What follows belongs to an exercise in optimizing a design on an open flow for small area, a short achievable clock period and few clock cycles; a production flow would make more cautious choices.
Where RTL was checked, it was by simulation tests only, not by an equivalence proof against the original.
Some runs may be left out. An edit can pass the tests and still lose a function that they never use.
No functional check of the RTL was part of runs 2 to 5 and 8 to 10.
Power and IR-drop figures of this design are not reliable: the tool's default activity estimate is inflated in some of its runs.

==> design.v <==
module sqrt(
	input				clk			,
	input				rst_n		,
	input 				sqrt_en		,  
	input   	[15:0]	din			,  
	output	reg 		valid		,
	output 	reg [7:0]  	sqrt_out	,
	output  reg [15:0]  remain_out
);
reg [3:0] state;
reg [15:0] remain_tmp;
reg [7:0] sqrt_tmp;
always@(posedge clk or negedge rst_n) begin
	if(~rst_n) begin
		state <= 'd0;
		sqrt_tmp <= 'd0;
		remain_tmp <= 'd0;
	end
	else if(sqrt_en) begin
		remain_tmp <= din;
		state <= 1'b1;
		sqrt_tmp <= 'd0;
	end
	else begin
		case(state)
			1 : begin 
				if(remain_tmp[15:14] >= 2'b01) begin  
					sqrt_tmp <= {sqrt_tmp[6:0],1'b1};
					remain_tmp <= remain_tmp - {2'b01,14'h0};
				end
				else begin
					sqrt_tmp <= {sqrt_tmp[6:0],1'b0};
					remain_tmp <= remain_tmp;
				end
				state <= state + 1'b1;
			end
			2 : begin 
				if(remain_tmp[15:12] >= {sqrt_tmp[0],2'b01}) begin  
					sqrt_tmp <= {sqrt_tmp[6:0],1'b1};
					remain_tmp <= remain_tmp - {sqrt_tmp[0],2'b01,12'h0};
				end
				else begin
					sqrt_tmp <= {sqrt_tmp[6:0],1'b0};
					remain_tmp <= remain_tmp;
				end
				state <= state + 1'b1;
			end
			3 : begin 
				if(remain_tmp[15:10] >= {sqrt_tmp[1:0],2'b01}) begin 
					sqrt_tmp <= {sqrt_tmp[6:0],1'b1};
					remain_tmp <= remain_tmp - {sqrt_tmp[1:0],2'b01,10'h0};
				end
				else begin
					sqrt_tmp <= {sqrt_tmp[6:0],1'b0};
					remain_tmp <= remain_tmp;
				end
				state <= state + 1'b1;
			end
			4 : begin 
				if(remain_tmp[15:8] >= {sqrt_tmp[2:0],2'b01}) begin 
					sqrt_tmp <= {sqrt_tmp[6:0],1'b1};
					remain_tmp <= remain_tmp - {sqrt_tmp[2:0],2'b01,8'h0};
				end
				else begin
					sqrt_tmp <= {sqrt_tmp[6:0],1'b0};
					remain_tmp <= remain_tmp;
				end
				state <= state + 1'b1;
			end
			5 : begin 
				if(remain_tmp[15:6] >= {sqrt_tmp[3:0],2'b01}) begin 
					sqrt_tmp <= {sqrt_tmp[6:0],1'b1};
					remain_tmp <= remain_tmp - {sqrt_tmp[3:0],2'b01,6'h0};
				end
				else begin
					sqrt_tmp <= {sqrt_tmp[6:0],1'b0};
					remain_tmp <= remain_tmp;
				end
				state <= state + 1'b1;
			end
			6 : begin 
				if(remain_tmp[15:4] >= {sqrt_tmp[4:0],2'b01}) begin 
					sqrt_tmp <= {sqrt_tmp[6:0],1'b1};
					remain_tmp <= remain_tmp - {sqrt_tmp[4:0],2'b01,4'h0};
				end
				else begin
					sqrt_tmp <= {sqrt_tmp[6:0],1'b0};
					remain_tmp <= remain_tmp;
				end
				state <= state + 1'b1;
			end
			7 : begin 
				if(remain_tmp[15:2] >= {sqrt_tmp[5:0],2'b01}) begin 
					sqrt_tmp <= {sqrt_tmp[6:0],1'b1};
					remain_tmp <= remain_tmp - {sqrt_tmp[5:0],2'b01,2'h0};
				end
				else begin
					sqrt_tmp <= {sqrt_tmp[6:0],1'b0};
					remain_tmp <= remain_tmp;
				end
				state <= state + 1'b1;
			end
			8: begin 
				if(remain_tmp[15:0] >= {sqrt_tmp[6:0],2'b01}) begin 
					sqrt_tmp <= {sqrt_tmp[6:0],1'b1};
					remain_tmp <= remain_tmp - {sqrt_tmp[6:0],2'b01};
				end
				else begin
					sqrt_tmp <= {sqrt_tmp[6:0],1'b0};
					remain_tmp <= remain_tmp;
				end
				state <= state + 1;
			end
			9: state <= 'd0;
		endcase
	end
end
always@(posedge clk or negedge rst_n) begin
	if(~rst_n) begin
		valid <= 1'b0;
		sqrt_out <= 'd0;
		remain_out <= 'd0;
	end
	else if(state == 'd9) begin
		valid <= 1'b1;
		sqrt_out <= sqrt_tmp;
		remain_out <= remain_tmp;
	end
	else begin
		valid <= 1'b0;
		sqrt_out <= 'd0;
		remain_out <= 'd0;
	end
end
endmodule
module a2_add_b2(
	input 				clk 	,
	input 				rst_n	,
	input 		[7:0]	a		,  
	input 		[7:0]	b		,  
	input 				i_vld	,
	output				o_vld	,
	output		[7:0]	sqrt	,
	output		[15:0]  remain
);
	reg [7:0] a_tmp;
	reg [7:0] b_tmp;
	wire [7:0] ua;
	wire [7:0] ub;
	wire [6:0] f_a;
	wire [6:0] f_b;
	reg [14:0] a_tmp_2;  
	reg [14:0] b_tmp_2;  
	wire [15:0] add;
	reg vld_d0;
	reg sqrt_en;
	assign ua = {1'b0,a_tmp[6:0]};
	assign ub = {1'b0,b_tmp[6:0]};
	assign f_a = ~(a_tmp[6:0])+1'b1;
	assign f_b = ~(b_tmp[6:0])+1'b1;
	always@(posedge clk or negedge rst_n) begin  
		if(~rst_n) begin
			a_tmp <= 'd0;
			b_tmp <= 'd0;
		end
		else if(i_vld) begin
			a_tmp <= a;
			b_tmp <= b;
		end	
	end
	always@(posedge clk or negedge rst_n) begin  
		if(~rst_n) begin
			a_tmp_2 <= 'd0;
			b_tmp_2 <= 'd0;
		end
		else begin  
			if(a_tmp == 8'b10000000 )
				a_tmp_2 <= ({1'b1,f_a}) * ({1'b1,f_a});
			else if(a_tmp[7] == 1)
				a_tmp_2 <= (f_a) * (f_a);
			else
				a_tmp_2 <= ua * ua;
			if(b_tmp == 8'b10000000 )
				b_tmp_2 <= ({1'b1,f_b}) * ({1'b1,f_b});
			else if(b_tmp[7] == 1)
				b_tmp_2 <= (f_b) * (f_b);
			else
				b_tmp_2 <= ub * ub;
		end	
	end
	always@(posedge clk or negedge rst_n) begin  
		if(~rst_n) begin
			vld_d0 <= 1'b0;
			sqrt_en <= 1'b0;
		end
		else begin
			vld_d0 <= i_vld;
			sqrt_en <= vld_d0;
		end		
	end
	assign add = a_tmp_2 + b_tmp_2;
	sqrt u_sqrt(
	.clk			(clk		),
	.rst_n			(rst_n		),
	.sqrt_en		(sqrt_en	),  
	.din			(add		),  
	.valid			(o_vld		),
	.sqrt_out		(sqrt	),
	.remain_out     (remain )
);
endmodule
==> run.sh <==
#!/bin/bash
# synth_recipe.tcl (not shown) runs the flow's synth.tcl, then flattens the netlist and writes it again
# the make line also repeats each setting of config.mk as NAME=value (left out here)
make -C /OpenROAD-flow-scripts/flow DESIGN_CONFIG=/design/flow/config.mk WORK_HOME=/design/flow/orfs CLKGATE_MAP_FILE= SYNTH_SCRIPT=/design/flow/synth_recipe.tcl finish
==> config.mk <==
export PLATFORM = sky130hd
export DESIGN_NAME = a2_add_b2
export DESIGN_NICKNAME = a2_add_b2
export VERILOG_FILES = /design/flow/design.v
export SDC_FILE = /design/flow/constraint.sdc
export NUM_CORES = 4
export LEC_CHECK = 0
export CAP_MARGIN = 20
export CORE_MARGIN = 2
export CORE_UTILIZATION = 40
export PLACE_DENSITY = 0.6
export SLEW_MARGIN = 20
==> constraint.sdc <==
create_clock -name core_clock -period 6.5 [get_ports {clk}]
set_input_delay 1.3000 -clock core_clock [delete_from_list [all_inputs] [get_ports {clk}]]
set_output_delay 1.3000 -clock core_clock [all_outputs]
set_load 0.01 [all_outputs]
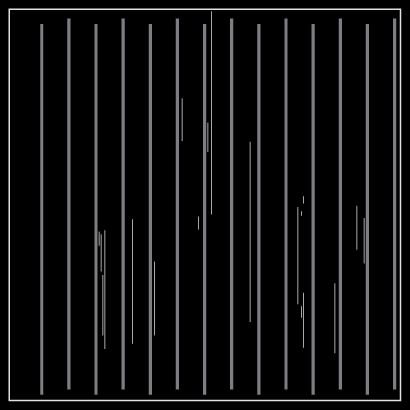
**Above:** run 1 (the metal 4 layer).
Drawn at 2 px/um. Supply wires on this layer in grey.
wire length on this layer: 611 um
share of all routed wire: 1.6%
via count: 12300
Total Wirelength: 39.3 mm

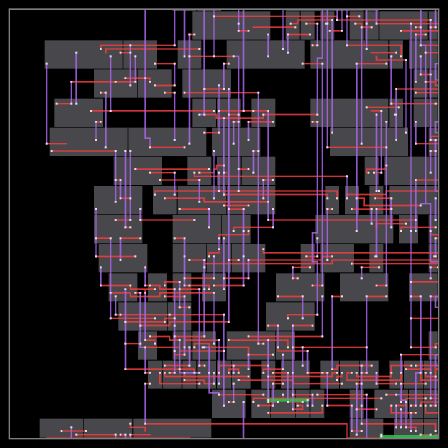
**Above:** run 1 (zoomed window).
Region (29, 126) to (69, 166) um. Cells in grey, sequential cells in the stronger grey; small squares are vias.
[purple] M2
[green] M3
[red] M1
sequential cells in the window: 0
most frequent: ha_1 (18), fa_1 (12), nand2_1 (11)
cells with their middle in the window: 100

==> impl_metrics.env, run 1 <==
export IMPL_clk_latency_ns=0.39
export IMPL_syn_avg_cell_area_um2=8.44
export IMPL_synth_top_family_by_area="adder cells"
export IMPL_period_share_pct=93.3
export IMPL_final_cell_mix="213 x ha_1, 212 x inv_1, 140 x nor2_1"
export IMPL_taps=461
export IMPL_hpwl_mm=31.3
export IMPL_rr_worst_depth=20
export IMPL_cts_root_buf="clkbuf_16"
export IMPL_synthSimpleGateAreaFrac_pct=17.5
export IMPL_grt_busiest_layer="met2"
export IMPL_slew_headroom_pct=27.9
export IMPL_cts_tree="built"
export IMPL_dieWidth_um=195
export IMPL_ys_seq_area_share_pct=17.0
export IMPL_status="complete, no violations"
export IMPL_dr_wl_met2_mm=18.5
export IMPL_nMultiInputCombCells=1363
export IMPL_fp_row_count=69
export IMPL_placed_area_um2=15500
export IMPL_clk_pin_slew_ns=0.08
export IMPL_yosys_area_share_xor_xnor_pct=7.87
export IMPL_antenna_cells=0
export IMPL_post_synth_top_area_cell="ha_1"
export IMPL_fin_area_um2=15900
export IMPL_setup_violations=0
export IMPL_top_layer_used="met4"
export IMPL_drive_gt1_share_pct=5.01
export IMPL_layout_cells_non_filler=2218
export IMPL_seq_cells=99
export IMPL_endpoint="b_tmp_2[12]"
export IMPL_final_common_cell="ha_1"
export IMPL_skew_ns=0.0161
export IMPL_path_depth=20
export IMPL_slowest_delay_ns=0.70
export IMPL_clock_buffers=9
export IMPL_cts_htree_levels=3
export IMPL_nNonClkBuffers=66
export IMPL_dr_pass1_iters=5
export IMPL_grt_start_max_net_pins=58
export IMPL_criticalPathCategory="register to register"
export IMPL_cts_max_path_buffers=2
export IMPL_die_area_um2=38000
export IMPL_drt_iter0_markers=854
export IMPL_grt_use_met2_pct=35.5
export IMPL_inv_count=213
export IMPL_critPathLaunch="b_tmp[0]"
export IMPL_buf_share_pct=3.79
export IMPL_ctsResizeCount=0
export IMPL_final_max_slew_viol_count=0
export IMPL_crit_arrival_ns=6.28
export IMPL_synth_edf_count=0
export IMPL_yosysWarnings=2
export IMPL_maxCapViolCount=0
export IMPL_wl_met3_mm=1.91
export IMPL_placedCellCount=2202
export IMPL_fp_dieH_um=195
export IMPL_tightest_slew_ns=1.08
export IMPL_cp_end_kind="register"
export IMPL_yosys_top_cells_count="213 x ha_1, 212 x inv_1, 140 x nor2_1"
export IMPL_critPathSlowestCell="dfrtp_1"
Testbench counts for the RTL of run 1, summed over its fixed seeds: cycles 49,152.
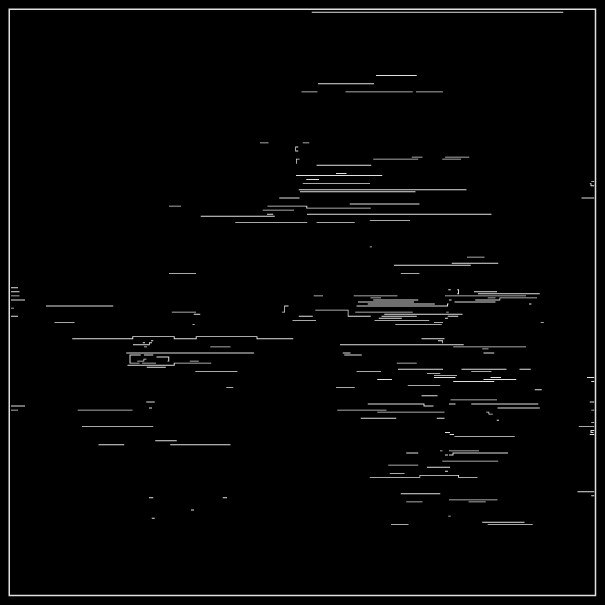
**Above:** run 1 (signal wires on met3).
Drawn at 3 px/um.
wire length on this layer: 1910 um
main direction: horizontal
met3 Use GR: 3.07%

[run 1: per-stage QoR]
| step | util (%) | hold slack (ns) | setup slack, ns |
|---|---|---|---|
| floorplan | - | 0.331 | 0.607 |
| global placement | 43.5 | 0.332 | 0.548 |
| detailed placement | 43.5 | 0.352 | 0.271 |
| CTS | 44.3 | 0.373 | 0.258 |
| global route | 44.4 | 0.390 | 0.0150 |
| finish | 44.4 | 0.371 | 0.433 |
[run 1: sequential cells by signal, summed over array words and instances, names as in the netlist]
signal / cells
b_tmp_2: 14
u_sqrt.sqrt_tmp: 8
vld_d0: 1
u_sqrt.valid: 1
u_sqrt.remain_out: 16
sqrt_en: 1
u_sqrt.state: 4
u_sqrt.sqrt_out: 8
a_tmp: 8
a_tmp_2: 14
u_sqrt.remain_tmp: 16
b_tmp: 8
[run 1: worst min path at each step]
stage / startpoint / endpoint / cells past startpoint
floorplan: vld_d0 / sqrt_en / 0
global placement: vld_d0 / sqrt_en / 0
detailed placement: vld_d0 / sqrt_en / 0
CTS: vld_d0 / sqrt_en / 0
global route: vld_d0 / sqrt_en / 0
finish: vld_d0 / sqrt_en / 0
**Run 1: IR drop map**

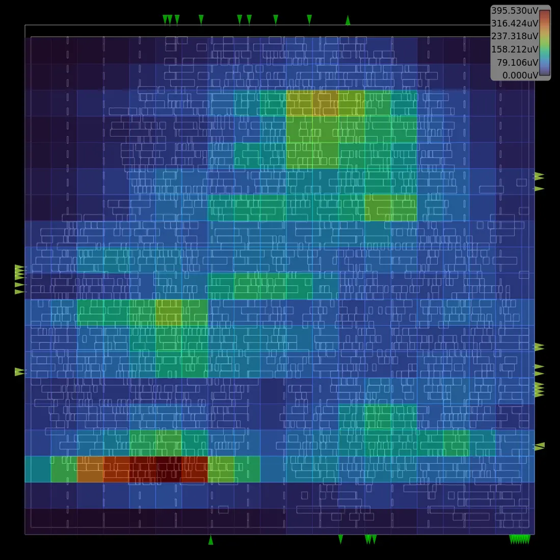

## Run 2: what changed since run 1
==> design.v (replaced) <==
module sqrt #(parameter FIRST = 0, parameter LAST = 8) (
	input  [15:0] s,
	input  [7:0]  q_in,
	input  [9:0]  r_in,
	output [7:0]  q_out,
	output [9:0]  r_out
);
	wire [7:0] Q [0:8];
	wire [9:0] R [0:8];
	assign Q[FIRST] = q_in;
	assign R[FIRST] = r_in;
	genvar k;
	generate for (k = FIRST; k < LAST; k = k + 1) begin : stg
		wire [k+2:0] rr = {R[k][k:0], s[15-2*k:14-2*k]};
		wire [k+3:0] t;
		if (k == 0) begin : first
			assign t = {1'b0, rr} - 4'b0001;
		end else begin : next
			assign t = {1'b0, rr} - {2'b00, Q[k][k-1:0], 2'b01};
		end
		wire bit_ = ~t[k+3];
		wire [k+1:0] rn = bit_ ? t[k+1:0] : rr[k+1:0];
		assign Q[k+1] = {Q[k][6:0], bit_};
		assign R[k+1] = rn;
	end endgenerate
	assign q_out = Q[LAST];
	assign r_out = R[LAST];
endmodule
module a2_add_b2(
	input 				clk 	,
	input 				rst_n	,
	input 		[7:0]	a		,
	input 		[7:0]	b		,
	input 				i_vld	,
	output				o_vld	,
	output		[7:0]	sqrt	,
	output		[15:0]  remain
);
	localparam CUT = 3;
	wire signed [7:0] sa = a;
	wire signed [7:0] sb = b;
	wire [15:0] s_in = sa*sa + sb*sb;
	wire [7:0] q_mid;
	wire [9:0] r_mid;
	wire [15:0] s_mid;
	sqrt #(.FIRST(0), .LAST(CUT)) u_front (
		.s(s_in), .q_in(8'd0), .r_in(10'd0), .q_out(q_mid), .r_out(r_mid));
	reg [7:0] q_r;
	reg [9:0] r_r;
	reg [15:0] s_r;
	reg vld_r;
	always @(posedge clk) begin
		q_r <= q_mid;
		r_r <= r_mid;
		s_r <= s_in;
	end
	always @(posedge clk or negedge rst_n) begin
		if (~rst_n) vld_r <= 1'b0;
		else        vld_r <= i_vld;
	end
	wire [7:0] q_end;
	wire [9:0] r_end;
	sqrt #(.FIRST(CUT), .LAST(8)) u_back (
		.s(s_r), .q_in(q_r), .r_in(r_r), .q_out(q_end), .r_out(r_end));
	assign o_vld  = vld_r;
	assign sqrt   = q_end;
	assign remain = {7'd0, r_end[8:0]};
endmodule
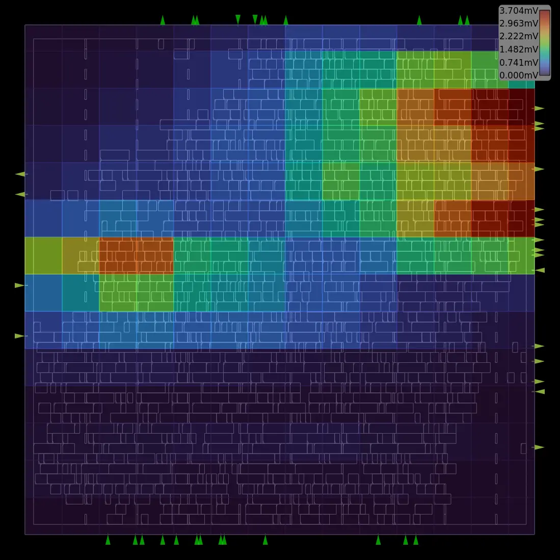
**Above:** run 2 (IR drop map).

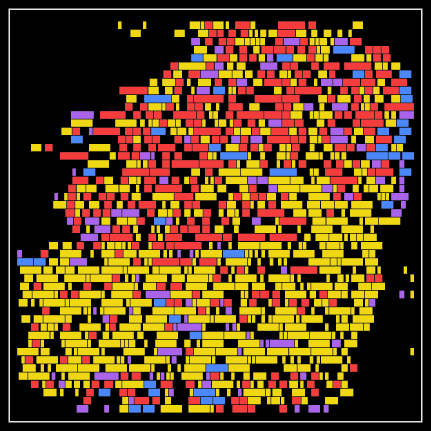
**Above:** run 2 (drive-strength map).
Drawn at 3 px/um.
[blue] x6 and larger | cells: 41 | share: 3.8%
[purple] x2 | cells: 96 | share: 8.9%
[red] x3 and x4 | cells: 330 | share: 30%
[yellow] x1 and smaller | cells: 617 | share: 57%
Synth-to-Final Area Change: 49.9%
post-route cell area: 10600 um2

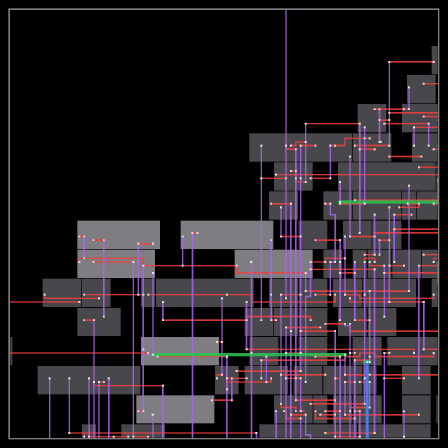
**Above:** run 2 (zoomed window).
Region (14, 83) to (54, 123) um. Cells in grey, sequential cells in the stronger grey; small squares are vias.
[red] M1
[blue] M4
[purple] M2
[green] M3
most frequent: buf_4 (22), dfxtp_1 (4)
netlist names of flops here include: q_r (3), r_r (3)
cells with their middle in the window: 57
sequential cells in the window: 6

==> impl_metrics.env, run 2 <==
export IMPL_placed_area_um2=9570
export IMPL_final_max_slew_viol_count=0
export IMPL_maxCapViolCount=0
export IMPL_globalRouteMet3Util_pct=1.89
export IMPL_yosysWarnings=3
export IMPL_dieWidth_um=137
export IMPL_final_cell_mix="241 x buf_4, 156 x inv_1, 111 x fa_1"
export IMPL_ys_seq_elements=18
export IMPL_cts_root_buf="clkbuf_16"
export IMPL_place_ws_ns=-2.91
export IMPL_ys_seq_area_share_pct=5.16
export IMPL_grt_busiest_layer="met2"
export IMPL_final_common_cell="buf_4"
export IMPL_cts_htree_levels=1
export IMPL_final_util_pct=61.3
export IMPL_fp_dieH_um=137
export IMPL_vias=6083
export IMPL_so_faults="negative setup slack"
export IMPL_holdWs_ns=1.19
export IMPL_critPathSlowestCell="or4_4"
export IMPL_layout_cells_non_filler=1309
export IMPL_dr_pass1_iters=4
export IMPL_grt_use_met2_pct=36.4
export IMPL_dr_wl_met2_mm=9.04
export IMPL_drt_iter0_markers=141
export IMPL_wl_met3_um=262
export IMPL_criticalPathCategory="register to output pin"
export IMPL_hpwl_mm=14.4
export IMPL_fill_cells=1482
export IMPL_antenna_cells=0
export IMPL_grt_start_max_net_pins=11
export IMPL_setup_violations=18
export IMPL_drive_gt1_share_pct=43.1
export IMPL_cts_max_path_buffers=2
export IMPL_period_share_pct=143
export IMPL_die_area_um2=18800
export IMPL_crit_arrival_ns=7.97
export IMPL_synth_edf_count=0
export IMPL_top_layer_used="met4"
export IMPL_critPathLaunch="q_r[1]"
export IMPL_cp_end_kind="output pin"
export IMPL_placedCellCount=1260
export IMPL_setup_ws_ns=-2.77
export IMPL_status="finished with violations"
export IMPL_largest_reg_flops=10
export IMPL_endpoint="remain[5]"
export IMPL_drt_wl_total_mm=17.0
export IMPL_fp_row_count=48
export IMPL_cts_tree="built"
run 2: changes by cell type after synthesis, moves of 28 or more:
cell      change
ha_1        -130
nor2_1      -117
dfrtp_1      -98
nand2_1      -81
a21oi_1      -74
o21ai_0      -64
xnor2_1      -47
clkbuf_1     -34
inv_1        -28
nand2b_1     -28
xor2_1       -28
run 2: worst max-delay path: cells and delay by family, from the launching register on:
| family | cells | cell delay (ns) |
|---|---|---|
| compound gates | 12 | 2.23 |
| xor+xnor | 1 | 0.07 |
| mux | 3 | 0.96 |
| buf+inv | 7 | 0.70 |
| flops | 1 | 0.35 |
| simple gates | 12 | 2.02 |
| fa+ha+maj | 5 | 1.38 |
run 2: repair_timing:
action,in CTS,in global routing
setup endpoints to repair,18,19
hold buffers,0,0
gates resized for setup,146,128
pin swaps,55,81
buffers inserted,30,21
gates cloned,0,0
run 2: final cells by class:
class,instances,share of cell area (%)
multi-input cells,574,63.2
clock buffers,4,0.838
well taps,225,2.65
flip-flops and latches,18,3.49
repair buffers,301,23.0
inverters,187,6.78
**Run 2: signal wires on met3**

Drawn at 4 px/um.
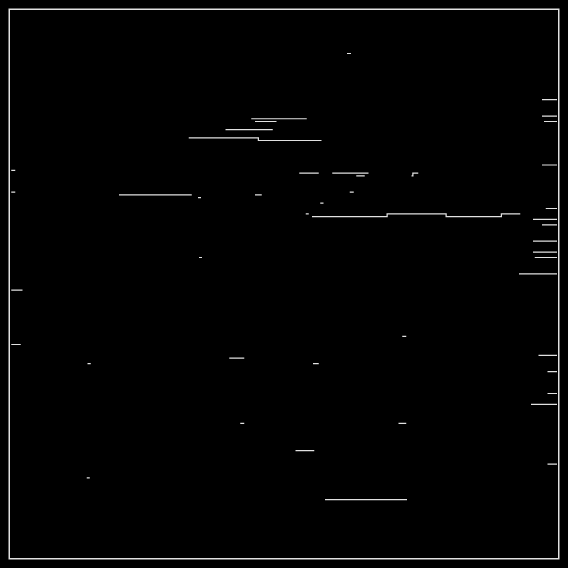

## Run 3: what changed since run 2
--- a/design.v
+++ b/design.v
@@ -38,3 +38,3 @@
 );
-	localparam CUT = 3;
+	localparam CUT = 0;
 	wire signed [7:0] sa = a;
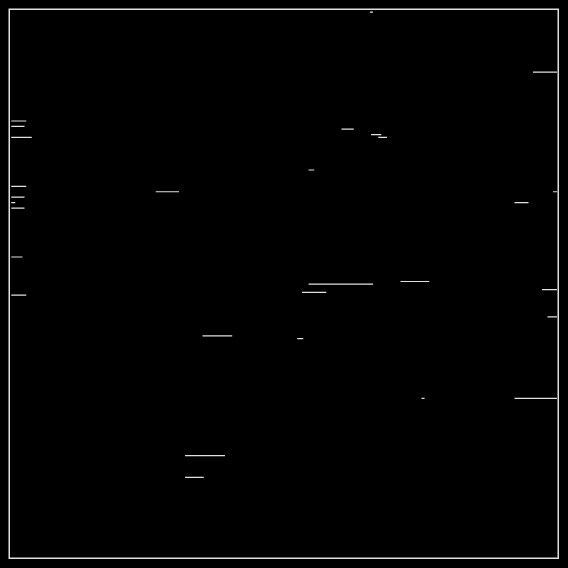
**Above:** run 3 (signal wires on met3).
Drawn at 4 px/um.
longest straight run: 15.9 um
share of all routed wire: 0.70%
nets with wire on the layer: 24
wire length on this layer: 118 um
met3 Use GR: 0.519%
via count: 5950

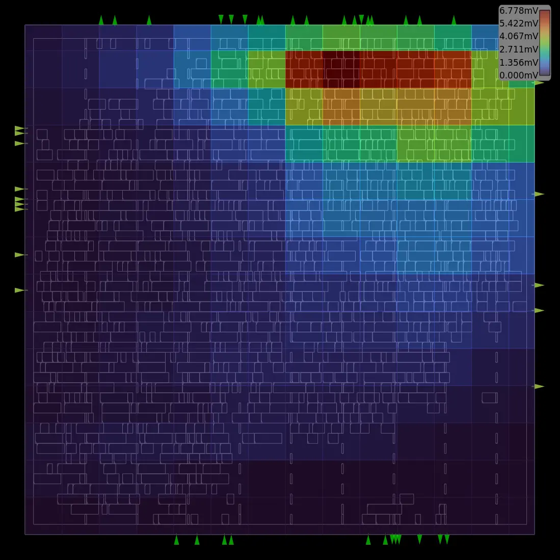
**Above:** run 3 (IR drop map).

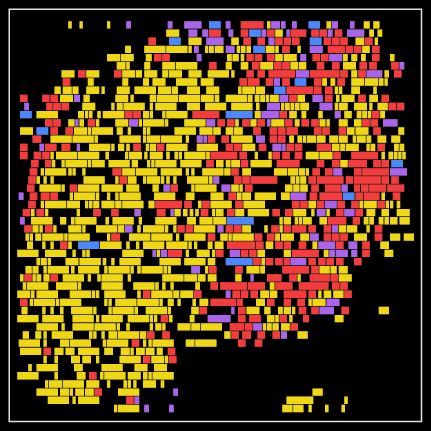
**Above:** run 3 (drive-strength map).
Drawn at 3 px/um.
[purple] x2 | cells: 88 | share: 8.2%
[blue] x6 and larger | cells: 16 | share: 1.5%
[red] x3 and x4 | cells: 299 | share: 28%
[yellow] x1 and smaller | cells: 669 | share: 62%
Synth-to-Final Area Change: 42.1%
post-route cell area: 10000 um2
Final Worst Setup Slack: -4.30 ns
Signal buffers: 287

==> impl_metrics.env, run 3 <==
export IMPL_criticalPathCategory="register to output pin"
export IMPL_setup_violations=12
export IMPL_holdWs_ns=1.18
export IMPL_so_faults="negative setup slack"
export IMPL_endpoint="remain[6]"
export IMPL_fp_row_count=48
export IMPL_placedCellCount=1245
export IMPL_cts_htree_levels=1
export IMPL_drive_gt1_share_pct=37.6
export IMPL_critPathSlowestCell="or4b_4"
export IMPL_final_common_cell="buf_4"
export IMPL_synth_edf_count=0
export IMPL_period_share_pct=166
export IMPL_status="finished with violations"
export IMPL_hpwl_mm=14.2
export IMPL_place_ws_ns=-4.56
export IMPL_cts_tree="built"
export IMPL_final_max_slew_viol_count=0
export IMPL_setup_ws_ns=-4.30
export IMPL_ctsHoldBuffers=0
export IMPL_final_util_pct=58.1
export IMPL_die_area_um2=18700
export IMPL_drt_wl_total_mm=16.9
export IMPL_layout_cells_non_filler=1297
export IMPL_top_layer_used="met4"
export IMPL_wl_met3_um=117
export IMPL_path_depth=55
export IMPL_drt_iter0_markers=191
export IMPL_dieWidth_um=137
export IMPL_critPathLaunch="s_r[12]"
export IMPL_grt_start_max_net_pins=13
export IMPL_dr_wl_met2_mm=8.39
export IMPL_fp_dieH_um=137
export IMPL_grt_busiest_layer="met2"
export IMPL_cts_max_path_buffers=2
export IMPL_grt_use_met2_pct=31.8
export IMPL_cp_num_buf_inv=9
export IMPL_yosysWarnings=3
export IMPL_crit_arrival_ns=9.50
## run 3: cell types whose count changed in the layout (fill, tap and decap cells not counted), moves of 6 or more
cell,previous run,this run
inv_1,156,175
a21oi_1,14,28
o21bai_1,4,11
buf_6,30,12
inv_2,25,10
nor2_2,1,9
clkbuf_2,2,8
ha_4,19,13
ha_1,61,74
## run 3: repair_timing
| action | 4_1_cts | 5_1_grt |
|---|---|---|
| setup endpoints to repair | 16 | 17 |
| cloned | 1 | 1 |
| resized for setup | 101 | 101 |
| buffers inserted | 28 | 20 |
| hold endpoints to repair | 0 | 0 |
| pin swaps | 66 | 88 |
## run 3: cell type report
type	instances	area, um2
flip-flops and latches	17	350
repair buffers	287	2190
inverters	191	732
clock inverters	1	5.00
well taps	225	282
clock buffers	3	75.1
fillers	1553	7260
multi-input cells	573	6400
## run 3: worst min path at each step
| stage | start | endpoint | cells after the start |
|---|---|---|---|
| 2_1_floorplan | rst_n | vld_r | 0 |
| 3_3_place_gp | rst_n | vld_r | 1 |
| 3_5_place_dp | rst_n | vld_r | 1 |
| 4_1_cts | rst_n | vld_r | 1 |
| 5_1_grt | rst_n | vld_r | 1 |
| 6_report | rst_n | vld_r | 1 |
**Run 3: zoomed window**

Region (14, 83) to (54, 123) um. Cells in grey, sequential cells in the stronger grey; small squares are vias.
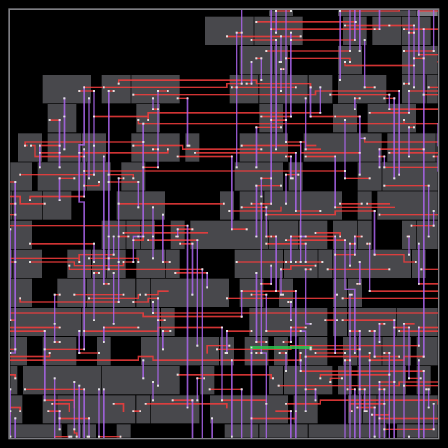

## Run 4: what changed since run 3
--- a/design.v
+++ b/design.v
@@ -38,3 +38,3 @@
 );
-	localparam CUT = 0;
+	localparam CUT = 8;
 	wire signed [7:0] sa = a;
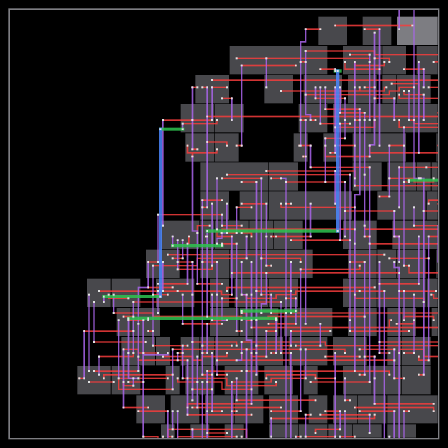
**Above:** run 4 (zoomed window).
Region (14, 83) to (54, 123) um. Cells in grey, sequential cells in the stronger grey; small squares are vias.
[blue] M4
[green] M3
[purple] M2
[red] M1
most frequent: buf_4 (30), inv_1 (6), nor2_1 (5)
cells with their middle in the window: 92
sequential cells in the window: 1
netlist names of flops here include: q_r (1)

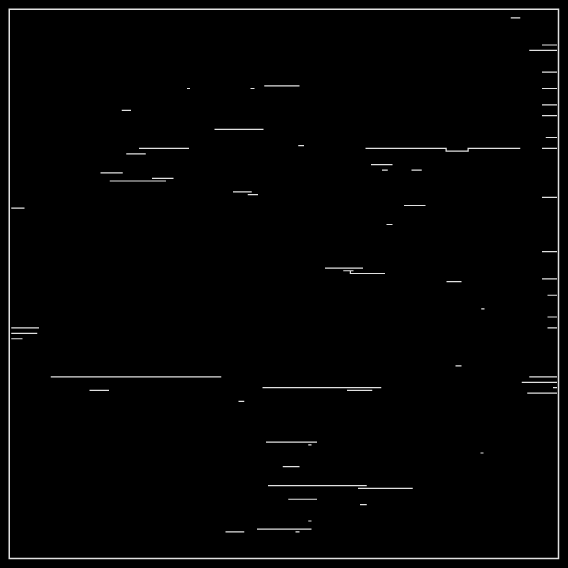
**Above:** run 4 (signal wires on met3).
Drawn at 4 px/um.
share of all routed wire: 2.4%
wire length on this layer: 407 um
nets with wire on the layer: 51
longest straight run: 42.3 um
main direction: horizontal
met3 Use GR: 1.11%
via count: 6383
Total Wirelength: 17.2 mm

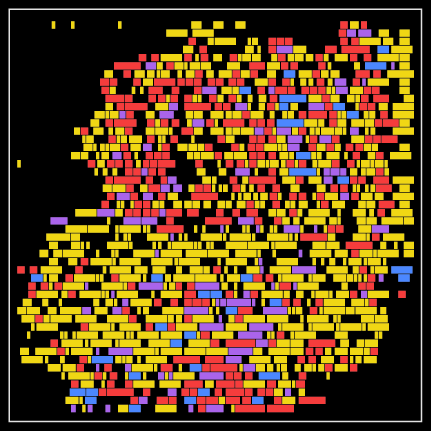
**Above:** run 4 (drive-strength map).
Drawn at 3 px/um.
[purple] x2 | cells: 94 | share: 8.6%
[yellow] x1 and smaller | cells: 637 | share: 58%
[red] x3 and x4 | cells: 324 | share: 30%
[blue] x6 and larger | cells: 35 | share: 3.2%
Signal buffers: 314
Final Worst Setup Slack: -8.07 ns
post-route cell area: 10600 um2
Synth-to-Final Area Change: 49.8%

==> impl_metrics.env, run 4 <==
export IMPL_status="finished with violations"
export IMPL_so_faults="negative setup slack"
export IMPL_grt_util_all_layers_pct=19.2
export IMPL_maxCapViolCount=0
export IMPL_grt_pass1_wl_mm=29.5
export IMPL_hpwl_mm=13.9
export IMPL_slowest_delay_ns=0.55
export IMPL_yosysWarnings=3
export IMPL_synth_compound_area_share_pct=13.8
export IMPL_die_area_um2=18700
export IMPL_yosys_top_cells_count="168 x inv_1, 111 x fa_1, 91 x ha_1"
export IMPL_drive_gt1_share_pct=41.6
export IMPL_cts_root_buf="clkbuf_16"
export IMPL_largest_reg_flops=9
export IMPL_grt_start_max_net_pins=11
export IMPL_ys_seq_elements=18
export IMPL_dieWidth_um=137
export IMPL_synth_top_family_by_area="adder cells"
export IMPL_synth_edf_count=0
export IMPL_drt_iter0_markers=196
export IMPL_criticalPathCategory="input port to register"
export IMPL_layout_cells_non_filler=1315
export IMPL_fill_cells=1462
export IMPL_placed_area_um2=9470
export IMPL_ios=44
export IMPL_synthAdderAreaFrac_pct=47.5
export IMPL_coreArea_um2=17300
export IMPL_cts_htree_levels=1
export IMPL_routabilityCongestion=0.872
export IMPL_yosysMostFrequentCell="inv_1"
export IMPL_cts_tree="built"
export IMPL_ys_seq_area_share_pct=5.17
export IMPL_placedCellCount=1242
export IMPL_cts_max_path_buffers=2
export IMPL_holdWs_ns=1.18
export IMPL_cp_common_cell="ha_1"
export IMPL_dr_pass1_iters=4
export IMPL_ctsResizeCount=126
export IMPL_netlist_top_cells_area="fa_1 31%, ha_1 16%, inv_1 8.9%"
export IMPL_cts_setup_buffers=46
export IMPL_clock_sinks=18
export IMPL_layout_nets=1312
export IMPL_crit_arrival_ns=14.71
export IMPL_drc=0
export IMPL_synth_ff_type="dfxtp_1"
export IMPL_vias_per_cell=4.85
export IMPL_fp_dieH_um=137
export IMPL_period_share_pct=224
export IMPL_post_synth_top_area_cell="fa_1"
export IMPL_final_common_cell="buf_4"
export IMPL_critPathSlowestCell="fa_2"
export IMPL_antenna_found_initial=0
export IMPL_initial_utilization_pct=40.9
export IMPL_synth_top_area_share_pct=31.4
export IMPL_cp_num_buf_inv=9
export IMPL_ctsHoldBuffers=0
export IMPL_hold_viol_final=0
export IMPL_period_needed_ns=14.57
export IMPL_cp_end_kind="register"
export IMPL_cp_required_ns=6.64
export IMPL_avgRoutedWirePerCell_um=13.1
export IMPL_antenna_cells=0
export IMPL_fp_row_count=48
export IMPL_synth_cell_types=67
export IMPL_netlist_area_um2=7070
export IMPL_setup_violations=15
export IMPL_final_cell_mix="255 x buf_4, 143 x inv_1, 99 x fa_1"
export IMPL_port_buffers=36
export IMPL_setup_ws_ns=-8.07
export IMPL_first_global_vias=6737
export IMPL_cts_buffers=3
export IMPL_ant_nets=0
export IMPL_final_max_slew_viol_count=0
export IMPL_fmax_mhz=68.6
-- run 4: layer usage --
metal | GRT usage (%) | part of all wire [%] | wire, um
met1 | 24.8 | 45 | 7740
met2 | 35.7 | 51 | 8850
met3 | 1.11 | 2.4 | 406
met4 | 3.26 | 1.4 | 242
met5 | 0 | 0 | 0
-- run 4: per-stage QoR --
step                setup slack, ns  utilization [%]
floorplan                     -8.45                -
global placement              -8.53             54.7
detailed placement            -8.76             54.7
CTS                           -7.88             58.6
global route                  -8.76             61.2
finish                        -8.07             61.2
-- run 4: layout make-up --
type                       instances  area (um2)  share of cell area, %
sequential                        18         365                   3.45
clock buffer                       4        88.8                  0.839
inverter                         169         657                   6.21
tap                              225         282                   2.66
multi-input combinational        585        6660                   62.9
timing repair buffer             314        2540                   24.0
-- run 4: path summary, 6_finish.rpt --
check | startpoint | to | slack [ns] | cells past startpoint
max | b[2] | r_end[3] | -8.07 | 69
min | rst_n | vld_r | 1.18 | 1
max in group asynchronous | rst_n | vld_r | 5.22 | 1
min in group core_clock | i_vld | vld_r | 1.49 | 1
**Run 4: IR drop map**

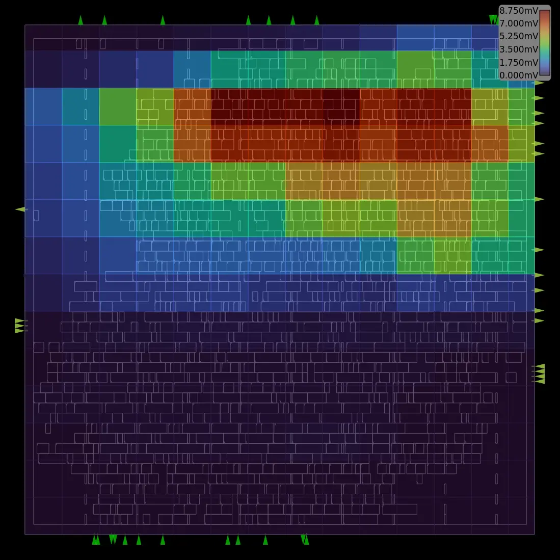

==> run 5: a larger rewrite; changed files in full <==
==> design.v <==
module sqtab(input [7:0] h, output reg [3:0] q, output reg [4:0] r);
always @(*) begin
	case (h)
	8'd0: begin q = 4'd0; r = 5'd0; end
	8'd1: begin q = 4'd1; r = 5'd0; end
	8'd2: begin q = 4'd1; r = 5'd1; end
	8'd3: begin q = 4'd1; r = 5'd2; end
	8'd4: begin q = 4'd2; r = 5'd0; end
	8'd5: begin q = 4'd2; r = 5'd1; end
	8'd6: begin q = 4'd2; r = 5'd2; end
	8'd7: begin q = 4'd2; r = 5'd3; end
	8'd8: begin q = 4'd2; r = 5'd4; end
	8'd9: begin q = 4'd3; r = 5'd0; end
	8'd10: begin q = 4'd3; r = 5'd1; end
	8'd11: begin q = 4'd3; r = 5'd2; end
	8'd12: begin q = 4'd3; r = 5'd3; end
	8'd13: begin q = 4'd3; r = 5'd4; end
	8'd14: begin q = 4'd3; r = 5'd5; end
	8'd15: begin q = 4'd3; r = 5'd6; end
	8'd16: begin q = 4'd4; r = 5'd0; end
	8'd17: begin q = 4'd4; r = 5'd1; end
	8'd18: begin q = 4'd4; r = 5'd2; end
	8'd19: begin q = 4'd4; r = 5'd3; end
	8'd20: begin q = 4'd4; r = 5'd4; end
	8'd21: begin q = 4'd4; r = 5'd5; end
	8'd22: begin q = 4'd4; r = 5'd6; end
	8'd23: begin q = 4'd4; r = 5'd7; end
	8'd24: begin q = 4'd4; r = 5'd8; end
	8'd25: begin q = 4'd5; r = 5'd0; end
	8'd26: begin q = 4'd5; r = 5'd1; end
	8'd27: begin q = 4'd5; r = 5'd2; end
	8'd28: begin q = 4'd5; r = 5'd3; end
	8'd29: begin q = 4'd5; r = 5'd4; end
	8'd30: begin q = 4'd5; r = 5'd5; end
	8'd31: begin q = 4'd5; r = 5'd6; end
	8'd32: begin q = 4'd5; r = 5'd7; end
	8'd33: begin q = 4'd5; r = 5'd8; end
	8'd34: begin q = 4'd5; r = 5'd9; end
	8'd35: begin q = 4'd5; r = 5'd10; end
	8'd36: begin q = 4'd6; r = 5'd0; end
	8'd37: begin q = 4'd6; r = 5'd1; end
	8'd38: begin q = 4'd6; r = 5'd2; end
	8'd39: begin q = 4'd6; r = 5'd3; end
	8'd40: begin q = 4'd6; r = 5'd4; end
	8'd41: begin q = 4'd6; r = 5'd5; end
	8'd42: begin q = 4'd6; r = 5'd6; end
	8'd43: begin q = 4'd6; r = 5'd7; end
	8'd44: begin q = 4'd6; r = 5'd8; end
	8'd45: begin q = 4'd6; r = 5'd9; end
	8'd46: begin q = 4'd6; r = 5'd10; end
	8'd47: begin q = 4'd6; r = 5'd11; end
	8'd48: begin q = 4'd6; r = 5'd12; end
	8'd49: begin q = 4'd7; r = 5'd0; end
	8'd50: begin q = 4'd7; r = 5'd1; end
	8'd51: begin q = 4'd7; r = 5'd2; end
	8'd52: begin q = 4'd7; r = 5'd3; end
	8'd53: begin q = 4'd7; r = 5'd4; end
	8'd54: begin q = 4'd7; r = 5'd5; end
	8'd55: begin q = 4'd7; r = 5'd6; end
	8'd56: begin q = 4'd7; r = 5'd7; end
	8'd57: begin q = 4'd7; r = 5'd8; end
	8'd58: begin q = 4'd7; r = 5'd9; end
	8'd59: begin q = 4'd7; r = 5'd10; end
	8'd60: begin q = 4'd7; r = 5'd11; end
	8'd61: begin q = 4'd7; r = 5'd12; end
	8'd62: begin q = 4'd7; r = 5'd13; end
	8'd63: begin q = 4'd7; r = 5'd14; end
	8'd64: begin q = 4'd8; r = 5'd0; end
	8'd65: begin q = 4'd8; r = 5'd1; end
	8'd66: begin q = 4'd8; r = 5'd2; end
	8'd67: begin q = 4'd8; r = 5'd3; end
	8'd68: begin q = 4'd8; r = 5'd4; end
	8'd69: begin q = 4'd8; r = 5'd5; end
	8'd70: begin q = 4'd8; r = 5'd6; end
	8'd71: begin q = 4'd8; r = 5'd7; end
	8'd72: begin q = 4'd8; r = 5'd8; end
	8'd73: begin q = 4'd8; r = 5'd9; end
	8'd74: begin q = 4'd8; r = 5'd10; end
	8'd75: begin q = 4'd8; r = 5'd11; end
	8'd76: begin q = 4'd8; r = 5'd12; end
	8'd77: begin q = 4'd8; r = 5'd13; end
	8'd78: begin q = 4'd8; r = 5'd14; end
	8'd79: begin q = 4'd8; r = 5'd15; end
	8'd80: begin q = 4'd8; r = 5'd16; end
	8'd81: begin q = 4'd9; r = 5'd0; end
	8'd82: begin q = 4'd9; r = 5'd1; end
	8'd83: begin q = 4'd9; r = 5'd2; end
	8'd84: begin q = 4'd9; r = 5'd3; end
	8'd85: begin q = 4'd9; r = 5'd4; end
	8'd86: begin q = 4'd9; r = 5'd5; end
	8'd87: begin q = 4'd9; r = 5'd6; end
	8'd88: begin q = 4'd9; r = 5'd7; end
	8'd89: begin q = 4'd9; r = 5'd8; end
	8'd90: begin q = 4'd9; r = 5'd9; end
	8'd91: begin q = 4'd9; r = 5'd10; end
	8'd92: begin q = 4'd9; r = 5'd11; end
	8'd93: begin q = 4'd9; r = 5'd12; end
	8'd94: begin q = 4'd9; r = 5'd13; end
	8'd95: begin q = 4'd9; r = 5'd14; end
	8'd96: begin q = 4'd9; r = 5'd15; end
	8'd97: begin q = 4'd9; r = 5'd16; end
	8'd98: begin q = 4'd9; r = 5'd17; end
	8'd99: begin q = 4'd9; r = 5'd18; end
	8'd100: begin q = 4'd10; r = 5'd0; end
	8'd101: begin q = 4'd10; r = 5'd1; end
	8'd102: begin q = 4'd10; r = 5'd2; end
	8'd103: begin q = 4'd10; r = 5'd3; end
	8'd104: begin q = 4'd10; r = 5'd4; end
	8'd105: begin q = 4'd10; r = 5'd5; end
	8'd106: begin q = 4'd10; r = 5'd6; end
	8'd107: begin q = 4'd10; r = 5'd7; end
	8'd108: begin q = 4'd10; r = 5'd8; end
	8'd109: begin q = 4'd10; r = 5'd9; end
	8'd110: begin q = 4'd10; r = 5'd10; end
	8'd111: begin q = 4'd10; r = 5'd11; end
	8'd112: begin q = 4'd10; r = 5'd12; end
	8'd113: begin q = 4'd10; r = 5'd13; end
	8'd114: begin q = 4'd10; r = 5'd14; end
	8'd115: begin q = 4'd10; r = 5'd15; end
	8'd116: begin q = 4'd10; r = 5'd16; end
	8'd117: begin q = 4'd10; r = 5'd17; end
	8'd118: begin q = 4'd10; r = 5'd18; end
	8'd119: begin q = 4'd10; r = 5'd19; end
	8'd120: begin q = 4'd10; r = 5'd20; end
	8'd121: begin q = 4'd11; r = 5'd0; end
	8'd122: begin q = 4'd11; r = 5'd1; end
	8'd123: begin q = 4'd11; r = 5'd2; end
	8'd124: begin q = 4'd11; r = 5'd3; end
	8'd125: begin q = 4'd11; r = 5'd4; end
	8'd126: begin q = 4'd11; r = 5'd5; end
	8'd127: begin q = 4'd11; r = 5'd6; end
	8'd128: begin q = 4'd11; r = 5'd7; end
	default: begin q = 4'bx; r = 5'bx; end
	endcase
end
endmodule
module sumsq(input [7:0] a, input [7:0] b, output [15:0] s);
	wire n1, n2;
	assign {n2, n1} = (a[1] & a[6]) + (a[2] & a[5]) + (a[3] & a[4]);
	wire n3, n4;
	assign {n4, n3} = a[4] + (a[7] & ~a[0]);
	wire n5, n6;
	assign {n6, n5} = (a[0] & a[5]) + (a[1] & a[4]) + (a[2] & a[3]);
	wire n7, n8;
	assign {n8, n7} = (a[0] & a[6]) + (a[1] & a[5]);
	wire n9, n10;
	assign {n10, n9} = a[7] + (b[1] & b[6]) + (b[2] & b[5]);
	wire n11, n12;
	assign {n12, n11} = (b[3] & b[4]) + b[4] + (b[7] & ~b[0]);
	wire n13, n14;
	assign {n14, n13} = (a[2] & a[6]) + (a[3] & a[5]) + (a[7] & ~a[1]);
	wire n15, n16;
	assign {n16, n15} = (b[2] & b[6]) + (b[3] & b[5]) + (b[7] & ~b[1]);
	wire n17, n18;
	assign {n18, n17} = (a[3] & a[6]) + (a[4] & a[5]) + a[5];
	wire n19, n20;
	assign {n20, n19} = (a[7] & ~a[2]) + (b[3] & b[6]) + (b[4] & b[5]);
	wire n21, n22;
	assign {n22, n21} = (a[0] & a[3]) + (a[1] & a[2]) + a[2];
	wire n23, n24;
	assign {n24, n23} = (a[0] & a[4]) + (a[1] & a[3]);
	wire n25, n26;
	assign {n26, n25} = a[3] + (b[0] & b[5]) + (b[1] & b[4]);
	wire n27, n28;
	assign {n28, n27} = (b[2] & b[3]) + b[3];
	wire n29, n30;
	assign {n30, n29} = (a[2] & a[4]) + (b[0] & b[6]) + (b[1] & b[5]);
	wire n31, n32;
	assign {n32, n31} = (b[2] & b[4]) + n6 + n7;
	wire n33, n34;
	assign {n34, n33} = b[7] + n1 + n3;
	wire n35, n36;
	assign {n36, n35} = n8 + n9 + n11;
	wire n37, n38;
	assign {n38, n37} = n2 + n4 + n10;
	wire n39, n40;
	assign {n40, n39} = n12 + n13 + n15;
	wire n41, n42;
	assign {n42, n41} = b[5] + (b[7] & ~b[2]) + n14;
	wire n43, n44;
	assign {n44, n43} = n16 + n17 + n19;
	wire n45, n46;
	assign {n46, n45} = (a[4] & a[6]) + (a[7] & ~a[3]) + (b[4] & b[6]);
	wire n47, n48;
	assign {n48, n47} = (b[7] & ~b[3]) + n18 + n20;
	wire n49, n50;
	assign {n50, n49} = (a[5] & a[6]) + a[6] + (a[7] & ~a[4]);
	wire n51, n52;
	assign {n52, n51} = (b[5] & b[6]) + b[6] + (b[7] & ~b[4]);
	wire n53, n54;
	assign {n54, n53} = (a[0] & a[1]) + a[1];
	wire n55, n56;
	assign {n56, n55} = (b[0] & b[3]) + (b[1] & b[2]);
	wire n57, n58;
	assign {n58, n57} = (b[0] & b[4]) + (b[1] & b[3]) + n22;
	wire n59, n60;
	assign {n60, n59} = n5 + n24 + n25;
	wire n61, n62;
	assign {n62, n61} = n26 + n28 + n29;
	wire n63, n64;
	assign {n64, n63} = n30 + n32 + n33;
	wire n65, n66;
	assign {n66, n65} = n34 + n36 + n37;
	wire n67, n68;
	assign {n68, n67} = n38 + n40 + n41;
	wire n69, n70;
	assign {n70, n69} = n42 + n44 + n45;
	wire n71, n72;
	assign {n72, n71} = n46 + n48 + n49;
	wire n73, n74;
	assign {n74, n73} = (a[7] & ~a[5]) + (b[7] & ~b[5]) + n50;
	wire n75, n76;
	assign {n76, n75} = (a[7] & ~a[6]) + a[7] + (b[7] & ~b[6]);
	wire n77, n78;
	assign {n78, n77} = (b[0] & b[1]) + b[1];
	wire n79, n80;
	assign {n80, n79} = (a[0] & a[2]) + (b[0] & b[2]) + n54;
	wire n81, n82;
	assign {n82, n81} = b[2] + n21 + n55;
	wire n83, n84;
	assign {n84, n83} = n23 + n56 + n57;
	wire n85, n86;
	assign {n86, n85} = n27 + n58 + n59;
	wire n87, n88;
	assign {n88, n87} = n31 + n60 + n61;
	wire n89, n90;
	assign {n90, n89} = n35 + n62 + n63;
	wire n91, n92;
	assign {n92, n91} = n39 + n64 + n65;
	wire n93, n94;
	assign {n94, n93} = n43 + n66 + n67;
	wire n95, n96;
	assign {n96, n95} = n47 + n68 + n69;
	wire n97, n98;
	assign {n98, n97} = n51 + n70 + n71;
	wire n99, n100;
	assign {n100, n99} = n52 + n72 + n73;
	wire n101, n102;
	assign {n102, n101} = b[7] + n74 + n75;
	wire n103, n104;
	assign {n104, n103} = a[7] + b[7] + n76;
	wire [15:0] r0 = {n102, n100, n98, n96, n94, n92, n90, n88, n86, n84, n82, n80, n78, n53, 1'b0, a[0]};
	wire [15:0] r1 = {n103, n101, n99, n97, n95, n93, n91, n89, n87, n85, n83, n81, n79, n77, 1'b0, b[0]};
	assign s = r0 + r1;
endmodule
module sqrt #(parameter FIRST = 0, parameter LAST = 8) (
	input  [15:0] s,
	input  [7:0]  q_in,
	input  [9:0]  r_in,
	output [7:0]  q_out,
	output [9:0]  r_out
);
	wire [7:0] Q [0:8];
	wire [9:0] R [0:8];
	assign Q[FIRST] = q_in;
	assign R[FIRST] = r_in;
	genvar k;
	generate for (k = FIRST; k < LAST; k = k + 1) begin : stg
		wire [k+2:0] rr = {R[k][k:0], s[15-2*k:14-2*k]};
		wire [k+3:0] t;
		if (k == 0) begin : first
			assign t = {1'b0, rr} - 4'b0001;
		end else begin : next
			assign t = {1'b0, rr} - {2'b00, Q[k][k-1:0], 2'b01};
		end
		wire bit_ = ~t[k+3];
		wire [k+1:0] rn = bit_ ? t[k+1:0] : rr[k+1:0];
		assign Q[k+1] = {Q[k][6:0], bit_};
		assign R[k+1] = rn;
	end endgenerate
	assign q_out = Q[LAST];
	assign r_out = R[LAST];
endmodule
module a2_add_b2(
	input 				clk 	,
	input 				rst_n	,
	input 		[7:0]	a		,
	input 		[7:0]	b		,
	input 				i_vld	,
	output				o_vld	,
	output		[7:0]	sqrt	,
	output		[15:0]  remain
);
	localparam N = 4;
	wire [15:0] s_in;
	sumsq u_sumsq (.a(a), .b(b), .s(s_in));
	wire [N-1:0] q_hi;
	wire [N:0] r_hi;
	sqtab u_tab (.h(s_in[15:16-2*N]), .q(q_hi), .r(r_hi));
	reg [N-1:0] q_r;
	reg [N:0] r_r;
	reg [15-2*N:0] s_r;
	reg vld_r;
	always @(posedge clk) begin
		q_r <= q_hi;
		r_r <= r_hi;
		s_r <= s_in[15-2*N:0];
	end
	always @(posedge clk or negedge rst_n) begin
		if (~rst_n) vld_r <= 1'b0;
		else        vld_r <= i_vld;
	end
	wire [7:0] q_end;
	wire [9:0] r_end;
	sqrt #(.FIRST(N), .LAST(8)) u_back (
		.s({{(2*N){1'b0}}, s_r}), .q_in({{(8-N){1'b0}}, q_r}), .r_in({{(9-N){1'b0}}, r_r}),
		.q_out(q_end), .r_out(r_end));
	assign o_vld  = vld_r;
	assign sqrt   = q_end;
	assign remain = {7'd0, r_end[8:0]};
endmodule
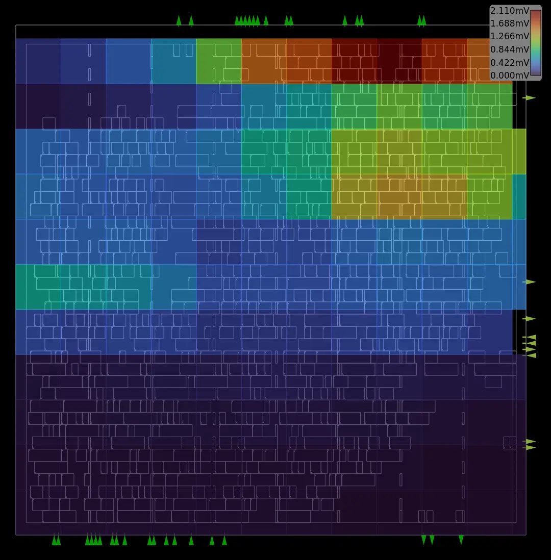
**Above:** run 5 (IR drop map).

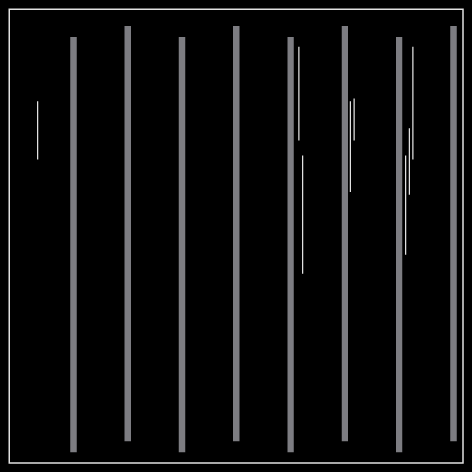
**Above:** run 5 (the metal 4 layer).
Drawn at 4 px/um. Supply wires on this layer in grey.
nets with wire on the layer: 8
longest straight run: 29.2 um
wire length on this layer: 168 um
main direction: vertical
share of all routed wire: 1.3%
Total Wirelength: 13.5 mm
via count: 4866

==> impl_metrics.env, run 5 <==
export IMPL_dr_wl_met2_mm=6.76
export IMPL_top_layer_used="met4"
export IMPL_cts_buffers=3
export IMPL_slowest_delay_ns=0.56
export IMPL_antenna_cells=0
export IMPL_layout_nets=908
export IMPL_grt_pass1_wl_mm=23.2
export IMPL_netlist_area_um2=4760
export IMPL_post_synth_top_area_cell="fa_1"
export IMPL_so_faults="negative setup slack"
export IMPL_place_ws_ns=-1.33
export IMPL_crit_arrival_ns=6.30
export IMPL_grt_start_max_net_pins=21
export IMPL_yosysMostFrequentCell="inv_1"
export IMPL_period_share_pct=117
export IMPL_cts_tree="built"
export IMPL_placed_area_um2=6380
export IMPL_ctsHoldBuffers=0
export IMPL_clock_sinks=18
export IMPL_antenna_found_initial=0
export IMPL_netlist_top_cells_area="fa_1 19%, ha_1 13%, dfxtp_1 7.2%"
export IMPL_endpoint="remain[3]"
export IMPL_setup_violations=10
export IMPL_cts_root_buf="clkbuf_16"
export IMPL_holdWs_ns=1.18
export IMPL_final_cell_mix="164 x buf_4, 74 x inv_1, 51 x nor2_1"
export IMPL_final_util_pct=60.0
export IMPL_synth_ff_type="dfxtp_1"
export IMPL_grtUsageMet1_pct=29.4
export IMPL_yosys_top_cells_count="78 x inv_1, 58 x nor2_1, 48 x ha_1"
export IMPL_layout_cells_non_filler=938
export IMPL_die_area_um2=12800
export IMPL_hold_viol_final=0
export IMPL_routabilityCongestion=0.919
export IMPL_synth_cell_types=75
export IMPL_setup_ws_ns=-1.10
export IMPL_final_common_cell="buf_4"
export IMPL_cp_required_ns=5.20
export IMPL_synth_edf_count=0
export IMPL_grt_util_all_layers_pct=22.0
export IMPL_coreArea_um2=11500
export IMPL_cp_common_cell="a21o_1"
export IMPL_status="finished with violations"
export IMPL_cts_max_path_buffers=2
export IMPL_synth_top_area_share_pct=18.9
export IMPL_fill_cells=1029
export IMPL_vias_per_cell=5.19
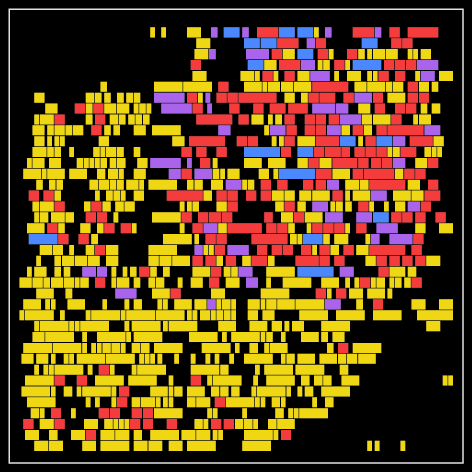
**Above:** run 5 (drive-strength map).
Drawn at 4 px/um.
[purple] x2 | cells: 50 | share: 6.3%
[yellow] x1 and smaller | cells: 532 | share: 67%
[blue] x6 and larger | cells: 18 | share: 2.3%
[red] x3 and x4 | cells: 195 | share: 25%
Synth-to-Final Area Change: 45.3%
Signal buffers: 208
Final Worst Setup Slack: -1.10 ns
post-route cell area: 6910 um2

## run 5: cell count changes after synthesis, sizes merged, moves of 7 or more
cell,delta
nor3,+15
nor2,+31
a31o,-7
nor2b,-15
ha,-43
a21oi,+14
xor2,+8
inv,-89
xnor2,-16
fa,-66
## run 5: logic make-up (layout without fill, tap and decap cells)
kind of cell / Yosys count / after routing / synth area share, %
and+or+nand+nor: 195 / 195 / 19.9
AOI/OAI and AO/OA: 135 / 135 / 20.2
buffers and inverters: 106 / 292 / 9.63
adders and majority gates: 93 / 93 / 31.6
xor gates and xnor gates: 43 / 43 / 7.92
DFF: 18 / 18 / 7.68
muxes: 12 / 12 / 3.00
other: 1 / 7 / 0.0789
## run 5: what timing repair did
action | in CTS | in global routing
pin swaps | 32 | 18
setup buffers | 26 | 5
endpoints found under the setup margin | 10 | 12
gates resized for setup | 74 | 22
## run 5: cell type report
class	instances	area, um2	share of cell area, %
Multi-Input combinational cell	485	4280	61.9
Timing Repair Buffer	208	1680	24.3
Sequential cell	18	369	5.34
Inverter	80	313	4.53
Tap cell	143	179	2.59
Clock buffer	4	88.8	1.29
**Run 5: zoomed window**

Region (8, 65) to (48, 105) um. Cells in grey, sequential cells in the stronger grey; small squares are vias.
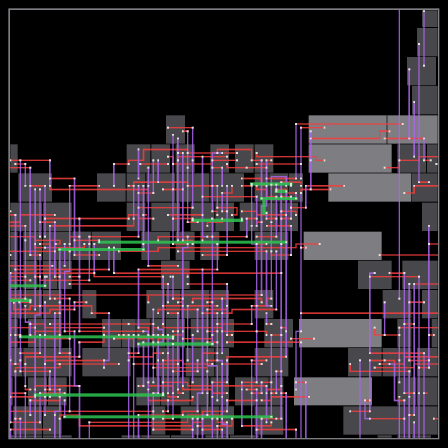

## Run 6: what changed since run 5
--- a/design.v
+++ b/design.v
@@ -245,29 +245,18 @@
 endmodule
-module sqrt #(parameter FIRST = 0, parameter LAST = 8) (
-	input  [15:0] s,
-	input  [7:0]  q_in,
-	input  [9:0]  r_in,
-	output [7:0]  q_out,
-	output [9:0]  r_out
+module sq4 #(parameter J = 4) (
+	input  [J-1:0] q,
+	input  [J:0]   r,
+	input  [3:0]   s4,
+	output [J+1:0] qn,
+	output [J+2:0] rn
 );
-	wire [7:0] Q [0:8];
-	wire [9:0] R [0:8];
-	assign Q[FIRST] = q_in;
-	assign R[FIRST] = r_in;
-	genvar k;
-	generate for (k = FIRST; k < LAST; k = k + 1) begin : stg
-		wire [k+2:0] rr = {R[k][k:0], s[15-2*k:14-2*k]};
-		wire [k+3:0] t;
-		if (k == 0) begin : first
-			assign t = {1'b0, rr} - 4'b0001;
-		end else begin : next
-			assign t = {1'b0, rr} - {2'b00, Q[k][k-1:0], 2'b01};
-		end
-		wire bit_ = ~t[k+3];
-		wire [k+1:0] rn = bit_ ? t[k+1:0] : rr[k+1:0];
-		assign Q[k+1] = {Q[k][6:0], bit_};
-		assign R[k+1] = rn;
-	end endgenerate
-	assign q_out = Q[LAST];
-	assign r_out = R[LAST];
+	wire [J+4:0] rr = {r, s4};
+	wire [J+5:0] d1 = {1'b0, rr} - {q, 3'b001};
+	wire [J+5:0] d2 = {1'b0, rr} - {q, 4'b0100};
+	wire [J+5:0] d3 = {1'b0, rr} - {q, 4'b0000} - {q, 3'b000} - 9;
+	wire g1 = ~d1[J+5];
+	wire g2 = ~d2[J+5];
+	wire g3 = ~d3[J+5];
+	assign qn = {q, g2, g3 | (g1 & ~g2)};
+	assign rn = g3 ? d3[J+2:0] : g2 ? d2[J+2:0] : g1 ? d1[J+2:0] : rr[J+2:0];
 endmodule
@@ -283,11 +272,10 @@
 );
-	localparam N = 4;
 	wire [15:0] s_in;
 	sumsq u_sumsq (.a(a), .b(b), .s(s_in));
-	wire [N-1:0] q_hi;
-	wire [N:0] r_hi;
-	sqtab u_tab (.h(s_in[15:16-2*N]), .q(q_hi), .r(r_hi));
-	reg [N-1:0] q_r;
-	reg [N:0] r_r;
-	reg [15-2*N:0] s_r;
+	wire [3:0] q_hi;
+	wire [4:0] r_hi;
+	sqtab u_tab (.h(s_in[15:8]), .q(q_hi), .r(r_hi));
+	reg [3:0] q_r;
+	reg [4:0] r_r;
+	reg [7:0] s_r;
 	reg vld_r;
@@ -296,3 +284,3 @@
 		r_r <= r_hi;
-		s_r <= s_in[15-2*N:0];
+		s_r <= s_in[7:0];
 	end
@@ -302,10 +290,11 @@
 	end
-	wire [7:0] q_end;
-	wire [9:0] r_end;
-	sqrt #(.FIRST(N), .LAST(8)) u_back (
-		.s({{(2*N){1'b0}}, s_r}), .q_in({{(8-N){1'b0}}, q_r}), .r_in({{(9-N){1'b0}}, r_r}),
-		.q_out(q_end), .r_out(r_end));
+	wire [5:0] q6;
+	wire [6:0] r6;
+	sq4 #(.J(4)) u_s4 (.q(q_r), .r(r_r), .s4(s_r[7:4]), .qn(q6), .rn(r6));
+	wire [7:0] q8;
+	wire [8:0] r8;
+	sq4 #(.J(6)) u_s6 (.q(q6), .r(r6), .s4(s_r[3:0]), .qn(q8), .rn(r8));
 	assign o_vld  = vld_r;
-	assign sqrt   = q_end;
-	assign remain = {7'd0, r_end[8:0]};
+	assign sqrt   = q8;
+	assign remain = {7'd0, r8};
 endmodule
--- a/config.mk
+++ b/config.mk
@@ -7,2 +7,3 @@
 export LEC_CHECK = 0
+export ABC_AREA = 1
 export CAP_MARGIN = 20
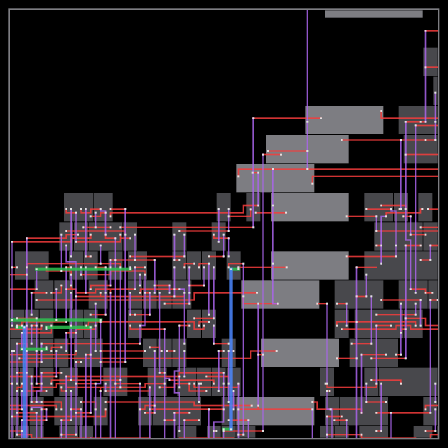
**Above:** run 6 (zoomed window).
Region (12, 75) to (52, 115) um. Cells in grey, sequential cells in the stronger grey; small squares are vias.
[blue] M4
[purple] M2
[red] M1
[green] M3
most frequent: nand2_1 (34), inv_1 (10), ha_1 (8)
sequential cells in the window: 8
cells with their middle in the window: 87
netlist names of flops here include: q_r (4), r_r (4)

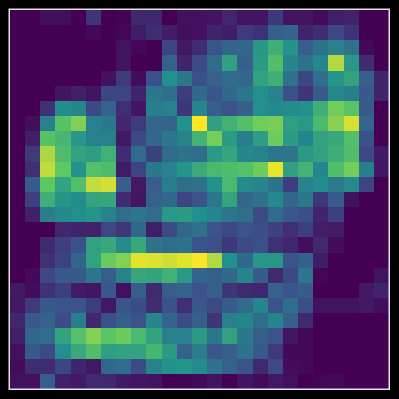
**Above:** run 6 (wire density map).
Drawn at 3 px/um. 25 x 25 tiles, from dark purple (low) to yellow (high), scaled to the fullest tile. Values are wire area over tile area, all layers added.
nearly empty tiles: 19%
emptiest ninth of the die: south-east
densest ninth of the die: centre
tiles over half the peak: 19%
Total Wirelength: 14.5 mm
GRT Resource Usage Total: 18.9%
WL/cell: 12.6 um

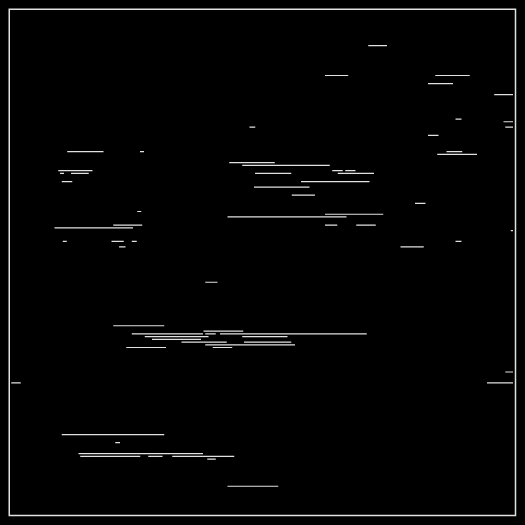
**Above:** run 6 (signal wires on met3).
Drawn at 4 px/um.
share of all routed wire: 3.8%
longest straight run: 36.3 um
via count: 5585
met3 Use GR: 1.06%

==> impl_metrics.env, run 6 <==
export IMPL_status="complete, no violations"
export IMPL_seq_cells=18
export IMPL_final_util_pct=46.4
export IMPL_antenna_cells=0
export IMPL_cts_max_path_buffers=2
export IMPL_synth_cell_types=45
export IMPL_initial_utilization_pct=40.9
export IMPL_fin_area_um2=6770
export IMPL_async_flop_share_pct=5.56
export IMPL_cp_top_family="adder cells"
export IMPL_period_needed_ns=6.17
export IMPL_final_cell_mix="255 x nand2_1, 189 x inv_1, 76 x ha_1"
export IMPL_fill_cells=1520
export IMPL_buf_share_pct=7.98
export IMPL_cts_setup_buffers=0
export IMPL_taps=184
export IMPL_netlist_top_cells_area="fa_1 18%, ha_1 16%, nand2_1 16%"
export IMPL_holdWs_ns=1.19
export IMPL_crit_arrival_ns=4.87
export IMPL_period_share_pct=95.0
export IMPL_placed_area_um2=6640
export IMPL_synth_ff_type="dfxtp_1"
export IMPL_maxCapViolCount=0
export IMPL_port_buffers=36
export IMPL_multi_input_area_um2=4790
export IMPL_inv_count=201
export IMPL_clock_buffers=4
export IMPL_netlist_area_um2=5970
export IMPL_yosys_top_cells_count="255 x nand2_1, 192 x inv_1, 77 x ha_1"
export IMPL_fp_dieH_um=126
export IMPL_seq_area_um2=367
export IMPL_area_growth_pct=13.4
export IMPL_cp_required_ns=5.20
export IMPL_fp_row_count=44
export IMPL_multi_input_area_share_pct=70.8
export IMPL_setup_ws_ns=0.327
export IMPL_dr_pass1_iters=5
export IMPL_layout_nets=1115
export IMPL_largest_cell_class="multi-input gates"
export IMPL_place_ws_ns=0.244
export IMPL_ctsHoldBuffers=0
export IMPL_slowest_delay_ns=0.53
export IMPL_cp_end_kind="output pin"
export IMPL_clock_sinks=18
export IMPL_nMultiInputCombCells=681
export IMPL_post_synth_top_area_cell="fa_1"
export IMPL_cts_buffers=3
export IMPL_clock_area_share_pct=1.31
export IMPL_synth_top_area_share_pct=18.4
export IMPL_yosysMostFrequentCell="nand2_1"
export IMPL_hold_viol_final=0
export IMPL_nNonClkBuffers=59
export IMPL_ios=44
export IMPL_cp_num_buf_inv=6
export IMPL_routabilityCongestion=0.853
export IMPL_cp_max_fo=10
export IMPL_fmax_mhz=162
export IMPL_setup_violations=0
export IMPL_drc=0
export IMPL_antenna_found_initial=0
export IMPL_final_common_cell="nand2_1"
export IMPL_cts_tree="built"
export IMPL_path_depth=25
export IMPL_syn_avg_cell_area_um2=6.55
export IMPL_first_global_vias=5359
export IMPL_cp_common_cell="nand2_1"
export IMPL_grt_start_max_net_pins=17
export IMPL_ctsResizeCount=0
export IMPL_die_area_um2=15900
export IMPL_grt_pass1_wl_mm=25.4
export IMPL_synth_edf_count=0
export IMPL_endpoint="remain[5]"
export IMPL_critPathSlowestCell="clkdlybuf4s50_1"
export IMPL_vias_per_cell=4.87
export IMPL_seq_share_pct=5.41
export IMPL_layout_cells_non_filler=1147
export IMPL_coreArea_um2=14600
export IMPL_start_kind="register"
export IMPL_cts_root_buf="clkbuf_16"
export IMPL_ys_seq_area_share_pct=6.12
Testbench counts for the RTL of run 6, summed over its fixed seeds: cycles 4,096.
-- run 6: changes by cell type in the layout (fill, tap and decap cells not counted), moves of 10 or more --
cell,delta
nand2_1,+213
buf_4,-141
inv_1,+115
nand3_1,+57
ha_1,+38
and2_1,-28
a21oi_1,+17
xnor2_1,-13
buf_6,-11
fa_1,+10
nand2_2,+10
nand2b_1,-10
nor3_1,-10
-- run 6: layer usage --
layer	global-route usage (%)	routed length (um)	vias to the layer above
met5	0	0	-
li1	-	-	2913
met4	2.52	111	0
met3	1.06	551	10
met2	31.3	6690	127
met1	27.9	7150	2535
-- run 6: cells by family after synthesis --
| group | synth area share (%) |
|---|---|
| other cells | 0.0628 |
| fa+ha+maj | 34.6 |
| compound gates | 9.11 |
| simple gates | 30.6 |
| flops | 6.12 |
| xor+xnor | 4.99 |
| buf+inv | 14.5 |
**Run 6: drive-strength map**

Drawn at 4 px/um.
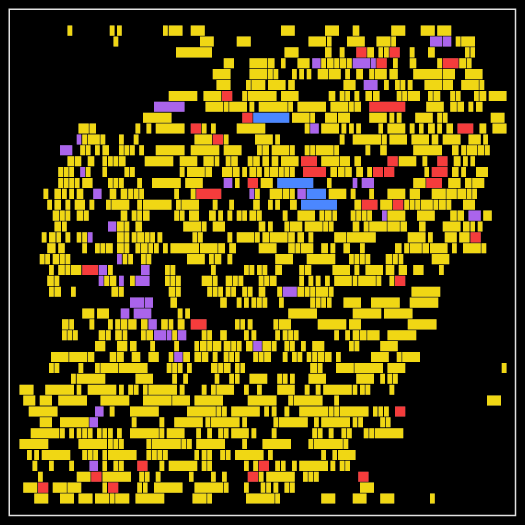

## Run 7: what changed since run 6
--- a/config.mk
+++ b/config.mk
@@ -7,3 +7,2 @@
 export LEC_CHECK = 0
-export ABC_AREA = 1
 export CAP_MARGIN = 20
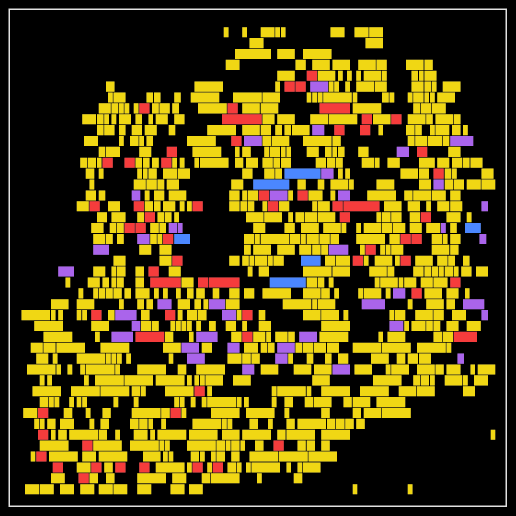
**Above:** run 7 (drive-strength map).
Drawn at 4 px/um.
[purple] x2 | cells: 40 | share: 5.1%
[yellow] x1 and smaller | cells: 675 | share: 86%
[blue] x6 and larger | cells: 6 | share: 0.76%
[red] x3 and x4 | cells: 64 | share: 8.2%
Signal buffers: 95
Synth-to-Final Area Change: 19.4%
post-route cell area: 6860 um2

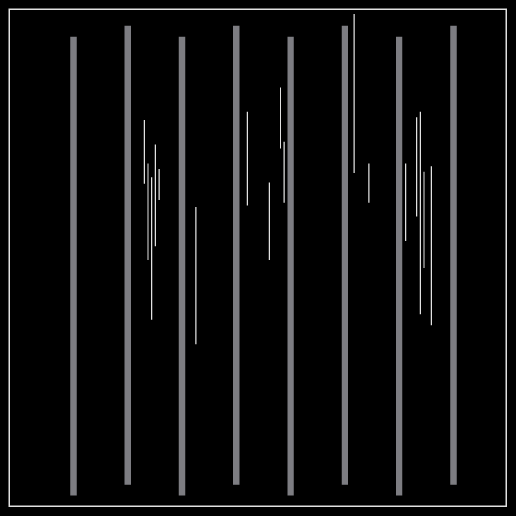
**Above:** run 7 (the metal 4 layer).
Drawn at 4 px/um. Supply wires on this layer in grey.
nets with wire on the layer: 17
wire length on this layer: 420 um
main direction: vertical
Total Wirelength: 14.5 mm
via count: 5289

==> impl_metrics.env, run 7 <==
export IMPL_layout_nets=937
export IMPL_yosys_top_cells_count="103 x inv_1, 77 x ha_1, 55 x fa_1"
export IMPL_initial_utilization_pct=41.2
export IMPL_holdWs_ns=1.19
export IMPL_vias_per_cell=5.48
export IMPL_yosys_area_share_xor_xnor_pct=5.64
export IMPL_cts_root_buf="clkbuf_16"
export IMPL_post_synth_top_area_cell="fa_1"
export IMPL_netlist_top_cells_area="fa_1 19%, ha_1 17%, inv_1 6.7%"
export IMPL_cts_setup_buffers=1
export IMPL_status="complete, no violations"
export IMPL_fmax_mhz=158
export IMPL_final_util_pct=49.2
export IMPL_final_cell_mix="103 x inv_1, 75 x ha_1, 57 x buf_4"
export IMPL_synth_edf_count=0
export IMPL_grt_util_all_layers_pct=19.6
export IMPL_cp_num_buf_inv=4
export IMPL_hold_viol_final=0
export IMPL_avgRoutedWirePerCell_um=15.0
export IMPL_synth_compound_area_share_pct=22.7
export IMPL_ys_seq_area_share_pct=6.36
export IMPL_synthSimpleGateAreaFrac_pct=17.5
export IMPL_place_ws_ns=-0.330
export IMPL_cts_max_path_buffers=2
export IMPL_final_common_cell="inv_1"
export IMPL_placed_area_um2=6640
export IMPL_cp_top_family="adder cells"
export IMPL_cts_buffers=3
export IMPL_synth_ff_type="dfxtp_1"
export IMPL_coreArea_um2=13900
export IMPL_synthAdderAreaFrac_pct=36.1
export IMPL_layout_cells_non_filler=965
export IMPL_syn_avg_cell_area_um2=8.16
export IMPL_synth_mux_area_share_pct=2.31
export IMPL_synth_top_area_share_pct=19.2
export IMPL_cp_required_ns=5.20
export IMPL_first_global_vias=5367
export IMPL_clock_sinks=18
export IMPL_netlist_area_um2=5750
export IMPL_yosysMostFrequentCell="inv_1"
export IMPL_start_kind="register"
export IMPL_grt_start_max_net_pins=21
export IMPL_period_share_pct=97.4
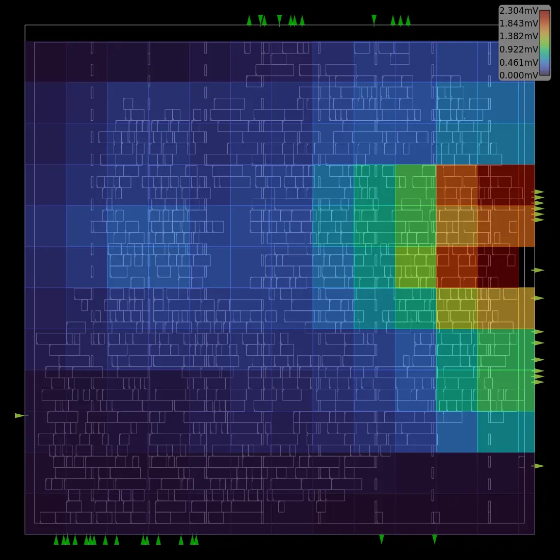
**Above:** run 7 (IR drop map).

run 7: changes by cell type in the layout (fill, tap and decap cells not counted), sizes merged, moves of 17 or more:
cell,delta
nand3,-62
buf,+37
nand2,-224
inv,-95
o21ai,+17
and2,+33
run 7: per-layer routing:
layer	global-route usage [%]	vias up	share of wire (%)
met4	5.61	0	2.9
met1	24.4	2559	43
li1	-	2587	-
met5	0	-	0
met3	1.51	37	3.0
met2	36.1	106	51
run 7: worst paths after layout:
check                            end  cells past startpoint  slack (ns)  startpoint
worst max-delay path       remain[5]                     21        0.17      q_r[2]
worst min-delay path           vld_r                      1        1.19       rst_n
max in group asynchronous      vld_r                      1        5.22       rst_n
min in group core_clock        vld_r                      1        1.49       i_vld
run 7: cell type report:
cell class / count / area [um2]
multi-input combinational: 563 / 5000
timing repair buffer: 95 / 790
inverter: 105 / 394
fill: 1330 / 7070
clock buffer: 4 / 88.8
sequential: 18 / 365
tap: 180 / 225
**Run 7: zoomed window**

Region (11, 73) to (51, 113) um. Cells in grey, sequential cells in the stronger grey; small squares are vias.
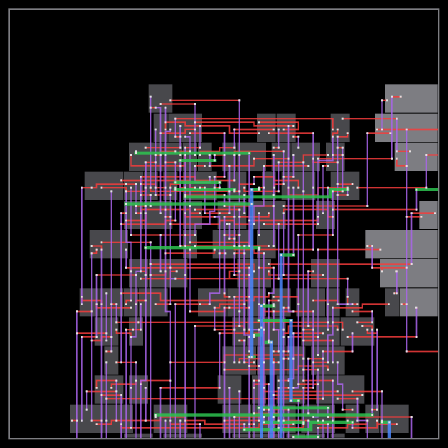

## Run 8: what changed since run 7
--- a/design.v
+++ b/design.v
@@ -243,3 +243,57 @@
 	wire [15:0] r1 = {n103, n101, n99, n97, n95, n93, n91, n89, n87, n85, n83, n81, n79, n77, 1'b0, b[0]};
-	assign s = r0 + r1;
+	wire [15:0] g0 = r0 & r1, p0 = r0 ^ r1;
+	wire bg1 = g0[1] | (p0[1] & g0[0]);
+	wire bp1 = p0[1] & p0[0];
+	wire bg2 = g0[3] | (p0[3] & g0[2]);
+	wire bp2 = p0[3] & p0[2];
+	wire bg3 = g0[5] | (p0[5] & g0[4]);
+	wire bp3 = p0[5] & p0[4];
+	wire bg4 = g0[7] | (p0[7] & g0[6]);
+	wire bp4 = p0[7] & p0[6];
+	wire bg5 = g0[9] | (p0[9] & g0[8]);
+	wire bp5 = p0[9] & p0[8];
+	wire bg6 = g0[11] | (p0[11] & g0[10]);
+	wire bp6 = p0[11] & p0[10];
+	wire bg7 = g0[13] | (p0[13] & g0[12]);
+	wire bp7 = p0[13] & p0[12];
+	wire bg8 = g0[15] | (p0[15] & g0[14]);
+	wire bp8 = p0[15] & p0[14];
+	wire bg9 = bg2 | (bp2 & bg1);
+	wire bp9 = bp2 & bp1;
+	wire bg10 = bg4 | (bp4 & bg3);
+	wire bp10 = bp4 & bp3;
+	wire bg11 = bg6 | (bp6 & bg5);
+	wire bp11 = bp6 & bp5;
+	wire bg12 = bg8 | (bp8 & bg7);
+	wire bp12 = bp8 & bp7;
+	wire bg13 = bg10 | (bp10 & bg9);
+	wire bp13 = bp10 & bp9;
+	wire bg14 = bg12 | (bp12 & bg11);
+	wire bp14 = bp12 & bp11;
+	wire bg15 = bg14 | (bp14 & bg13);
+	wire bp15 = bp14 & bp13;
+	wire bg16 = bg11 | (bp11 & bg13);
+	wire bp16 = bp11 & bp13;
+	wire bg17 = bg3 | (bp3 & bg9);
+	wire bp17 = bp3 & bp9;
+	wire bg18 = bg5 | (bp5 & bg13);
+	wire bp18 = bp5 & bp13;
+	wire bg19 = bg7 | (bp7 & bg16);
+	wire bp19 = bp7 & bp16;
+	wire bg20 = g0[2] | (p0[2] & bg1);
+	wire bp20 = p0[2] & bp1;
+	wire bg21 = g0[4] | (p0[4] & bg9);
+	wire bp21 = p0[4] & bp9;
+	wire bg22 = g0[6] | (p0[6] & bg17);
+	wire bp22 = p0[6] & bp17;
+	wire bg23 = g0[8] | (p0[8] & bg13);
+	wire bp23 = p0[8] & bp13;
+	wire bg24 = g0[10] | (p0[10] & bg18);
+	wire bp24 = p0[10] & bp18;
+	wire bg25 = g0[12] | (p0[12] & bg16);
+	wire bp25 = p0[12] & bp16;
+	wire bg26 = g0[14] | (p0[14] & bg19);
+	wire bp26 = p0[14] & bp19;
+	wire [15:0] c = {bg26, bg19, bg25, bg16, bg24, bg18, bg23, bg13, bg22, bg17, bg21, bg9, bg20, bg1, g0[0], 1'b0};
+	assign s = p0 ^ c;
 endmodule
--- a/config.mk
+++ b/config.mk
@@ -7,2 +7,3 @@
 export LEC_CHECK = 0
+export ABC_AREA = 1
 export CAP_MARGIN = 20
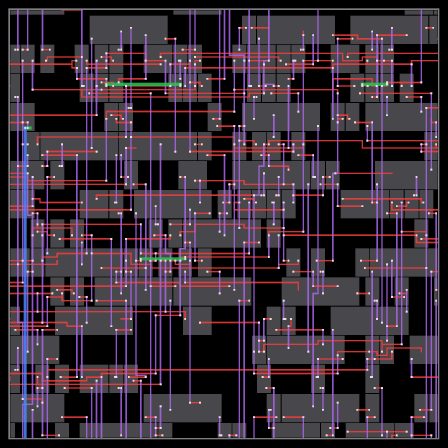
**Above:** run 8 (zoomed window).
Region (11, 72) to (51, 112) um. Cells in grey, sequential cells in the stronger grey; small squares are vias.
[green] M3
[red] M1
[blue] M4
[purple] M2
cells with their middle in the window: 135
most frequent: inv_1 (58), nand2_1 (33), fa_1 (24)
sequential cells in the window: 0

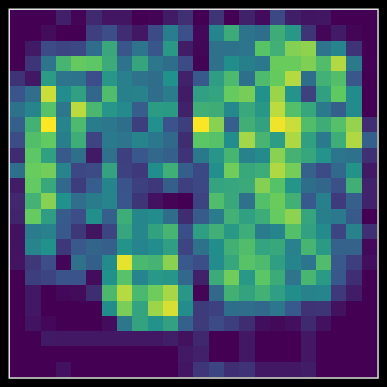
**Above:** run 8 (wire density map).
Drawn at 3 px/um. 24 x 24 tiles, from dark purple (low) to yellow (high), scaled to the fullest tile. Values are wire area over tile area, all layers added.
emptiest ninth of the die: south-west
nearly empty tiles: 17%
mean over tiles: 0.14
fullest tile: 0.40
tiles over half the peak: 31%
via count: 5098
Total Wirelength: 13.5 mm
GRT Resource Usage Total: 18.7%
WL/cell: 12.6 um

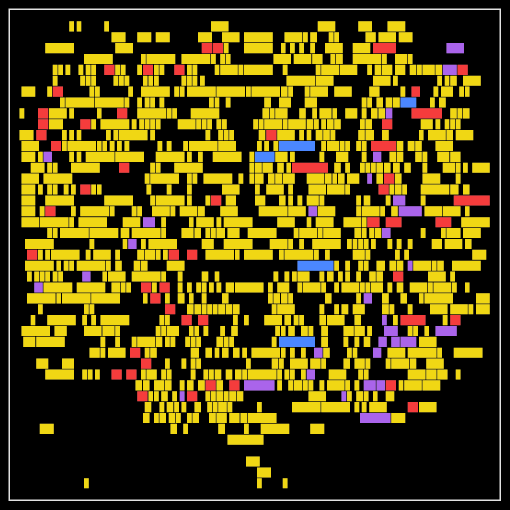
**Above:** run 8 (drive-strength map).
Drawn at 4 px/um.
[red] x3 and x4 | cells: 52 | share: 5.8%
[purple] x2 | cells: 31 | share: 3.5%
[blue] x6 and larger | cells: 5 | share: 0.56%
[yellow] x1 and smaller | cells: 801 | share: 90%
Synth-to-Final Area Change: 18.5%
post-route cell area: 6640 um2
Signal buffers: 79

==> impl_metrics.env, run 8 <==
export IMPL_status="complete, no violations"
export IMPL_multi_input_area_um2=4510
export IMPL_yosysMostFrequentCell="nand2_1"
export IMPL_seq_area_um2=368
export IMPL_initial_utilization_pct=40.7
export IMPL_clock_sinks=18
export IMPL_layout_nets=1046
export IMPL_placed_area_um2=6430
export IMPL_synth_mux_area_share_pct=0
export IMPL_synth_edf_count=0
export IMPL_cts_buffers=3
export IMPL_synth_ff_type="dfxtp_1"
export IMPL_ys_seq_area_share_pct=6.51
export IMPL_cts_root_buf="clkbuf_16"
export IMPL_hold_viol_final=0
export IMPL_netlist_top_cells_area="fa_1 22%, ha_1 17%, nand2_1 12%"
export IMPL_holdWs_ns=1.18
export IMPL_fmax_mhz=161
export IMPL_first_global_vias=4949
export IMPL_coreArea_um2=13800
export IMPL_netlist_area_um2=5610
export IMPL_post_synth_top_area_cell="fa_1"
export IMPL_period_share_pct=95.5
export IMPL_yosys_top_cells_count="186 x nand2_1, 184 x inv_1, 76 x ha_1"
export IMPL_final_common_cell="inv_1"
export IMPL_cts_max_path_buffers=2
export IMPL_layout_cells_non_filler=1069
export IMPL_cts_setup_buffers=0
export IMPL_vias_per_cell=4.77
export IMPL_synth_compound_area_share_pct=11.4
-- run 8: changes by cell type after synthesis, moves of 13 or more --
cell,before,now
and2_1,33,0
nand3_1,12,39
nor2_1,36,49
inv_1,103,184
a21oi_1,34,49
nand2b_1,15,0
nand2_1,47,186
-- run 8: per-layer routing --
metal / up-vias / global-route usage (%) / share of wire (%)
met3: 9 / 0.836 / 1.7
met2: 55 / 34.0 / 51
met4: 0 / 3.95 / 1.2
met1: 2382 / 24.5 / 46
met5: - / 0 / 0
li1: 2652 / - / -
-- run 8: path summary, 6_finish.rpt --
check	from	slack, ns	end
setup / recovery	q_r[1]	0.29	sqrt[0]
hold / removal	rst_n	1.18	vld_r
max in group asynchronous	rst_n	5.22	vld_r
min in group core_clock	i_vld	1.53	vld_r
-- run 8: critical path, delay by kind of cell (launching register included) --
family	cells	cell delay, ns
fa+ha+maj	5	1.98
buf+inv	7	1.12
simple gates	6	0.64
compound gates	4	0.55
flops	1	0.35
-- run 8: area by class of cell --
cell class / count / share of cell area, %
clock buffer: 4 / 1.34
sequential: 18 / 5.54
tap: 180 / 3.39
timing repair buffer: 79 / 10.8
inverter: 193 / 11.0
multi-input combinational: 595 / 67.9
**Run 8: signal wires on met3**

Drawn at 4 px/um.
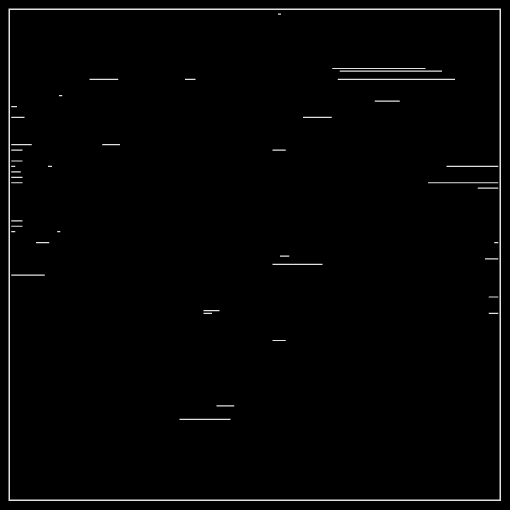

## Run 9: what changed since run 8
==> flow/run.sh (new file) <==
#!/bin/bash
# The standard layout flow, with one change: synthesis leaves adders as
# plain gates for ABC instead of mapping them to the library's full- and
# half-adder cells (ADDER_MAP_FILE empty). Registers are unaffected.
set -o pipefail
bash standard.sh ADDER_MAP_FILE= finish 2>&1 | tee standard.log
==> standard.sh (new file) <==
#!/bin/bash
# synth_recipe.tcl (not shown) runs the flow's synth.tcl, then flattens the netlist and writes it again
# the make line also repeats each setting of config.mk as NAME=value (left out here)
make -C /OpenROAD-flow-scripts/flow DESIGN_CONFIG=/design/flow/config.mk WORK_HOME=/design/flow/orfs CLKGATE_MAP_FILE= SYNTH_SCRIPT=/design/flow/synth_recipe.tcl "${@:-finish}"
removed: run.sh
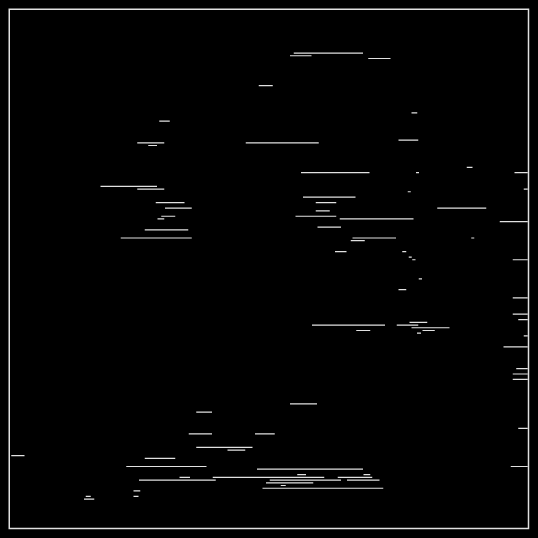
**Above:** run 9 (signal wires on met3).
Drawn at 4 px/um.
nets with wire on the layer: 72
main direction: horizontal
wire length on this layer: 551 um
Total Wirelength: 16.5 mm
met3 Use GR: 0.867%
via count: 7166

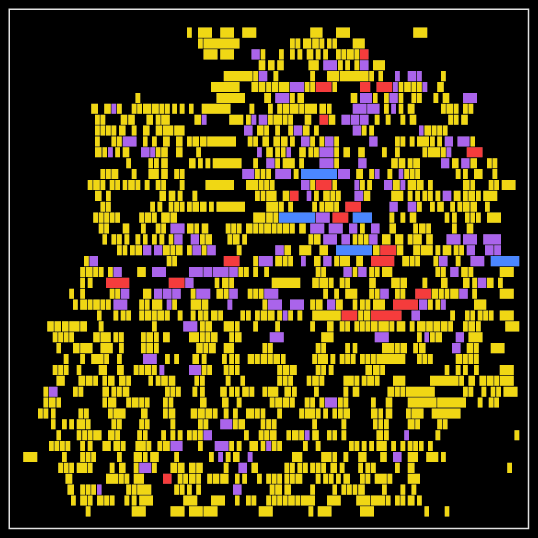
**Above:** run 9 (drive-strength map).
Drawn at 4 px/um.
[red] x3 and x4 | cells: 20 | share: 1.6%
[yellow] x1 and smaller | cells: 1070 | share: 86%
[blue] x6 and larger | cells: 5 | share: 0.40%
[purple] x2 | cells: 143 | share: 12%
post-route cell area: 6720 um2
Signal buffers: 37

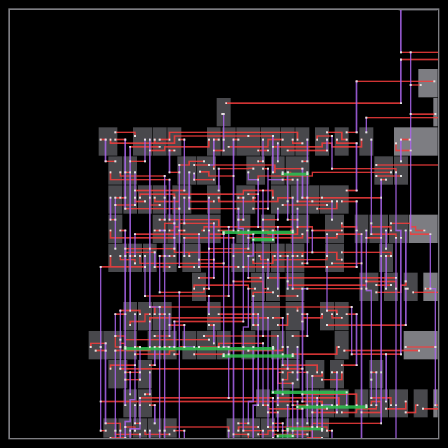
**Above:** run 9 (zoomed window).
Region (12, 77) to (52, 117) um. Cells in grey, sequential cells in the stronger grey; small squares are vias.
[purple] M2
[green] M3
[red] M1
sequential cells in the window: 1
netlist names of flops here include: q_r (1)
most frequent: nand2_1 (52), nand3_1 (15), o21ai_1 (9)
cells with their middle in the window: 110

==> impl_metrics.env, run 9 <==
export IMPL_grt_overflow_total=0
export IMPL_cts_max_path_buffers=2
export IMPL_yosys_area_share_xor_xnor_pct=3.90
export IMPL_async_flop_share_pct=5.56
export IMPL_period_needed_ns=5.96
export IMPL_ys_seq_area_share_pct=5.81
export IMPL_cts_root_buf="clkbuf_16"
export IMPL_cp_end_kind="output pin"
export IMPL_status="complete, no violations"
export IMPL_first_global_vias=6618
export IMPL_fp_dieH_um=129
export IMPL_hold_path_class="input port to async pin"
export IMPL_cp_common_cell="nand2_1"
export IMPL_final_common_cell="nand2_1"
export IMPL_final_cell_mix="471 x nand2_1, 140 x nand3_1, 134 x inv_1"
export IMPL_synth_mux_area_share_pct=0
export IMPL_criticalPathCategory="register to output pin"
export IMPL_synth_compound_area_share_pct=11.9
export IMPL_dr_pass1_iters=5
export IMPL_clk_pin_slew_ns=0.06
export IMPL_routabilityCongestion=0.915
export IMPL_coreArea_um2=15300
export IMPL_ios=44
export IMPL_synthAdderAreaFrac_pct=0
export IMPL_final_util_pct=43.9
export IMPL_tightest_slew_ns=0.553
export IMPL_drive_gt1_share_pct=13.6
export IMPL_synth_edf_count=0
export IMPL_grt_pass1_wl_mm=29.2
export IMPL_port_buffers=36
export IMPL_drt_iter0_markers=410
export IMPL_period_share_pct=91.6
export IMPL_avgRoutedWirePerCell_um=11.4
export IMPL_final_max_slew_viol_count=0
export IMPL_cts_htree_levels=1
export IMPL_area_growth_pct=6.80
export IMPL_crit_arrival_ns=4.66
export IMPL_cts_buffers=3
export IMPL_die_area_um2=16700
export IMPL_maxCapViolCount=0
export IMPL_yosysMostFrequentCell="nand2_1"
export IMPL_timing_setup_tns_ns=0
export IMPL_netlist_area_um2=6290
export IMPL_antenna_cells=0
export IMPL_cp_max_fo=15
export IMPL_synthSimpleGateAreaFrac_pct=62.8
export IMPL_slew_headroom_pct=63.1
export IMPL_dieWidth_um=129
export IMPL_hold_viol_final=0
export IMPL_critPathLaunch="q_r[0]"
export IMPL_drc=0
export IMPL_placedCellCount=1445
export IMPL_cp_required_ns=5.20
export IMPL_initial_utilization_pct=41.1
export IMPL_crit_chain="inv_4 > nor2_1 > o21bai_2 > inv_2 > nor2_2 > nor2_1 > nand2_1 > nand3_1 > and2_1 > inv_2 > nand2_1 > o31ai_1 > o21ai_1 > nand2_1 > nor3_4 > nand2_2 > nand3_4 > nand2_2 > nand4_2 > nand2_1 > nand2_1 > clkdlybuf4s50_1"
export IMPL_hpwl_mm=13.7
export IMPL_post_synth_top_area_cell="nand2_1"
export IMPL_fmax_mhz=168
export IMPL_grt_util_all_layers_pct=20.4
export IMPL_clock_sinks=18
export IMPL_netlist_top_cells_area="nand2_1 28%, nand3_1 11%, inv_1 8.0%"
export IMPL_largest_reg_flops=8
export IMPL_cts_tree="built"
export IMPL_slowest_delay_ns=0.64
export IMPL_placed_area_um2=6630
export IMPL_start_kind="register"
export IMPL_synth_ff_type="dfxtp_1"
export IMPL_synth_cell_types=53
export IMPL_layout_nets=1258
export IMPL_ant_nets=0
export IMPL_rsz0062_at_grt="no"
export IMPL_syn_inst=1229
export IMPL_holdWs_ns=1.18
export IMPL_syn_avg_cell_area_um2=5.12
export IMPL_synth_top_area_share_pct=28.1
export IMPL_synth_top_family_by_area="simple AND/OR/NAND/NOR gates"
export IMPL_ctsHoldBuffers=0
export IMPL_setup_violations=0
export IMPL_cts_setup_buffers=0
export IMPL_yosysWarnings=2
export IMPL_grt_start_max_net_pins=17
export IMPL_layout_cells_non_filler=1449
export IMPL_place_ws_ns=0.812
export IMPL_fill_cells=1740
export IMPL_vias_per_cell=4.95
export IMPL_yosys_top_cells_count="471 x nand2_1, 140 x nand3_1, 134 x inv_1"
-- run 9: worst max-delay path: cells and delay by family, from the launching register on --
family,cells,cell delay [ns]
DFF,1,0.64
AOI/OAI and AO/OA,3,0.51
buffers and inverters,4,0.92
and+or+nand+nor,15,2.30
-- run 9: final cells by class --
| class | instances | area [um2] | area share, % |
|---|---|---|---|
| tap | 211 | 264 | 3.93 |
| multi-input combinational | 1006 | 4970 | 74.0 |
| inverter | 173 | 661 | 9.83 |
| clock buffer | 4 | 88.8 | 1.32 |
| timing repair buffer | 37 | 368 | 5.47 |
| sequential | 18 | 365 | 5.44 |
-- run 9: metal layers --
layer / share of wire (%) / track usage [%] / up-vias
met1: 49 / 27.3 / 3110
met3: 3.3 / 0.867 / 17
met4: 0.74 / 2.91 / 0
li1: - / - / 3895
met5: 0 / 0 / -
met2: 47 / 37.2 / 144
-- run 9: final timing paths --
check | slack (ns) | cells past startpoint | end
min in group core_clock | 1.48 | 1 | vld_r
min | 1.18 | 1 | vld_r
max in group asynchronous | 5.22 | 1 | vld_r
max | 0.54 | 22 | remain[0]
**Run 9: IR drop map**

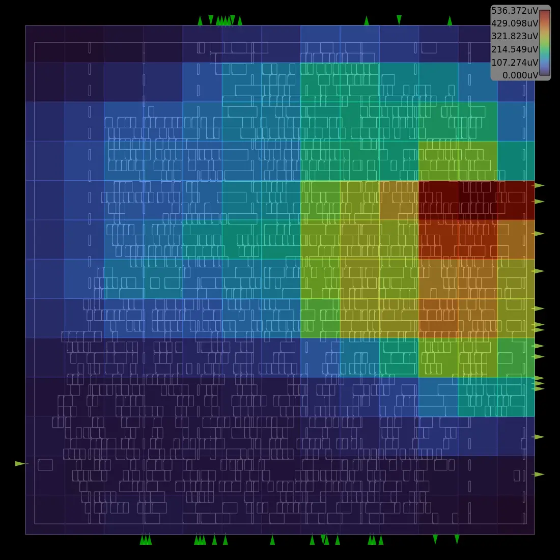

## Run 10: what changed since run 9
--- a/design.v
+++ b/design.v
@@ -299,2 +299,20 @@
 endmodule
+module sq2 #(parameter J = 4) (
+	input  [J-1+(J==0):0] q,
+	input  [J:0]   r,
+	input  [1:0]   s2,
+	output [J:0]   qn,
+	output [J+1:0] rn
+);
+	wire [J+2:0] rr = {r, s2};
+	wire [J+3:0] d;
+	generate if (J == 0) begin : first
+		assign d = {1'b0, rr} - 4'b0001;
+		assign qn = ~d[J+3];
+	end else begin : next
+		assign d = {1'b0, rr} - {q, 2'b01};
+		assign qn = {q, ~d[J+3]};
+	end endgenerate
+	assign rn = d[J+3] ? rr[J+1:0] : d[J+1:0];
+endmodule
 module sq4 #(parameter J = 4) (
@@ -328,5 +346,6 @@
 	sumsq u_sumsq (.a(a), .b(b), .s(s_in));
-	wire [3:0] q_hi;
-	wire [4:0] r_hi;
-	sqtab u_tab (.h(s_in[15:8]), .q(q_hi), .r(r_hi));
+	wire [3:0] q4;
+	wire [4:0] r4;
+	sqtab u_tab (.h(s_in[15:8]), .q(q4), .r(r4));
+	reg vld_r;
 	reg [3:0] q_r;
@@ -334,6 +353,5 @@
 	reg [7:0] s_r;
-	reg vld_r;
 	always @(posedge clk) begin
-		q_r <= q_hi;
-		r_r <= r_hi;
+		q_r <= q4;
+		r_r <= r4;
 		s_r <= s_in[7:0];
@@ -344,11 +362,13 @@
 	end
-	wire [5:0] q6;
-	wire [6:0] r6;
-	sq4 #(.J(4)) u_s4 (.q(q_r), .r(r_r), .s4(s_r[7:4]), .qn(q6), .rn(r6));
-	wire [7:0] q8;
-	wire [8:0] r8;
-	sq4 #(.J(6)) u_s6 (.q(q6), .r(r6), .s4(s_r[3:0]), .qn(q8), .rn(r8));
+	wire [3:0] p4 = q_r;
+	wire [4:0] t4 = r_r;
+	wire [5:0] p6;
+	wire [6:0] t6;
+	sq4 #(.J(4)) u_t4 (.q(p4), .r(t4), .s4(s_r[7:4]), .qn(p6), .rn(t6));
+	wire [7:0] p8;
+	wire [8:0] t8;
+	sq4 #(.J(6)) u_t6 (.q(p6), .r(t6), .s4(s_r[3:0]), .qn(p8), .rn(t8));
 	assign o_vld  = vld_r;
-	assign sqrt   = q8;
-	assign remain = {7'd0, r8};
+	assign sqrt   = p8;
+	assign remain = {7'd0, t8[8:0]};
 endmodule
==> flow/run.sh (replaced) <==
#!/bin/bash
# The standard layout flow (standard.sh), with two changes:
#  - synthesis leaves adders as plain gates for ABC instead of mapping them
#    to the library's full- and half-adder cells (ADDER_MAP_FILE empty);
#  - the port buffers that placement inserts on every input and output are
#    sky130_fd_sc_hd__buf_2 cells.
# Registers, constraints and every other step are the standard ones.
set -o pipefail
bash standard.sh ADDER_MAP_FILE= "BUFFER_PORTS_ARGS=-buffer_cell sky130_fd_sc_hd__buf_2" finish > standard.log 2>&1
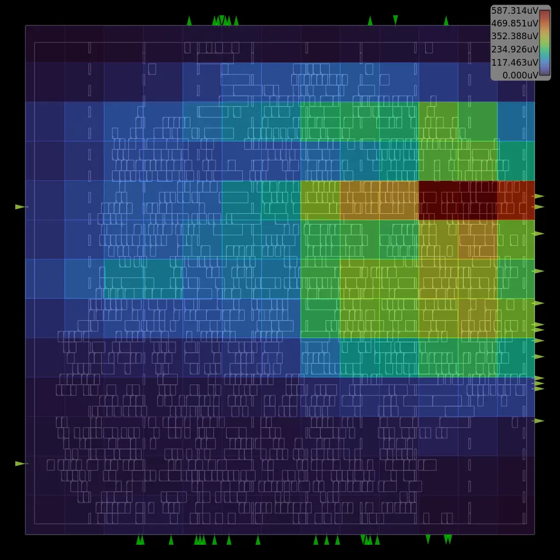
**Above:** run 10 (IR drop map).

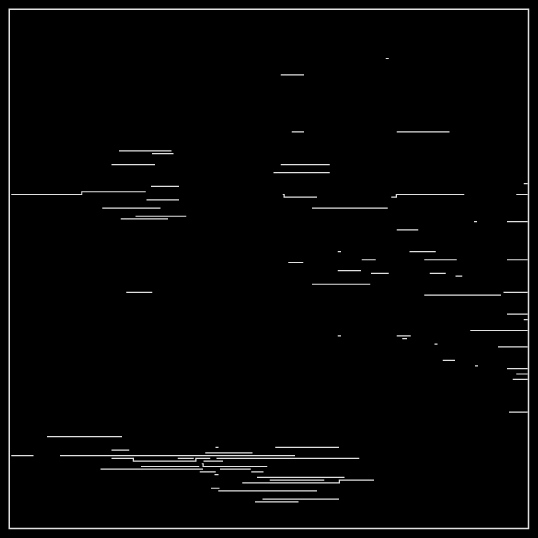
**Above:** run 10 (signal wires on met3).
Drawn at 4 px/um.
share of all routed wire: 4.6%
nets with wire on the layer: 64
Total Wirelength: 16.1 mm
met3 Use GR: 1.82%
via count: 7135

==> impl_metrics.env, run 10 <==
export IMPL_drc=0
export IMPL_taps=211
export IMPL_drive_gt1_share_pct=16.4
export IMPL_buf_share_pct=2.76
export IMPL_synth_top_family_by_area="simple AND/OR/NAND/NOR gates"
export IMPL_dieWidth_um=129
export IMPL_coreArea_um2=15300
export IMPL_post_synth_top_area_cell="nand2_1"
export IMPL_clock_area_share_pct=1.36
export IMPL_hold_path_class="input port to async pin"
export IMPL_clock_sinks=18
export IMPL_largest_reg_flops=8
export IMPL_largest_cell_class="multi-input gates"
export IMPL_cts_root_buf="clkbuf_16"
export IMPL_fp_row_count=45
export IMPL_grt_use_met2_pct=35.9
export IMPL_cp_num_buf_inv=5
export IMPL_nMultiInputCombCells=1006
export IMPL_grt_busiest_layer="met2"
export IMPL_rsz0062_at_grt="no"
export IMPL_yosys_top_cells_count="471 x nand2_1, 140 x nand3_1, 134 x inv_1"
export IMPL_layout_cells_non_filler=1448
export IMPL_syn_inst=1229
export IMPL_yosysWarnings=2
export IMPL_slowest_delay_ns=0.66
export IMPL_dr_pass1_iters=5
export IMPL_cts_tree="built"
export IMPL_synth_top_area_share_pct=28.1
export IMPL_port_buffers=36
export IMPL_cp_top_family="simple AND/OR/NAND/NOR gates"
export IMPL_die_area_um2=16700
export IMPL_cp_common_cell="nand2_1"
export IMPL_timing_setup_tns_ns=0
export IMPL_seq_cells=18
export IMPL_cts_setup_buffers=0
export IMPL_antenna_cells=0
export IMPL_synthAdderAreaFrac_pct=0
export IMPL_grtUsageMet1_pct=26.2
export IMPL_hold_viol_final=0
export IMPL_slew_headroom_pct=63.3
export IMPL_synth_compound_area_share_pct=11.9
export IMPL_layout_nets=1257
export IMPL_crit_chain="inv_4 > nor2_1 > o21bai_2 > inv_2 > nor2_2 > nor2_1 > nand2_1 > nand3_1 > and2_1 > inv_2 > nand2_1 > o31ai_1 > o21ai_1 > inv_1 > nand3_1 > nand2_1 > nand3_2 > nor2_1 > a21oi_2 > nand2_2 > nor2_8 > nand3_1 > nand2_1 > buf_2"
export IMPL_fp_dieH_um=129
export IMPL_clk_pin_slew_ns=0.05
export IMPL_grt_pass1_wl_mm=28.4
export IMPL_seq_share_pct=5.59
export IMPL_holdWs_ns=0.808
export IMPL_first_global_vias=6461
export IMPL_seq_area_um2=365
export IMPL_grt_util_all_layers_pct=19.9
export IMPL_synthSimpleGateAreaFrac_pct=62.8
export IMPL_final_util_pct=42.7
export IMPL_start_kind="register"
export IMPL_setup_violations=0
export IMPL_synth_cell_types=53
export IMPL_maxCapViolCount=0
export IMPL_fmax_mhz=182
export IMPL_yosys_area_share_xor_xnor_pct=3.90
export IMPL_ios=44
export IMPL_netlist_top_cells_area="nand2_1 28%, nand3_1 11%, inv_1 8.0%"
export IMPL_tightest_slew_ns=0.549
export IMPL_netlist_area_um2=6290
export IMPL_cp_max_fo=15
export IMPL_cp_end_kind="output pin"
export IMPL_avgRoutedWirePerCell_um=11.1
export IMPL_routabilityCongestion=0.912
export IMPL_place_ws_ns=1.26
export IMPL_synth_mux_area_share_pct=0
export IMPL_async_flop_share_pct=5.56
export IMPL_syn_avg_cell_area_um2=5.12
export IMPL_multi_input_area_share_pct=76.1
export IMPL_grt_overflow_total=0
export IMPL_criticalPathCategory="register to output pin"
export IMPL_clock_buffers=4
export IMPL_multi_input_area_um2=4970
export IMPL_initial_utilization_pct=41.1
export IMPL_ys_seq_area_share_pct=5.81
export IMPL_drt_iter0_markers=363
export IMPL_crit_arrival_ns=4.20
export IMPL_cts_htree_levels=1
export IMPL_final_max_slew_viol_count=0
export IMPL_ant_nets=0
export IMPL_cp_required_ns=5.20
export IMPL_status="complete, no violations"
export IMPL_ctsHoldBuffers=0
export IMPL_cts_max_path_buffers=2
export IMPL_period_share_pct=84.6
export IMPL_inv_count=173
export IMPL_period_needed_ns=5.50
export IMPL_cts_buffers=3
export IMPL_path_depth=24
export IMPL_hpwl_mm=13.6
export IMPL_final_common_cell="nand2_1"
export IMPL_placed_area_um2=6440
export IMPL_synth_ff_type="dfxtp_1"
export IMPL_fill_cells=1726
export IMPL_vias_per_cell=4.93
export IMPL_yosysMostFrequentCell="nand2_1"
export IMPL_final_cell_mix="471 x nand2_1, 140 x nand3_1, 134 x inv_1"
export IMPL_placedCellCount=1444
export IMPL_grt_start_max_net_pins=17
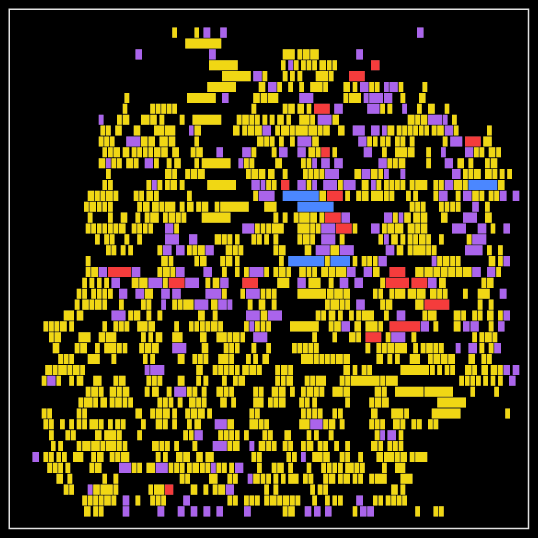
**Above:** run 10 (drive-strength map).
Drawn at 4 px/um.
[blue] x6 and larger | cells: 5 | share: 0.40%
[red] x3 and x4 | cells: 19 | share: 1.5%
[yellow] x1 and smaller | cells: 1034 | share: 84%
[purple] x2 | cells: 179 | share: 14%
Synth-to-Final Area Change: 3.82%
Signal buffers: 36
post-route cell area: 6530 um2
Final Worst Setup Slack: 1.00 ns

-- run 10: cell counts after synthesis --
Identical to the previous run, type by type.
-- run 10: cells by family after synthesis --
| family | Yosys count |
|---|---|
| buffers and inverters | 211 |
| AO/OA/AOI/OAI | 125 |
| AND/OR/NAND/NOR | 846 |
| other | 1 |
| flip-flops | 18 |
| XOR/XNOR | 28 |
-- run 10: final timing paths --
| check | from | end | slack (ns) |
|---|---|---|---|
| max in group asynchronous | rst_n | vld_r | 5.61 |
| min in group core_clock | i_vld | vld_r | 1.16 |
| worst max-delay path | q_r[0] | remain[7] | 1.0 |
| worst min-delay path | rst_n | vld_r | 0.81 |
-- run 10: routing by layer --
layer  up-vias  part of all wire [%]  routed length [um]
met4         0                   1.0                 167
li1       3900                     -                   -
met3        14                   4.5                 734
met5         -                     0                   0
met2       132                    46                7490
met1      3089                    48                7750
**Run 10: wire density map**

Drawn at 3 px/um. 26 x 26 tiles, from dark purple (low) to yellow (high), scaled to the fullest tile. Values are wire area over tile area, all layers added.
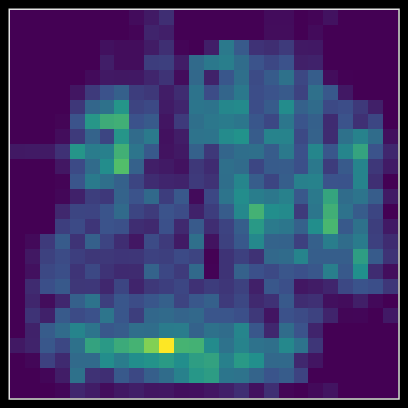

## Run 11: what changed since run 10
--- a/design.v
+++ b/design.v
@@ -364,8 +364,14 @@
 	wire [4:0] t4 = r_r;
+	wire [4:0] p5;
+	wire [5:0] t5;
+	sq2 #(.J(4)) u_t4 (.q(p4), .r(t4), .s2(s_r[7:6]), .qn(p5), .rn(t5));
 	wire [5:0] p6;
 	wire [6:0] t6;
-	sq4 #(.J(4)) u_t4 (.q(p4), .r(t4), .s4(s_r[7:4]), .qn(p6), .rn(t6));
+	sq2 #(.J(5)) u_t5 (.q(p5), .r(t5), .s2(s_r[5:4]), .qn(p6), .rn(t6));
+	wire [6:0] p7;
+	wire [7:0] t7;
+	sq2 #(.J(6)) u_t6 (.q(p6), .r(t6), .s2(s_r[3:2]), .qn(p7), .rn(t7));
 	wire [7:0] p8;
 	wire [8:0] t8;
-	sq4 #(.J(6)) u_t6 (.q(p6), .r(t6), .s4(s_r[3:0]), .qn(p8), .rn(t8));
+	sq2 #(.J(7)) u_t7 (.q(p7), .r(t7), .s2(s_r[1:0]), .qn(p8), .rn(t8));
 	assign o_vld  = vld_r;
--- a/config.mk
+++ b/config.mk
@@ -10,4 +10,4 @@
 export CORE_MARGIN = 2
-export CORE_UTILIZATION = 40
-export PLACE_DENSITY = 0.6
+export CORE_UTILIZATION = 60
+export PLACE_DENSITY = 0.7
 export SLEW_MARGIN = 20
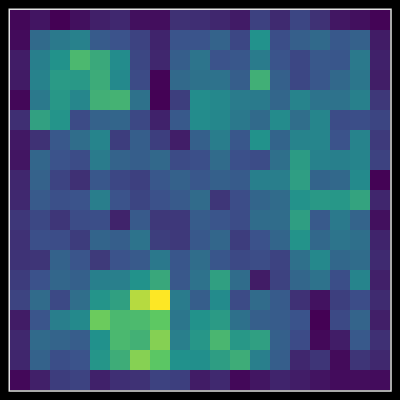
**Above:** run 11 (wire density map).
Drawn at 4 px/um. 19 x 19 tiles, from dark purple (low) to yellow (high), scaled to the fullest tile. Values are wire area over tile area, all layers added.
fullest tile: 0.70
densest ninth of the die: south
nearly empty tiles: 1.9%
emptiest ninth of the die: south-east
tiles over half the peak: 14%
via count: 5821
GRT Resource Usage Total: 28.2%
WL/cell: 10.8 um

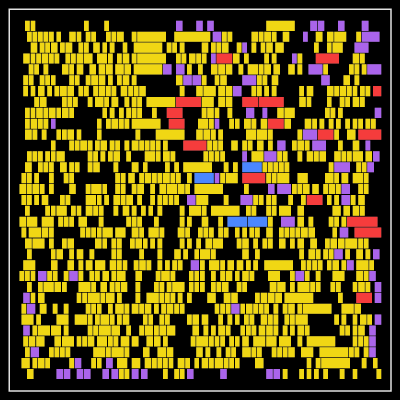
**Above:** run 11 (drive-strength map).
Drawn at 4 px/um.
[yellow] x1 and smaller | cells: 912 | share: 90%
[red] x3 and x4 | cells: 17 | share: 1.7%
[purple] x2 | cells: 79 | share: 7.8%
[blue] x6 and larger | cells: 4 | share: 0.40%
post-route cell area: 5220 um2
Synth-to-Final Area Change: 4.78%

==> impl_metrics.env, run 11 <==
export IMPL_status="complete, no violations"
export IMPL_synth_mux_area_share_pct=0
export IMPL_port_buffers=36
export IMPL_dr_wl_met2_mm=5.68
export IMPL_clock_sinks=18
export IMPL_globalRouteMet3Util_pct=1.90
export IMPL_grtUsageMet1_pct=37.0
export IMPL_routabilityCongestion=0.919
export IMPL_cp_max_fo=15
export IMPL_hpwl_mm=10.1
export IMPL_wl_met3_um=508
export IMPL_final_cell_mix="412 x nand2_1, 142 x nand3_1, 129 x inv_1"
export IMPL_top_layer_used="met4"
export IMPL_yosysWarnings=2
export IMPL_largest_cell_class="multi-input gates"
export IMPL_clk_pin_slew_ns=0.07
export IMPL_grt_overflow_total=0
export IMPL_seq_cells=18
export IMPL_fmax_mhz=170
export IMPL_slowest_delay_ns=0.56
export IMPL_setup_ws_ns=0.608
export IMPL_ios=44
export IMPL_final_max_slew_viol_count=0
export IMPL_cts_htree_levels=1
export IMPL_antenna_cells=0
export IMPL_fp_dieH_um=95.1
export IMPL_layout_cells_non_filler=1117
export IMPL_drc=0
export IMPL_drive_gt1_share_pct=9.88
export IMPL_fp_row_count=33
export IMPL_coreArea_um2=8130
export IMPL_cts_tree="built"
export IMPL_synthSimpleGateAreaFrac_pct=60.8
export IMPL_grt_start_max_net_pins=20
export IMPL_synth_compound_area_share_pct=11.8
export IMPL_synth_top_family_by_area="simple AND/OR/NAND/NOR gates"
export IMPL_final_common_cell="nand2_1"
export IMPL_ant_nets=0
export IMPL_multi_input_area_um2=3950
export IMPL_layout_nets=1032
export IMPL_async_flop_share_pct=5.56
export IMPL_crit_arrival_ns=4.59
export IMPL_cts_root_buf="clkbuf_8"
export IMPL_cp_end_kind="output pin"
export IMPL_placedCellCount=1113
export IMPL_dr_pass1_iters=5
export IMPL_holdWs_ns=0.805
export IMPL_synth_ff_type="dfxtp_1"
export IMPL_die_area_um2=9040
export IMPL_taps=105
export IMPL_ctsHoldBuffers=0
export IMPL_nMultiInputCombCells=813
export IMPL_syn_avg_cell_area_um2=5.03
export IMPL_fill_cells=881
export IMPL_start_kind="register"
export IMPL_drt_wl_total_mm=12.1
export IMPL_setup_violations=0
export IMPL_timing_setup_tns_ns=0
export IMPL_period_share_pct=90.6
export IMPL_nNonClkBuffers=36
export IMPL_cts_buffers=3
export IMPL_post_synth_top_area_cell="nand2_1"
export IMPL_met1_length_mm=5.77
export IMPL_synth_top_area_share_pct=31.1
export IMPL_cts_max_path_buffers=2
export IMPL_period_needed_ns=5.89
export IMPL_drt_iter0_markers=306
export IMPL_netlist_top_cells_area="nand2_1 31%, nand3_1 14%, inv_1 9.7%"
export IMPL_seq_area_um2=365
export IMPL_initial_utilization_pct=61.2
export IMPL_placed_area_um2=5160
export IMPL_cp_required_ns=5.20
export IMPL_vias_per_cell=5.21
export IMPL_grt_pass1_wl_mm=21.4
export IMPL_synthAdderAreaFrac_pct=0
export IMPL_grt_use_met2_pct=51.2
export IMPL_largest_reg_flops=8
export IMPL_yosysMostFrequentCell="nand2_1"
export IMPL_yosys_top_cells_count="412 x nand2_1, 142 x nand3_1, 129 x inv_1"
export IMPL_grt_busiest_layer="met2"
export IMPL_multi_input_area_share_pct=75.8
export IMPL_inv_count=141
export IMPL_syn_inst=989
export IMPL_cts_setup_buffers=0
export IMPL_rsz0062_at_grt="no"
export IMPL_hold_path_class="input port to async pin"
export IMPL_ys_seq_area_share_pct=7.34
export IMPL_hold_viol_final=0
Testbench counts for the RTL of run 11, summed over its fixed seeds: cycles 4,096.
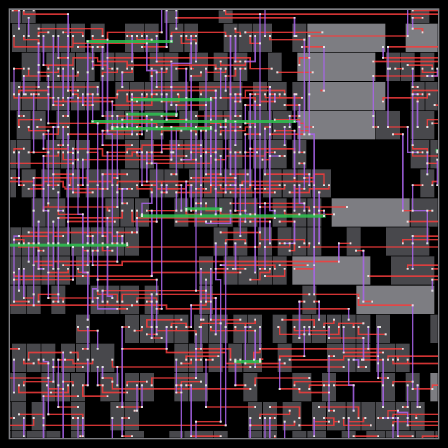
**Above:** run 11 (zoomed window).
Region (4, 51) to (44, 91) um. Cells in grey, sequential cells in the stronger grey; small squares are vias.
[red] M1
[green] M3
[purple] M2
cells with their middle in the window: 206
most frequent: nand2_1 (103), nand3_1 (35), inv_1 (24)
netlist names of flops here include: r_r (5), q_r (2)
sequential cells in the window: 7

## run 11: cell types whose count changed after synthesis, moves of 7 or more
cell     change
nand2_1     -59
nand2_2     -40
nor2_1      -27
o21ai_1     -24
inv_2       -22
nand3_2     -18
a21oi_1     -14
buf_4       -13
nor2_2      -11
nand4_1      -8
buf_6        -7
o21ai_0      +7
o22ai_1      +7
## run 11: critical path: cells and delay by family (launching register included)
kind                   cells  cell delay (ns)
AND/OR/NAND/NOR           22             2.52
AO/OA/AOI/OAI              3             0.70
flip-flops                 1             0.56
buffers and inverters      5             0.52
## run 11: worst paths after layout
kind,start,endpoint,slack [ns],cells past startpoint
worst max-delay path,q_r[2],remain[7],0.61,30
min in group core_clock,i_vld,vld_r,1.15,1
worst min-delay path,rst_n,vld_r,0.80,1
max in group asynchronous,rst_n,vld_r,5.61,1
## run 11: kinds of logic (layout without fill, tap and decap cells)
logic type | count (synthesis) | after routing
other | 1 | 7
xor gates and xnor gates | 36 | 36
DFF | 18 | 18
and+or+nand+nor | 680 | 680
buffers and inverters | 164 | 181
AOI/OAI and AO/OA | 90 | 90
**Run 11: IR drop map**

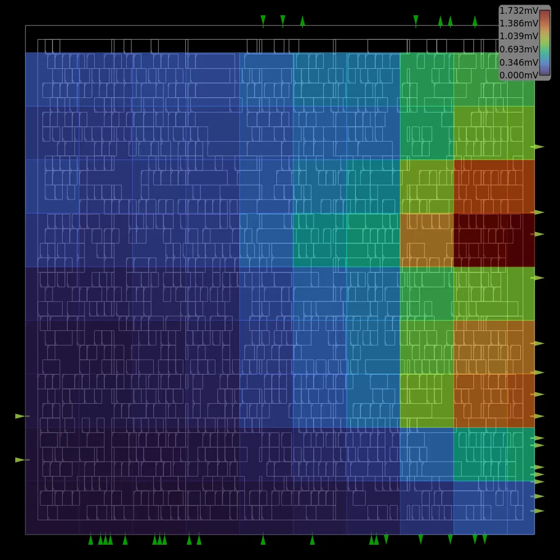

## Run 12: what changed since run 11
--- a/config.mk
+++ b/config.mk
@@ -10,4 +10,4 @@
 export CORE_MARGIN = 2
-export CORE_UTILIZATION = 60
-export PLACE_DENSITY = 0.7
+export CORE_UTILIZATION = 75
+export PLACE_DENSITY = 0.85
 export SLEW_MARGIN = 20
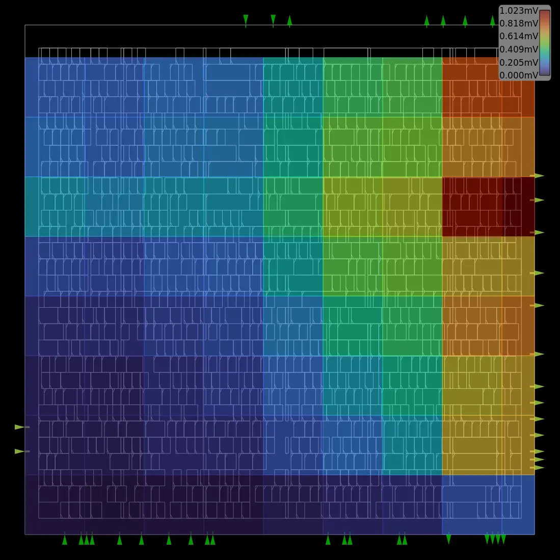
**Above:** run 12 (IR drop map).

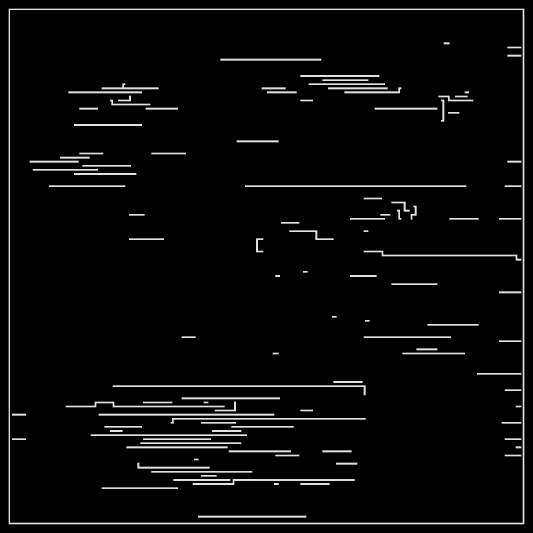
**Above:** run 12 (signal wires on met3).
Drawn at 6 px/um.
main direction: horizontal
wire length on this layer: 814 um
share of all routed wire: 6.7%
nets with wire on the layer: 86
met3 Use GR: 3.02%
via count: 6024

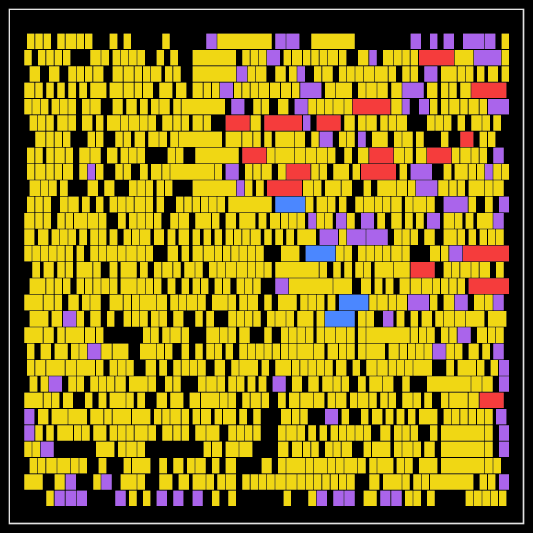
**Above:** run 12 (drive-strength map).
Drawn at 6 px/um.
[blue] x6 and larger | cells: 4 | share: 0.40%
[red] x3 and x4 | cells: 17 | share: 1.7%
[purple] x2 | cells: 79 | share: 7.8%
[yellow] x1 and smaller | cells: 912 | share: 90%
Final Worst Setup Slack: 0.658 ns
Synth-to-Final Area Change: 4.07%

==> impl_metrics.env, run 12 <==
export IMPL_status="complete, no violations"
export IMPL_synth_compound_area_share_pct=11.8
export IMPL_met1_length_mm=5.34
export IMPL_grtUsageMet1_pct=43.0
export IMPL_die_area_um2=7300
export IMPL_final_cell_mix="412 x nand2_1, 142 x nand3_1, 129 x inv_1"
export IMPL_yosys_top_cells_count="412 x nand2_1, 142 x nand3_1, 129 x inv_1"
export IMPL_crit_arrival_ns=4.54
export IMPL_grt_pass1_wl_mm=21.6
export IMPL_clock_sinks=18
export IMPL_ant_nets=0
export IMPL_hpwl_mm=10.0
export IMPL_port_buffers=36
export IMPL_layout_cells_non_filler=1089
export IMPL_fp_dieH_um=85.5
export IMPL_synthSimpleGateAreaFrac_pct=60.8
export IMPL_routabilityCongestion=1.04
export IMPL_rsz0062_at_grt="no"
export IMPL_fmax_mhz=171
export IMPL_clk_pin_slew_ns=0.07
export IMPL_async_flop_share_pct=5.56
export IMPL_grt_util_all_layers_pct=34.1
export IMPL_synth_top_family_by_area="simple AND/OR/NAND/NOR gates"
export IMPL_hold_path_class="input port to async pin"
export IMPL_ios=44
export IMPL_cts_htree_levels=1
export IMPL_antenna_cells=0
export IMPL_cts_max_path_buffers=2
export IMPL_largest_reg_flops=8
export IMPL_ctsHoldBuffers=0
export IMPL_synthAdderAreaFrac_pct=0
export IMPL_cts_tree="built"
export IMPL_syn_avg_cell_area_um2=5.03
export IMPL_ys_seq_area_share_pct=7.34
export IMPL_layout_nets=1032
export IMPL_grt_use_met2_pct=62.1
export IMPL_coreArea_um2=6390
export IMPL_hold_viol_final=0
export IMPL_vias_per_cell=5.53
export IMPL_timing_setup_tns_ns=0
export IMPL_drive_gt1_share_pct=9.88
export IMPL_setup_violations=0
export IMPL_cts_root_buf="clkbuf_8"
export IMPL_drt_iter0_markers=425
-- run 12: cell counts in the layout (fill, tap and decap cells not counted) --
No cell type changed its count.
-- run 12: stage by stage --
stage                     area (um2)  hold slack (ns)  setup slack [ns]
after floorplan                 5000             1.00              1.71
after global routing            5180            0.798             0.264
after detailed placement        5120             1.08              1.02
after global placement          5120             1.07              1.13
final                           5180            0.804             0.658
after CTS                       5180            0.801             0.718
-- run 12: worst paths after layout --
check | end | slack [ns] | cells past startpoint
max | remain[7] | 0.66 | 30
min | vld_r | 0.80 | 1
max in group asynchronous | vld_r | 5.61 | 1
min in group core_clock | vld_r | 1.15 | 1
-- run 12: final cells by class --
type / count / area [um2]
Inverter: 141 / 532
Sequential cell: 18 / 365
Clock buffer: 4 / 55.1
Tap cell: 77 / 96.3
Fill cell: 543 / 1210
Multi-Input combinational cell: 813 / 3950
Timing Repair Buffer: 36 / 180
-- run 12: critical path: cells and delay by family, from the launching register on --
kind / cells / cell delay, ns
AO/OA/AOI/OAI: 3 / 0.72
flip-flops: 1 / 0.54
buffers and inverters: 4 / 0.47
AND/OR/NAND/NOR: 23 / 2.53

==> what the ideal ports hide <==
How much do the figures lean on ideal ports? The routed layouts below were timed once more, with nothing changed but the port constraints.
Step 1, drivers: a clkbuf_16 drives clk and a buf_2 each remaining input, both assumed.
Step 2, shift: input delay + t, output delay - t, t = (earliest + latest rising clock arrival at the registers) / 2. This alone moves slack from input paths to output paths.
Three values: ideal, step 1, step 2; two values: the first two.
| run | t (ns) | setup slack, ns | hold WS [ns] | slew at the worst register clock pin (ns) | pins driven straight from the clock port |
|---|---|---|---|---|---|
| run 1 | 0.430 | 0.433 / 0.433 / 0.433 | 0.371 / 0.371 / 0.371 | 0.09 / 0.09 | 1 |
| run 2 | 0.292 | -2.774 / -2.812 / -2.520 | 1.188 / 1.174 / 1.466 | 0.05 / 0.05 | 1 |
| run 3 | 0.293 | -4.300 / -4.338 / -4.045 | 1.180 / 1.170 / 1.463 | 0.06 / 0.06 | 1 |
| run 4 | 0.286 | -8.074 / -8.074 / -8.360 | 1.184 / 1.173 / 1.459 | 0.06 / 0.06 | 1 |
| run 5 | 0.286 | -1.100 / -1.134 / -0.848 | 1.184 / 1.179 / 1.465 | 0.05 / 0.05 | 1 |
| run 6 | 0.284 | 0.327 / 0.293 / 0.206 | 1.185 / 1.174 / 1.458 | 0.05 / 0.05 | 1 |
| run 7 | 0.281 | 0.172 / 0.139 / 0.021 | 1.186 / 1.178 / 1.459 | 0.05 / 0.05 | 1 |
| run 8 | 0.288 | 0.291 / 0.258 / 0.101 | 1.180 / 1.173 / 1.461 | 0.05 / 0.05 | 1 |
| run 9 | 0.286 | 0.544 / 0.512 / 0.798 | 1.179 / 1.170 / 1.456 | 0.06 / 0.06 | 1 |
| run 10 | 0.283 | 1.000 / 0.967 / 1.250 | 0.808 / 0.798 / 1.081 | 0.05 / 0.05 | 1 |
| run 11 | 0.280 | 0.608 / 0.578 / 0.858 | 0.805 / 0.796 / 1.076 | 0.07 / 0.07 | 1 |
| run 12 | 0.280 | 0.658 / 0.630 / 0.910 | 0.804 / 0.805 / 1.085 | 0.07 / 0.07 | 1 |
The setup slack of run 4, which loses most, moves by 0.000 ns with the drivers and by -0.286 ns with both steps.
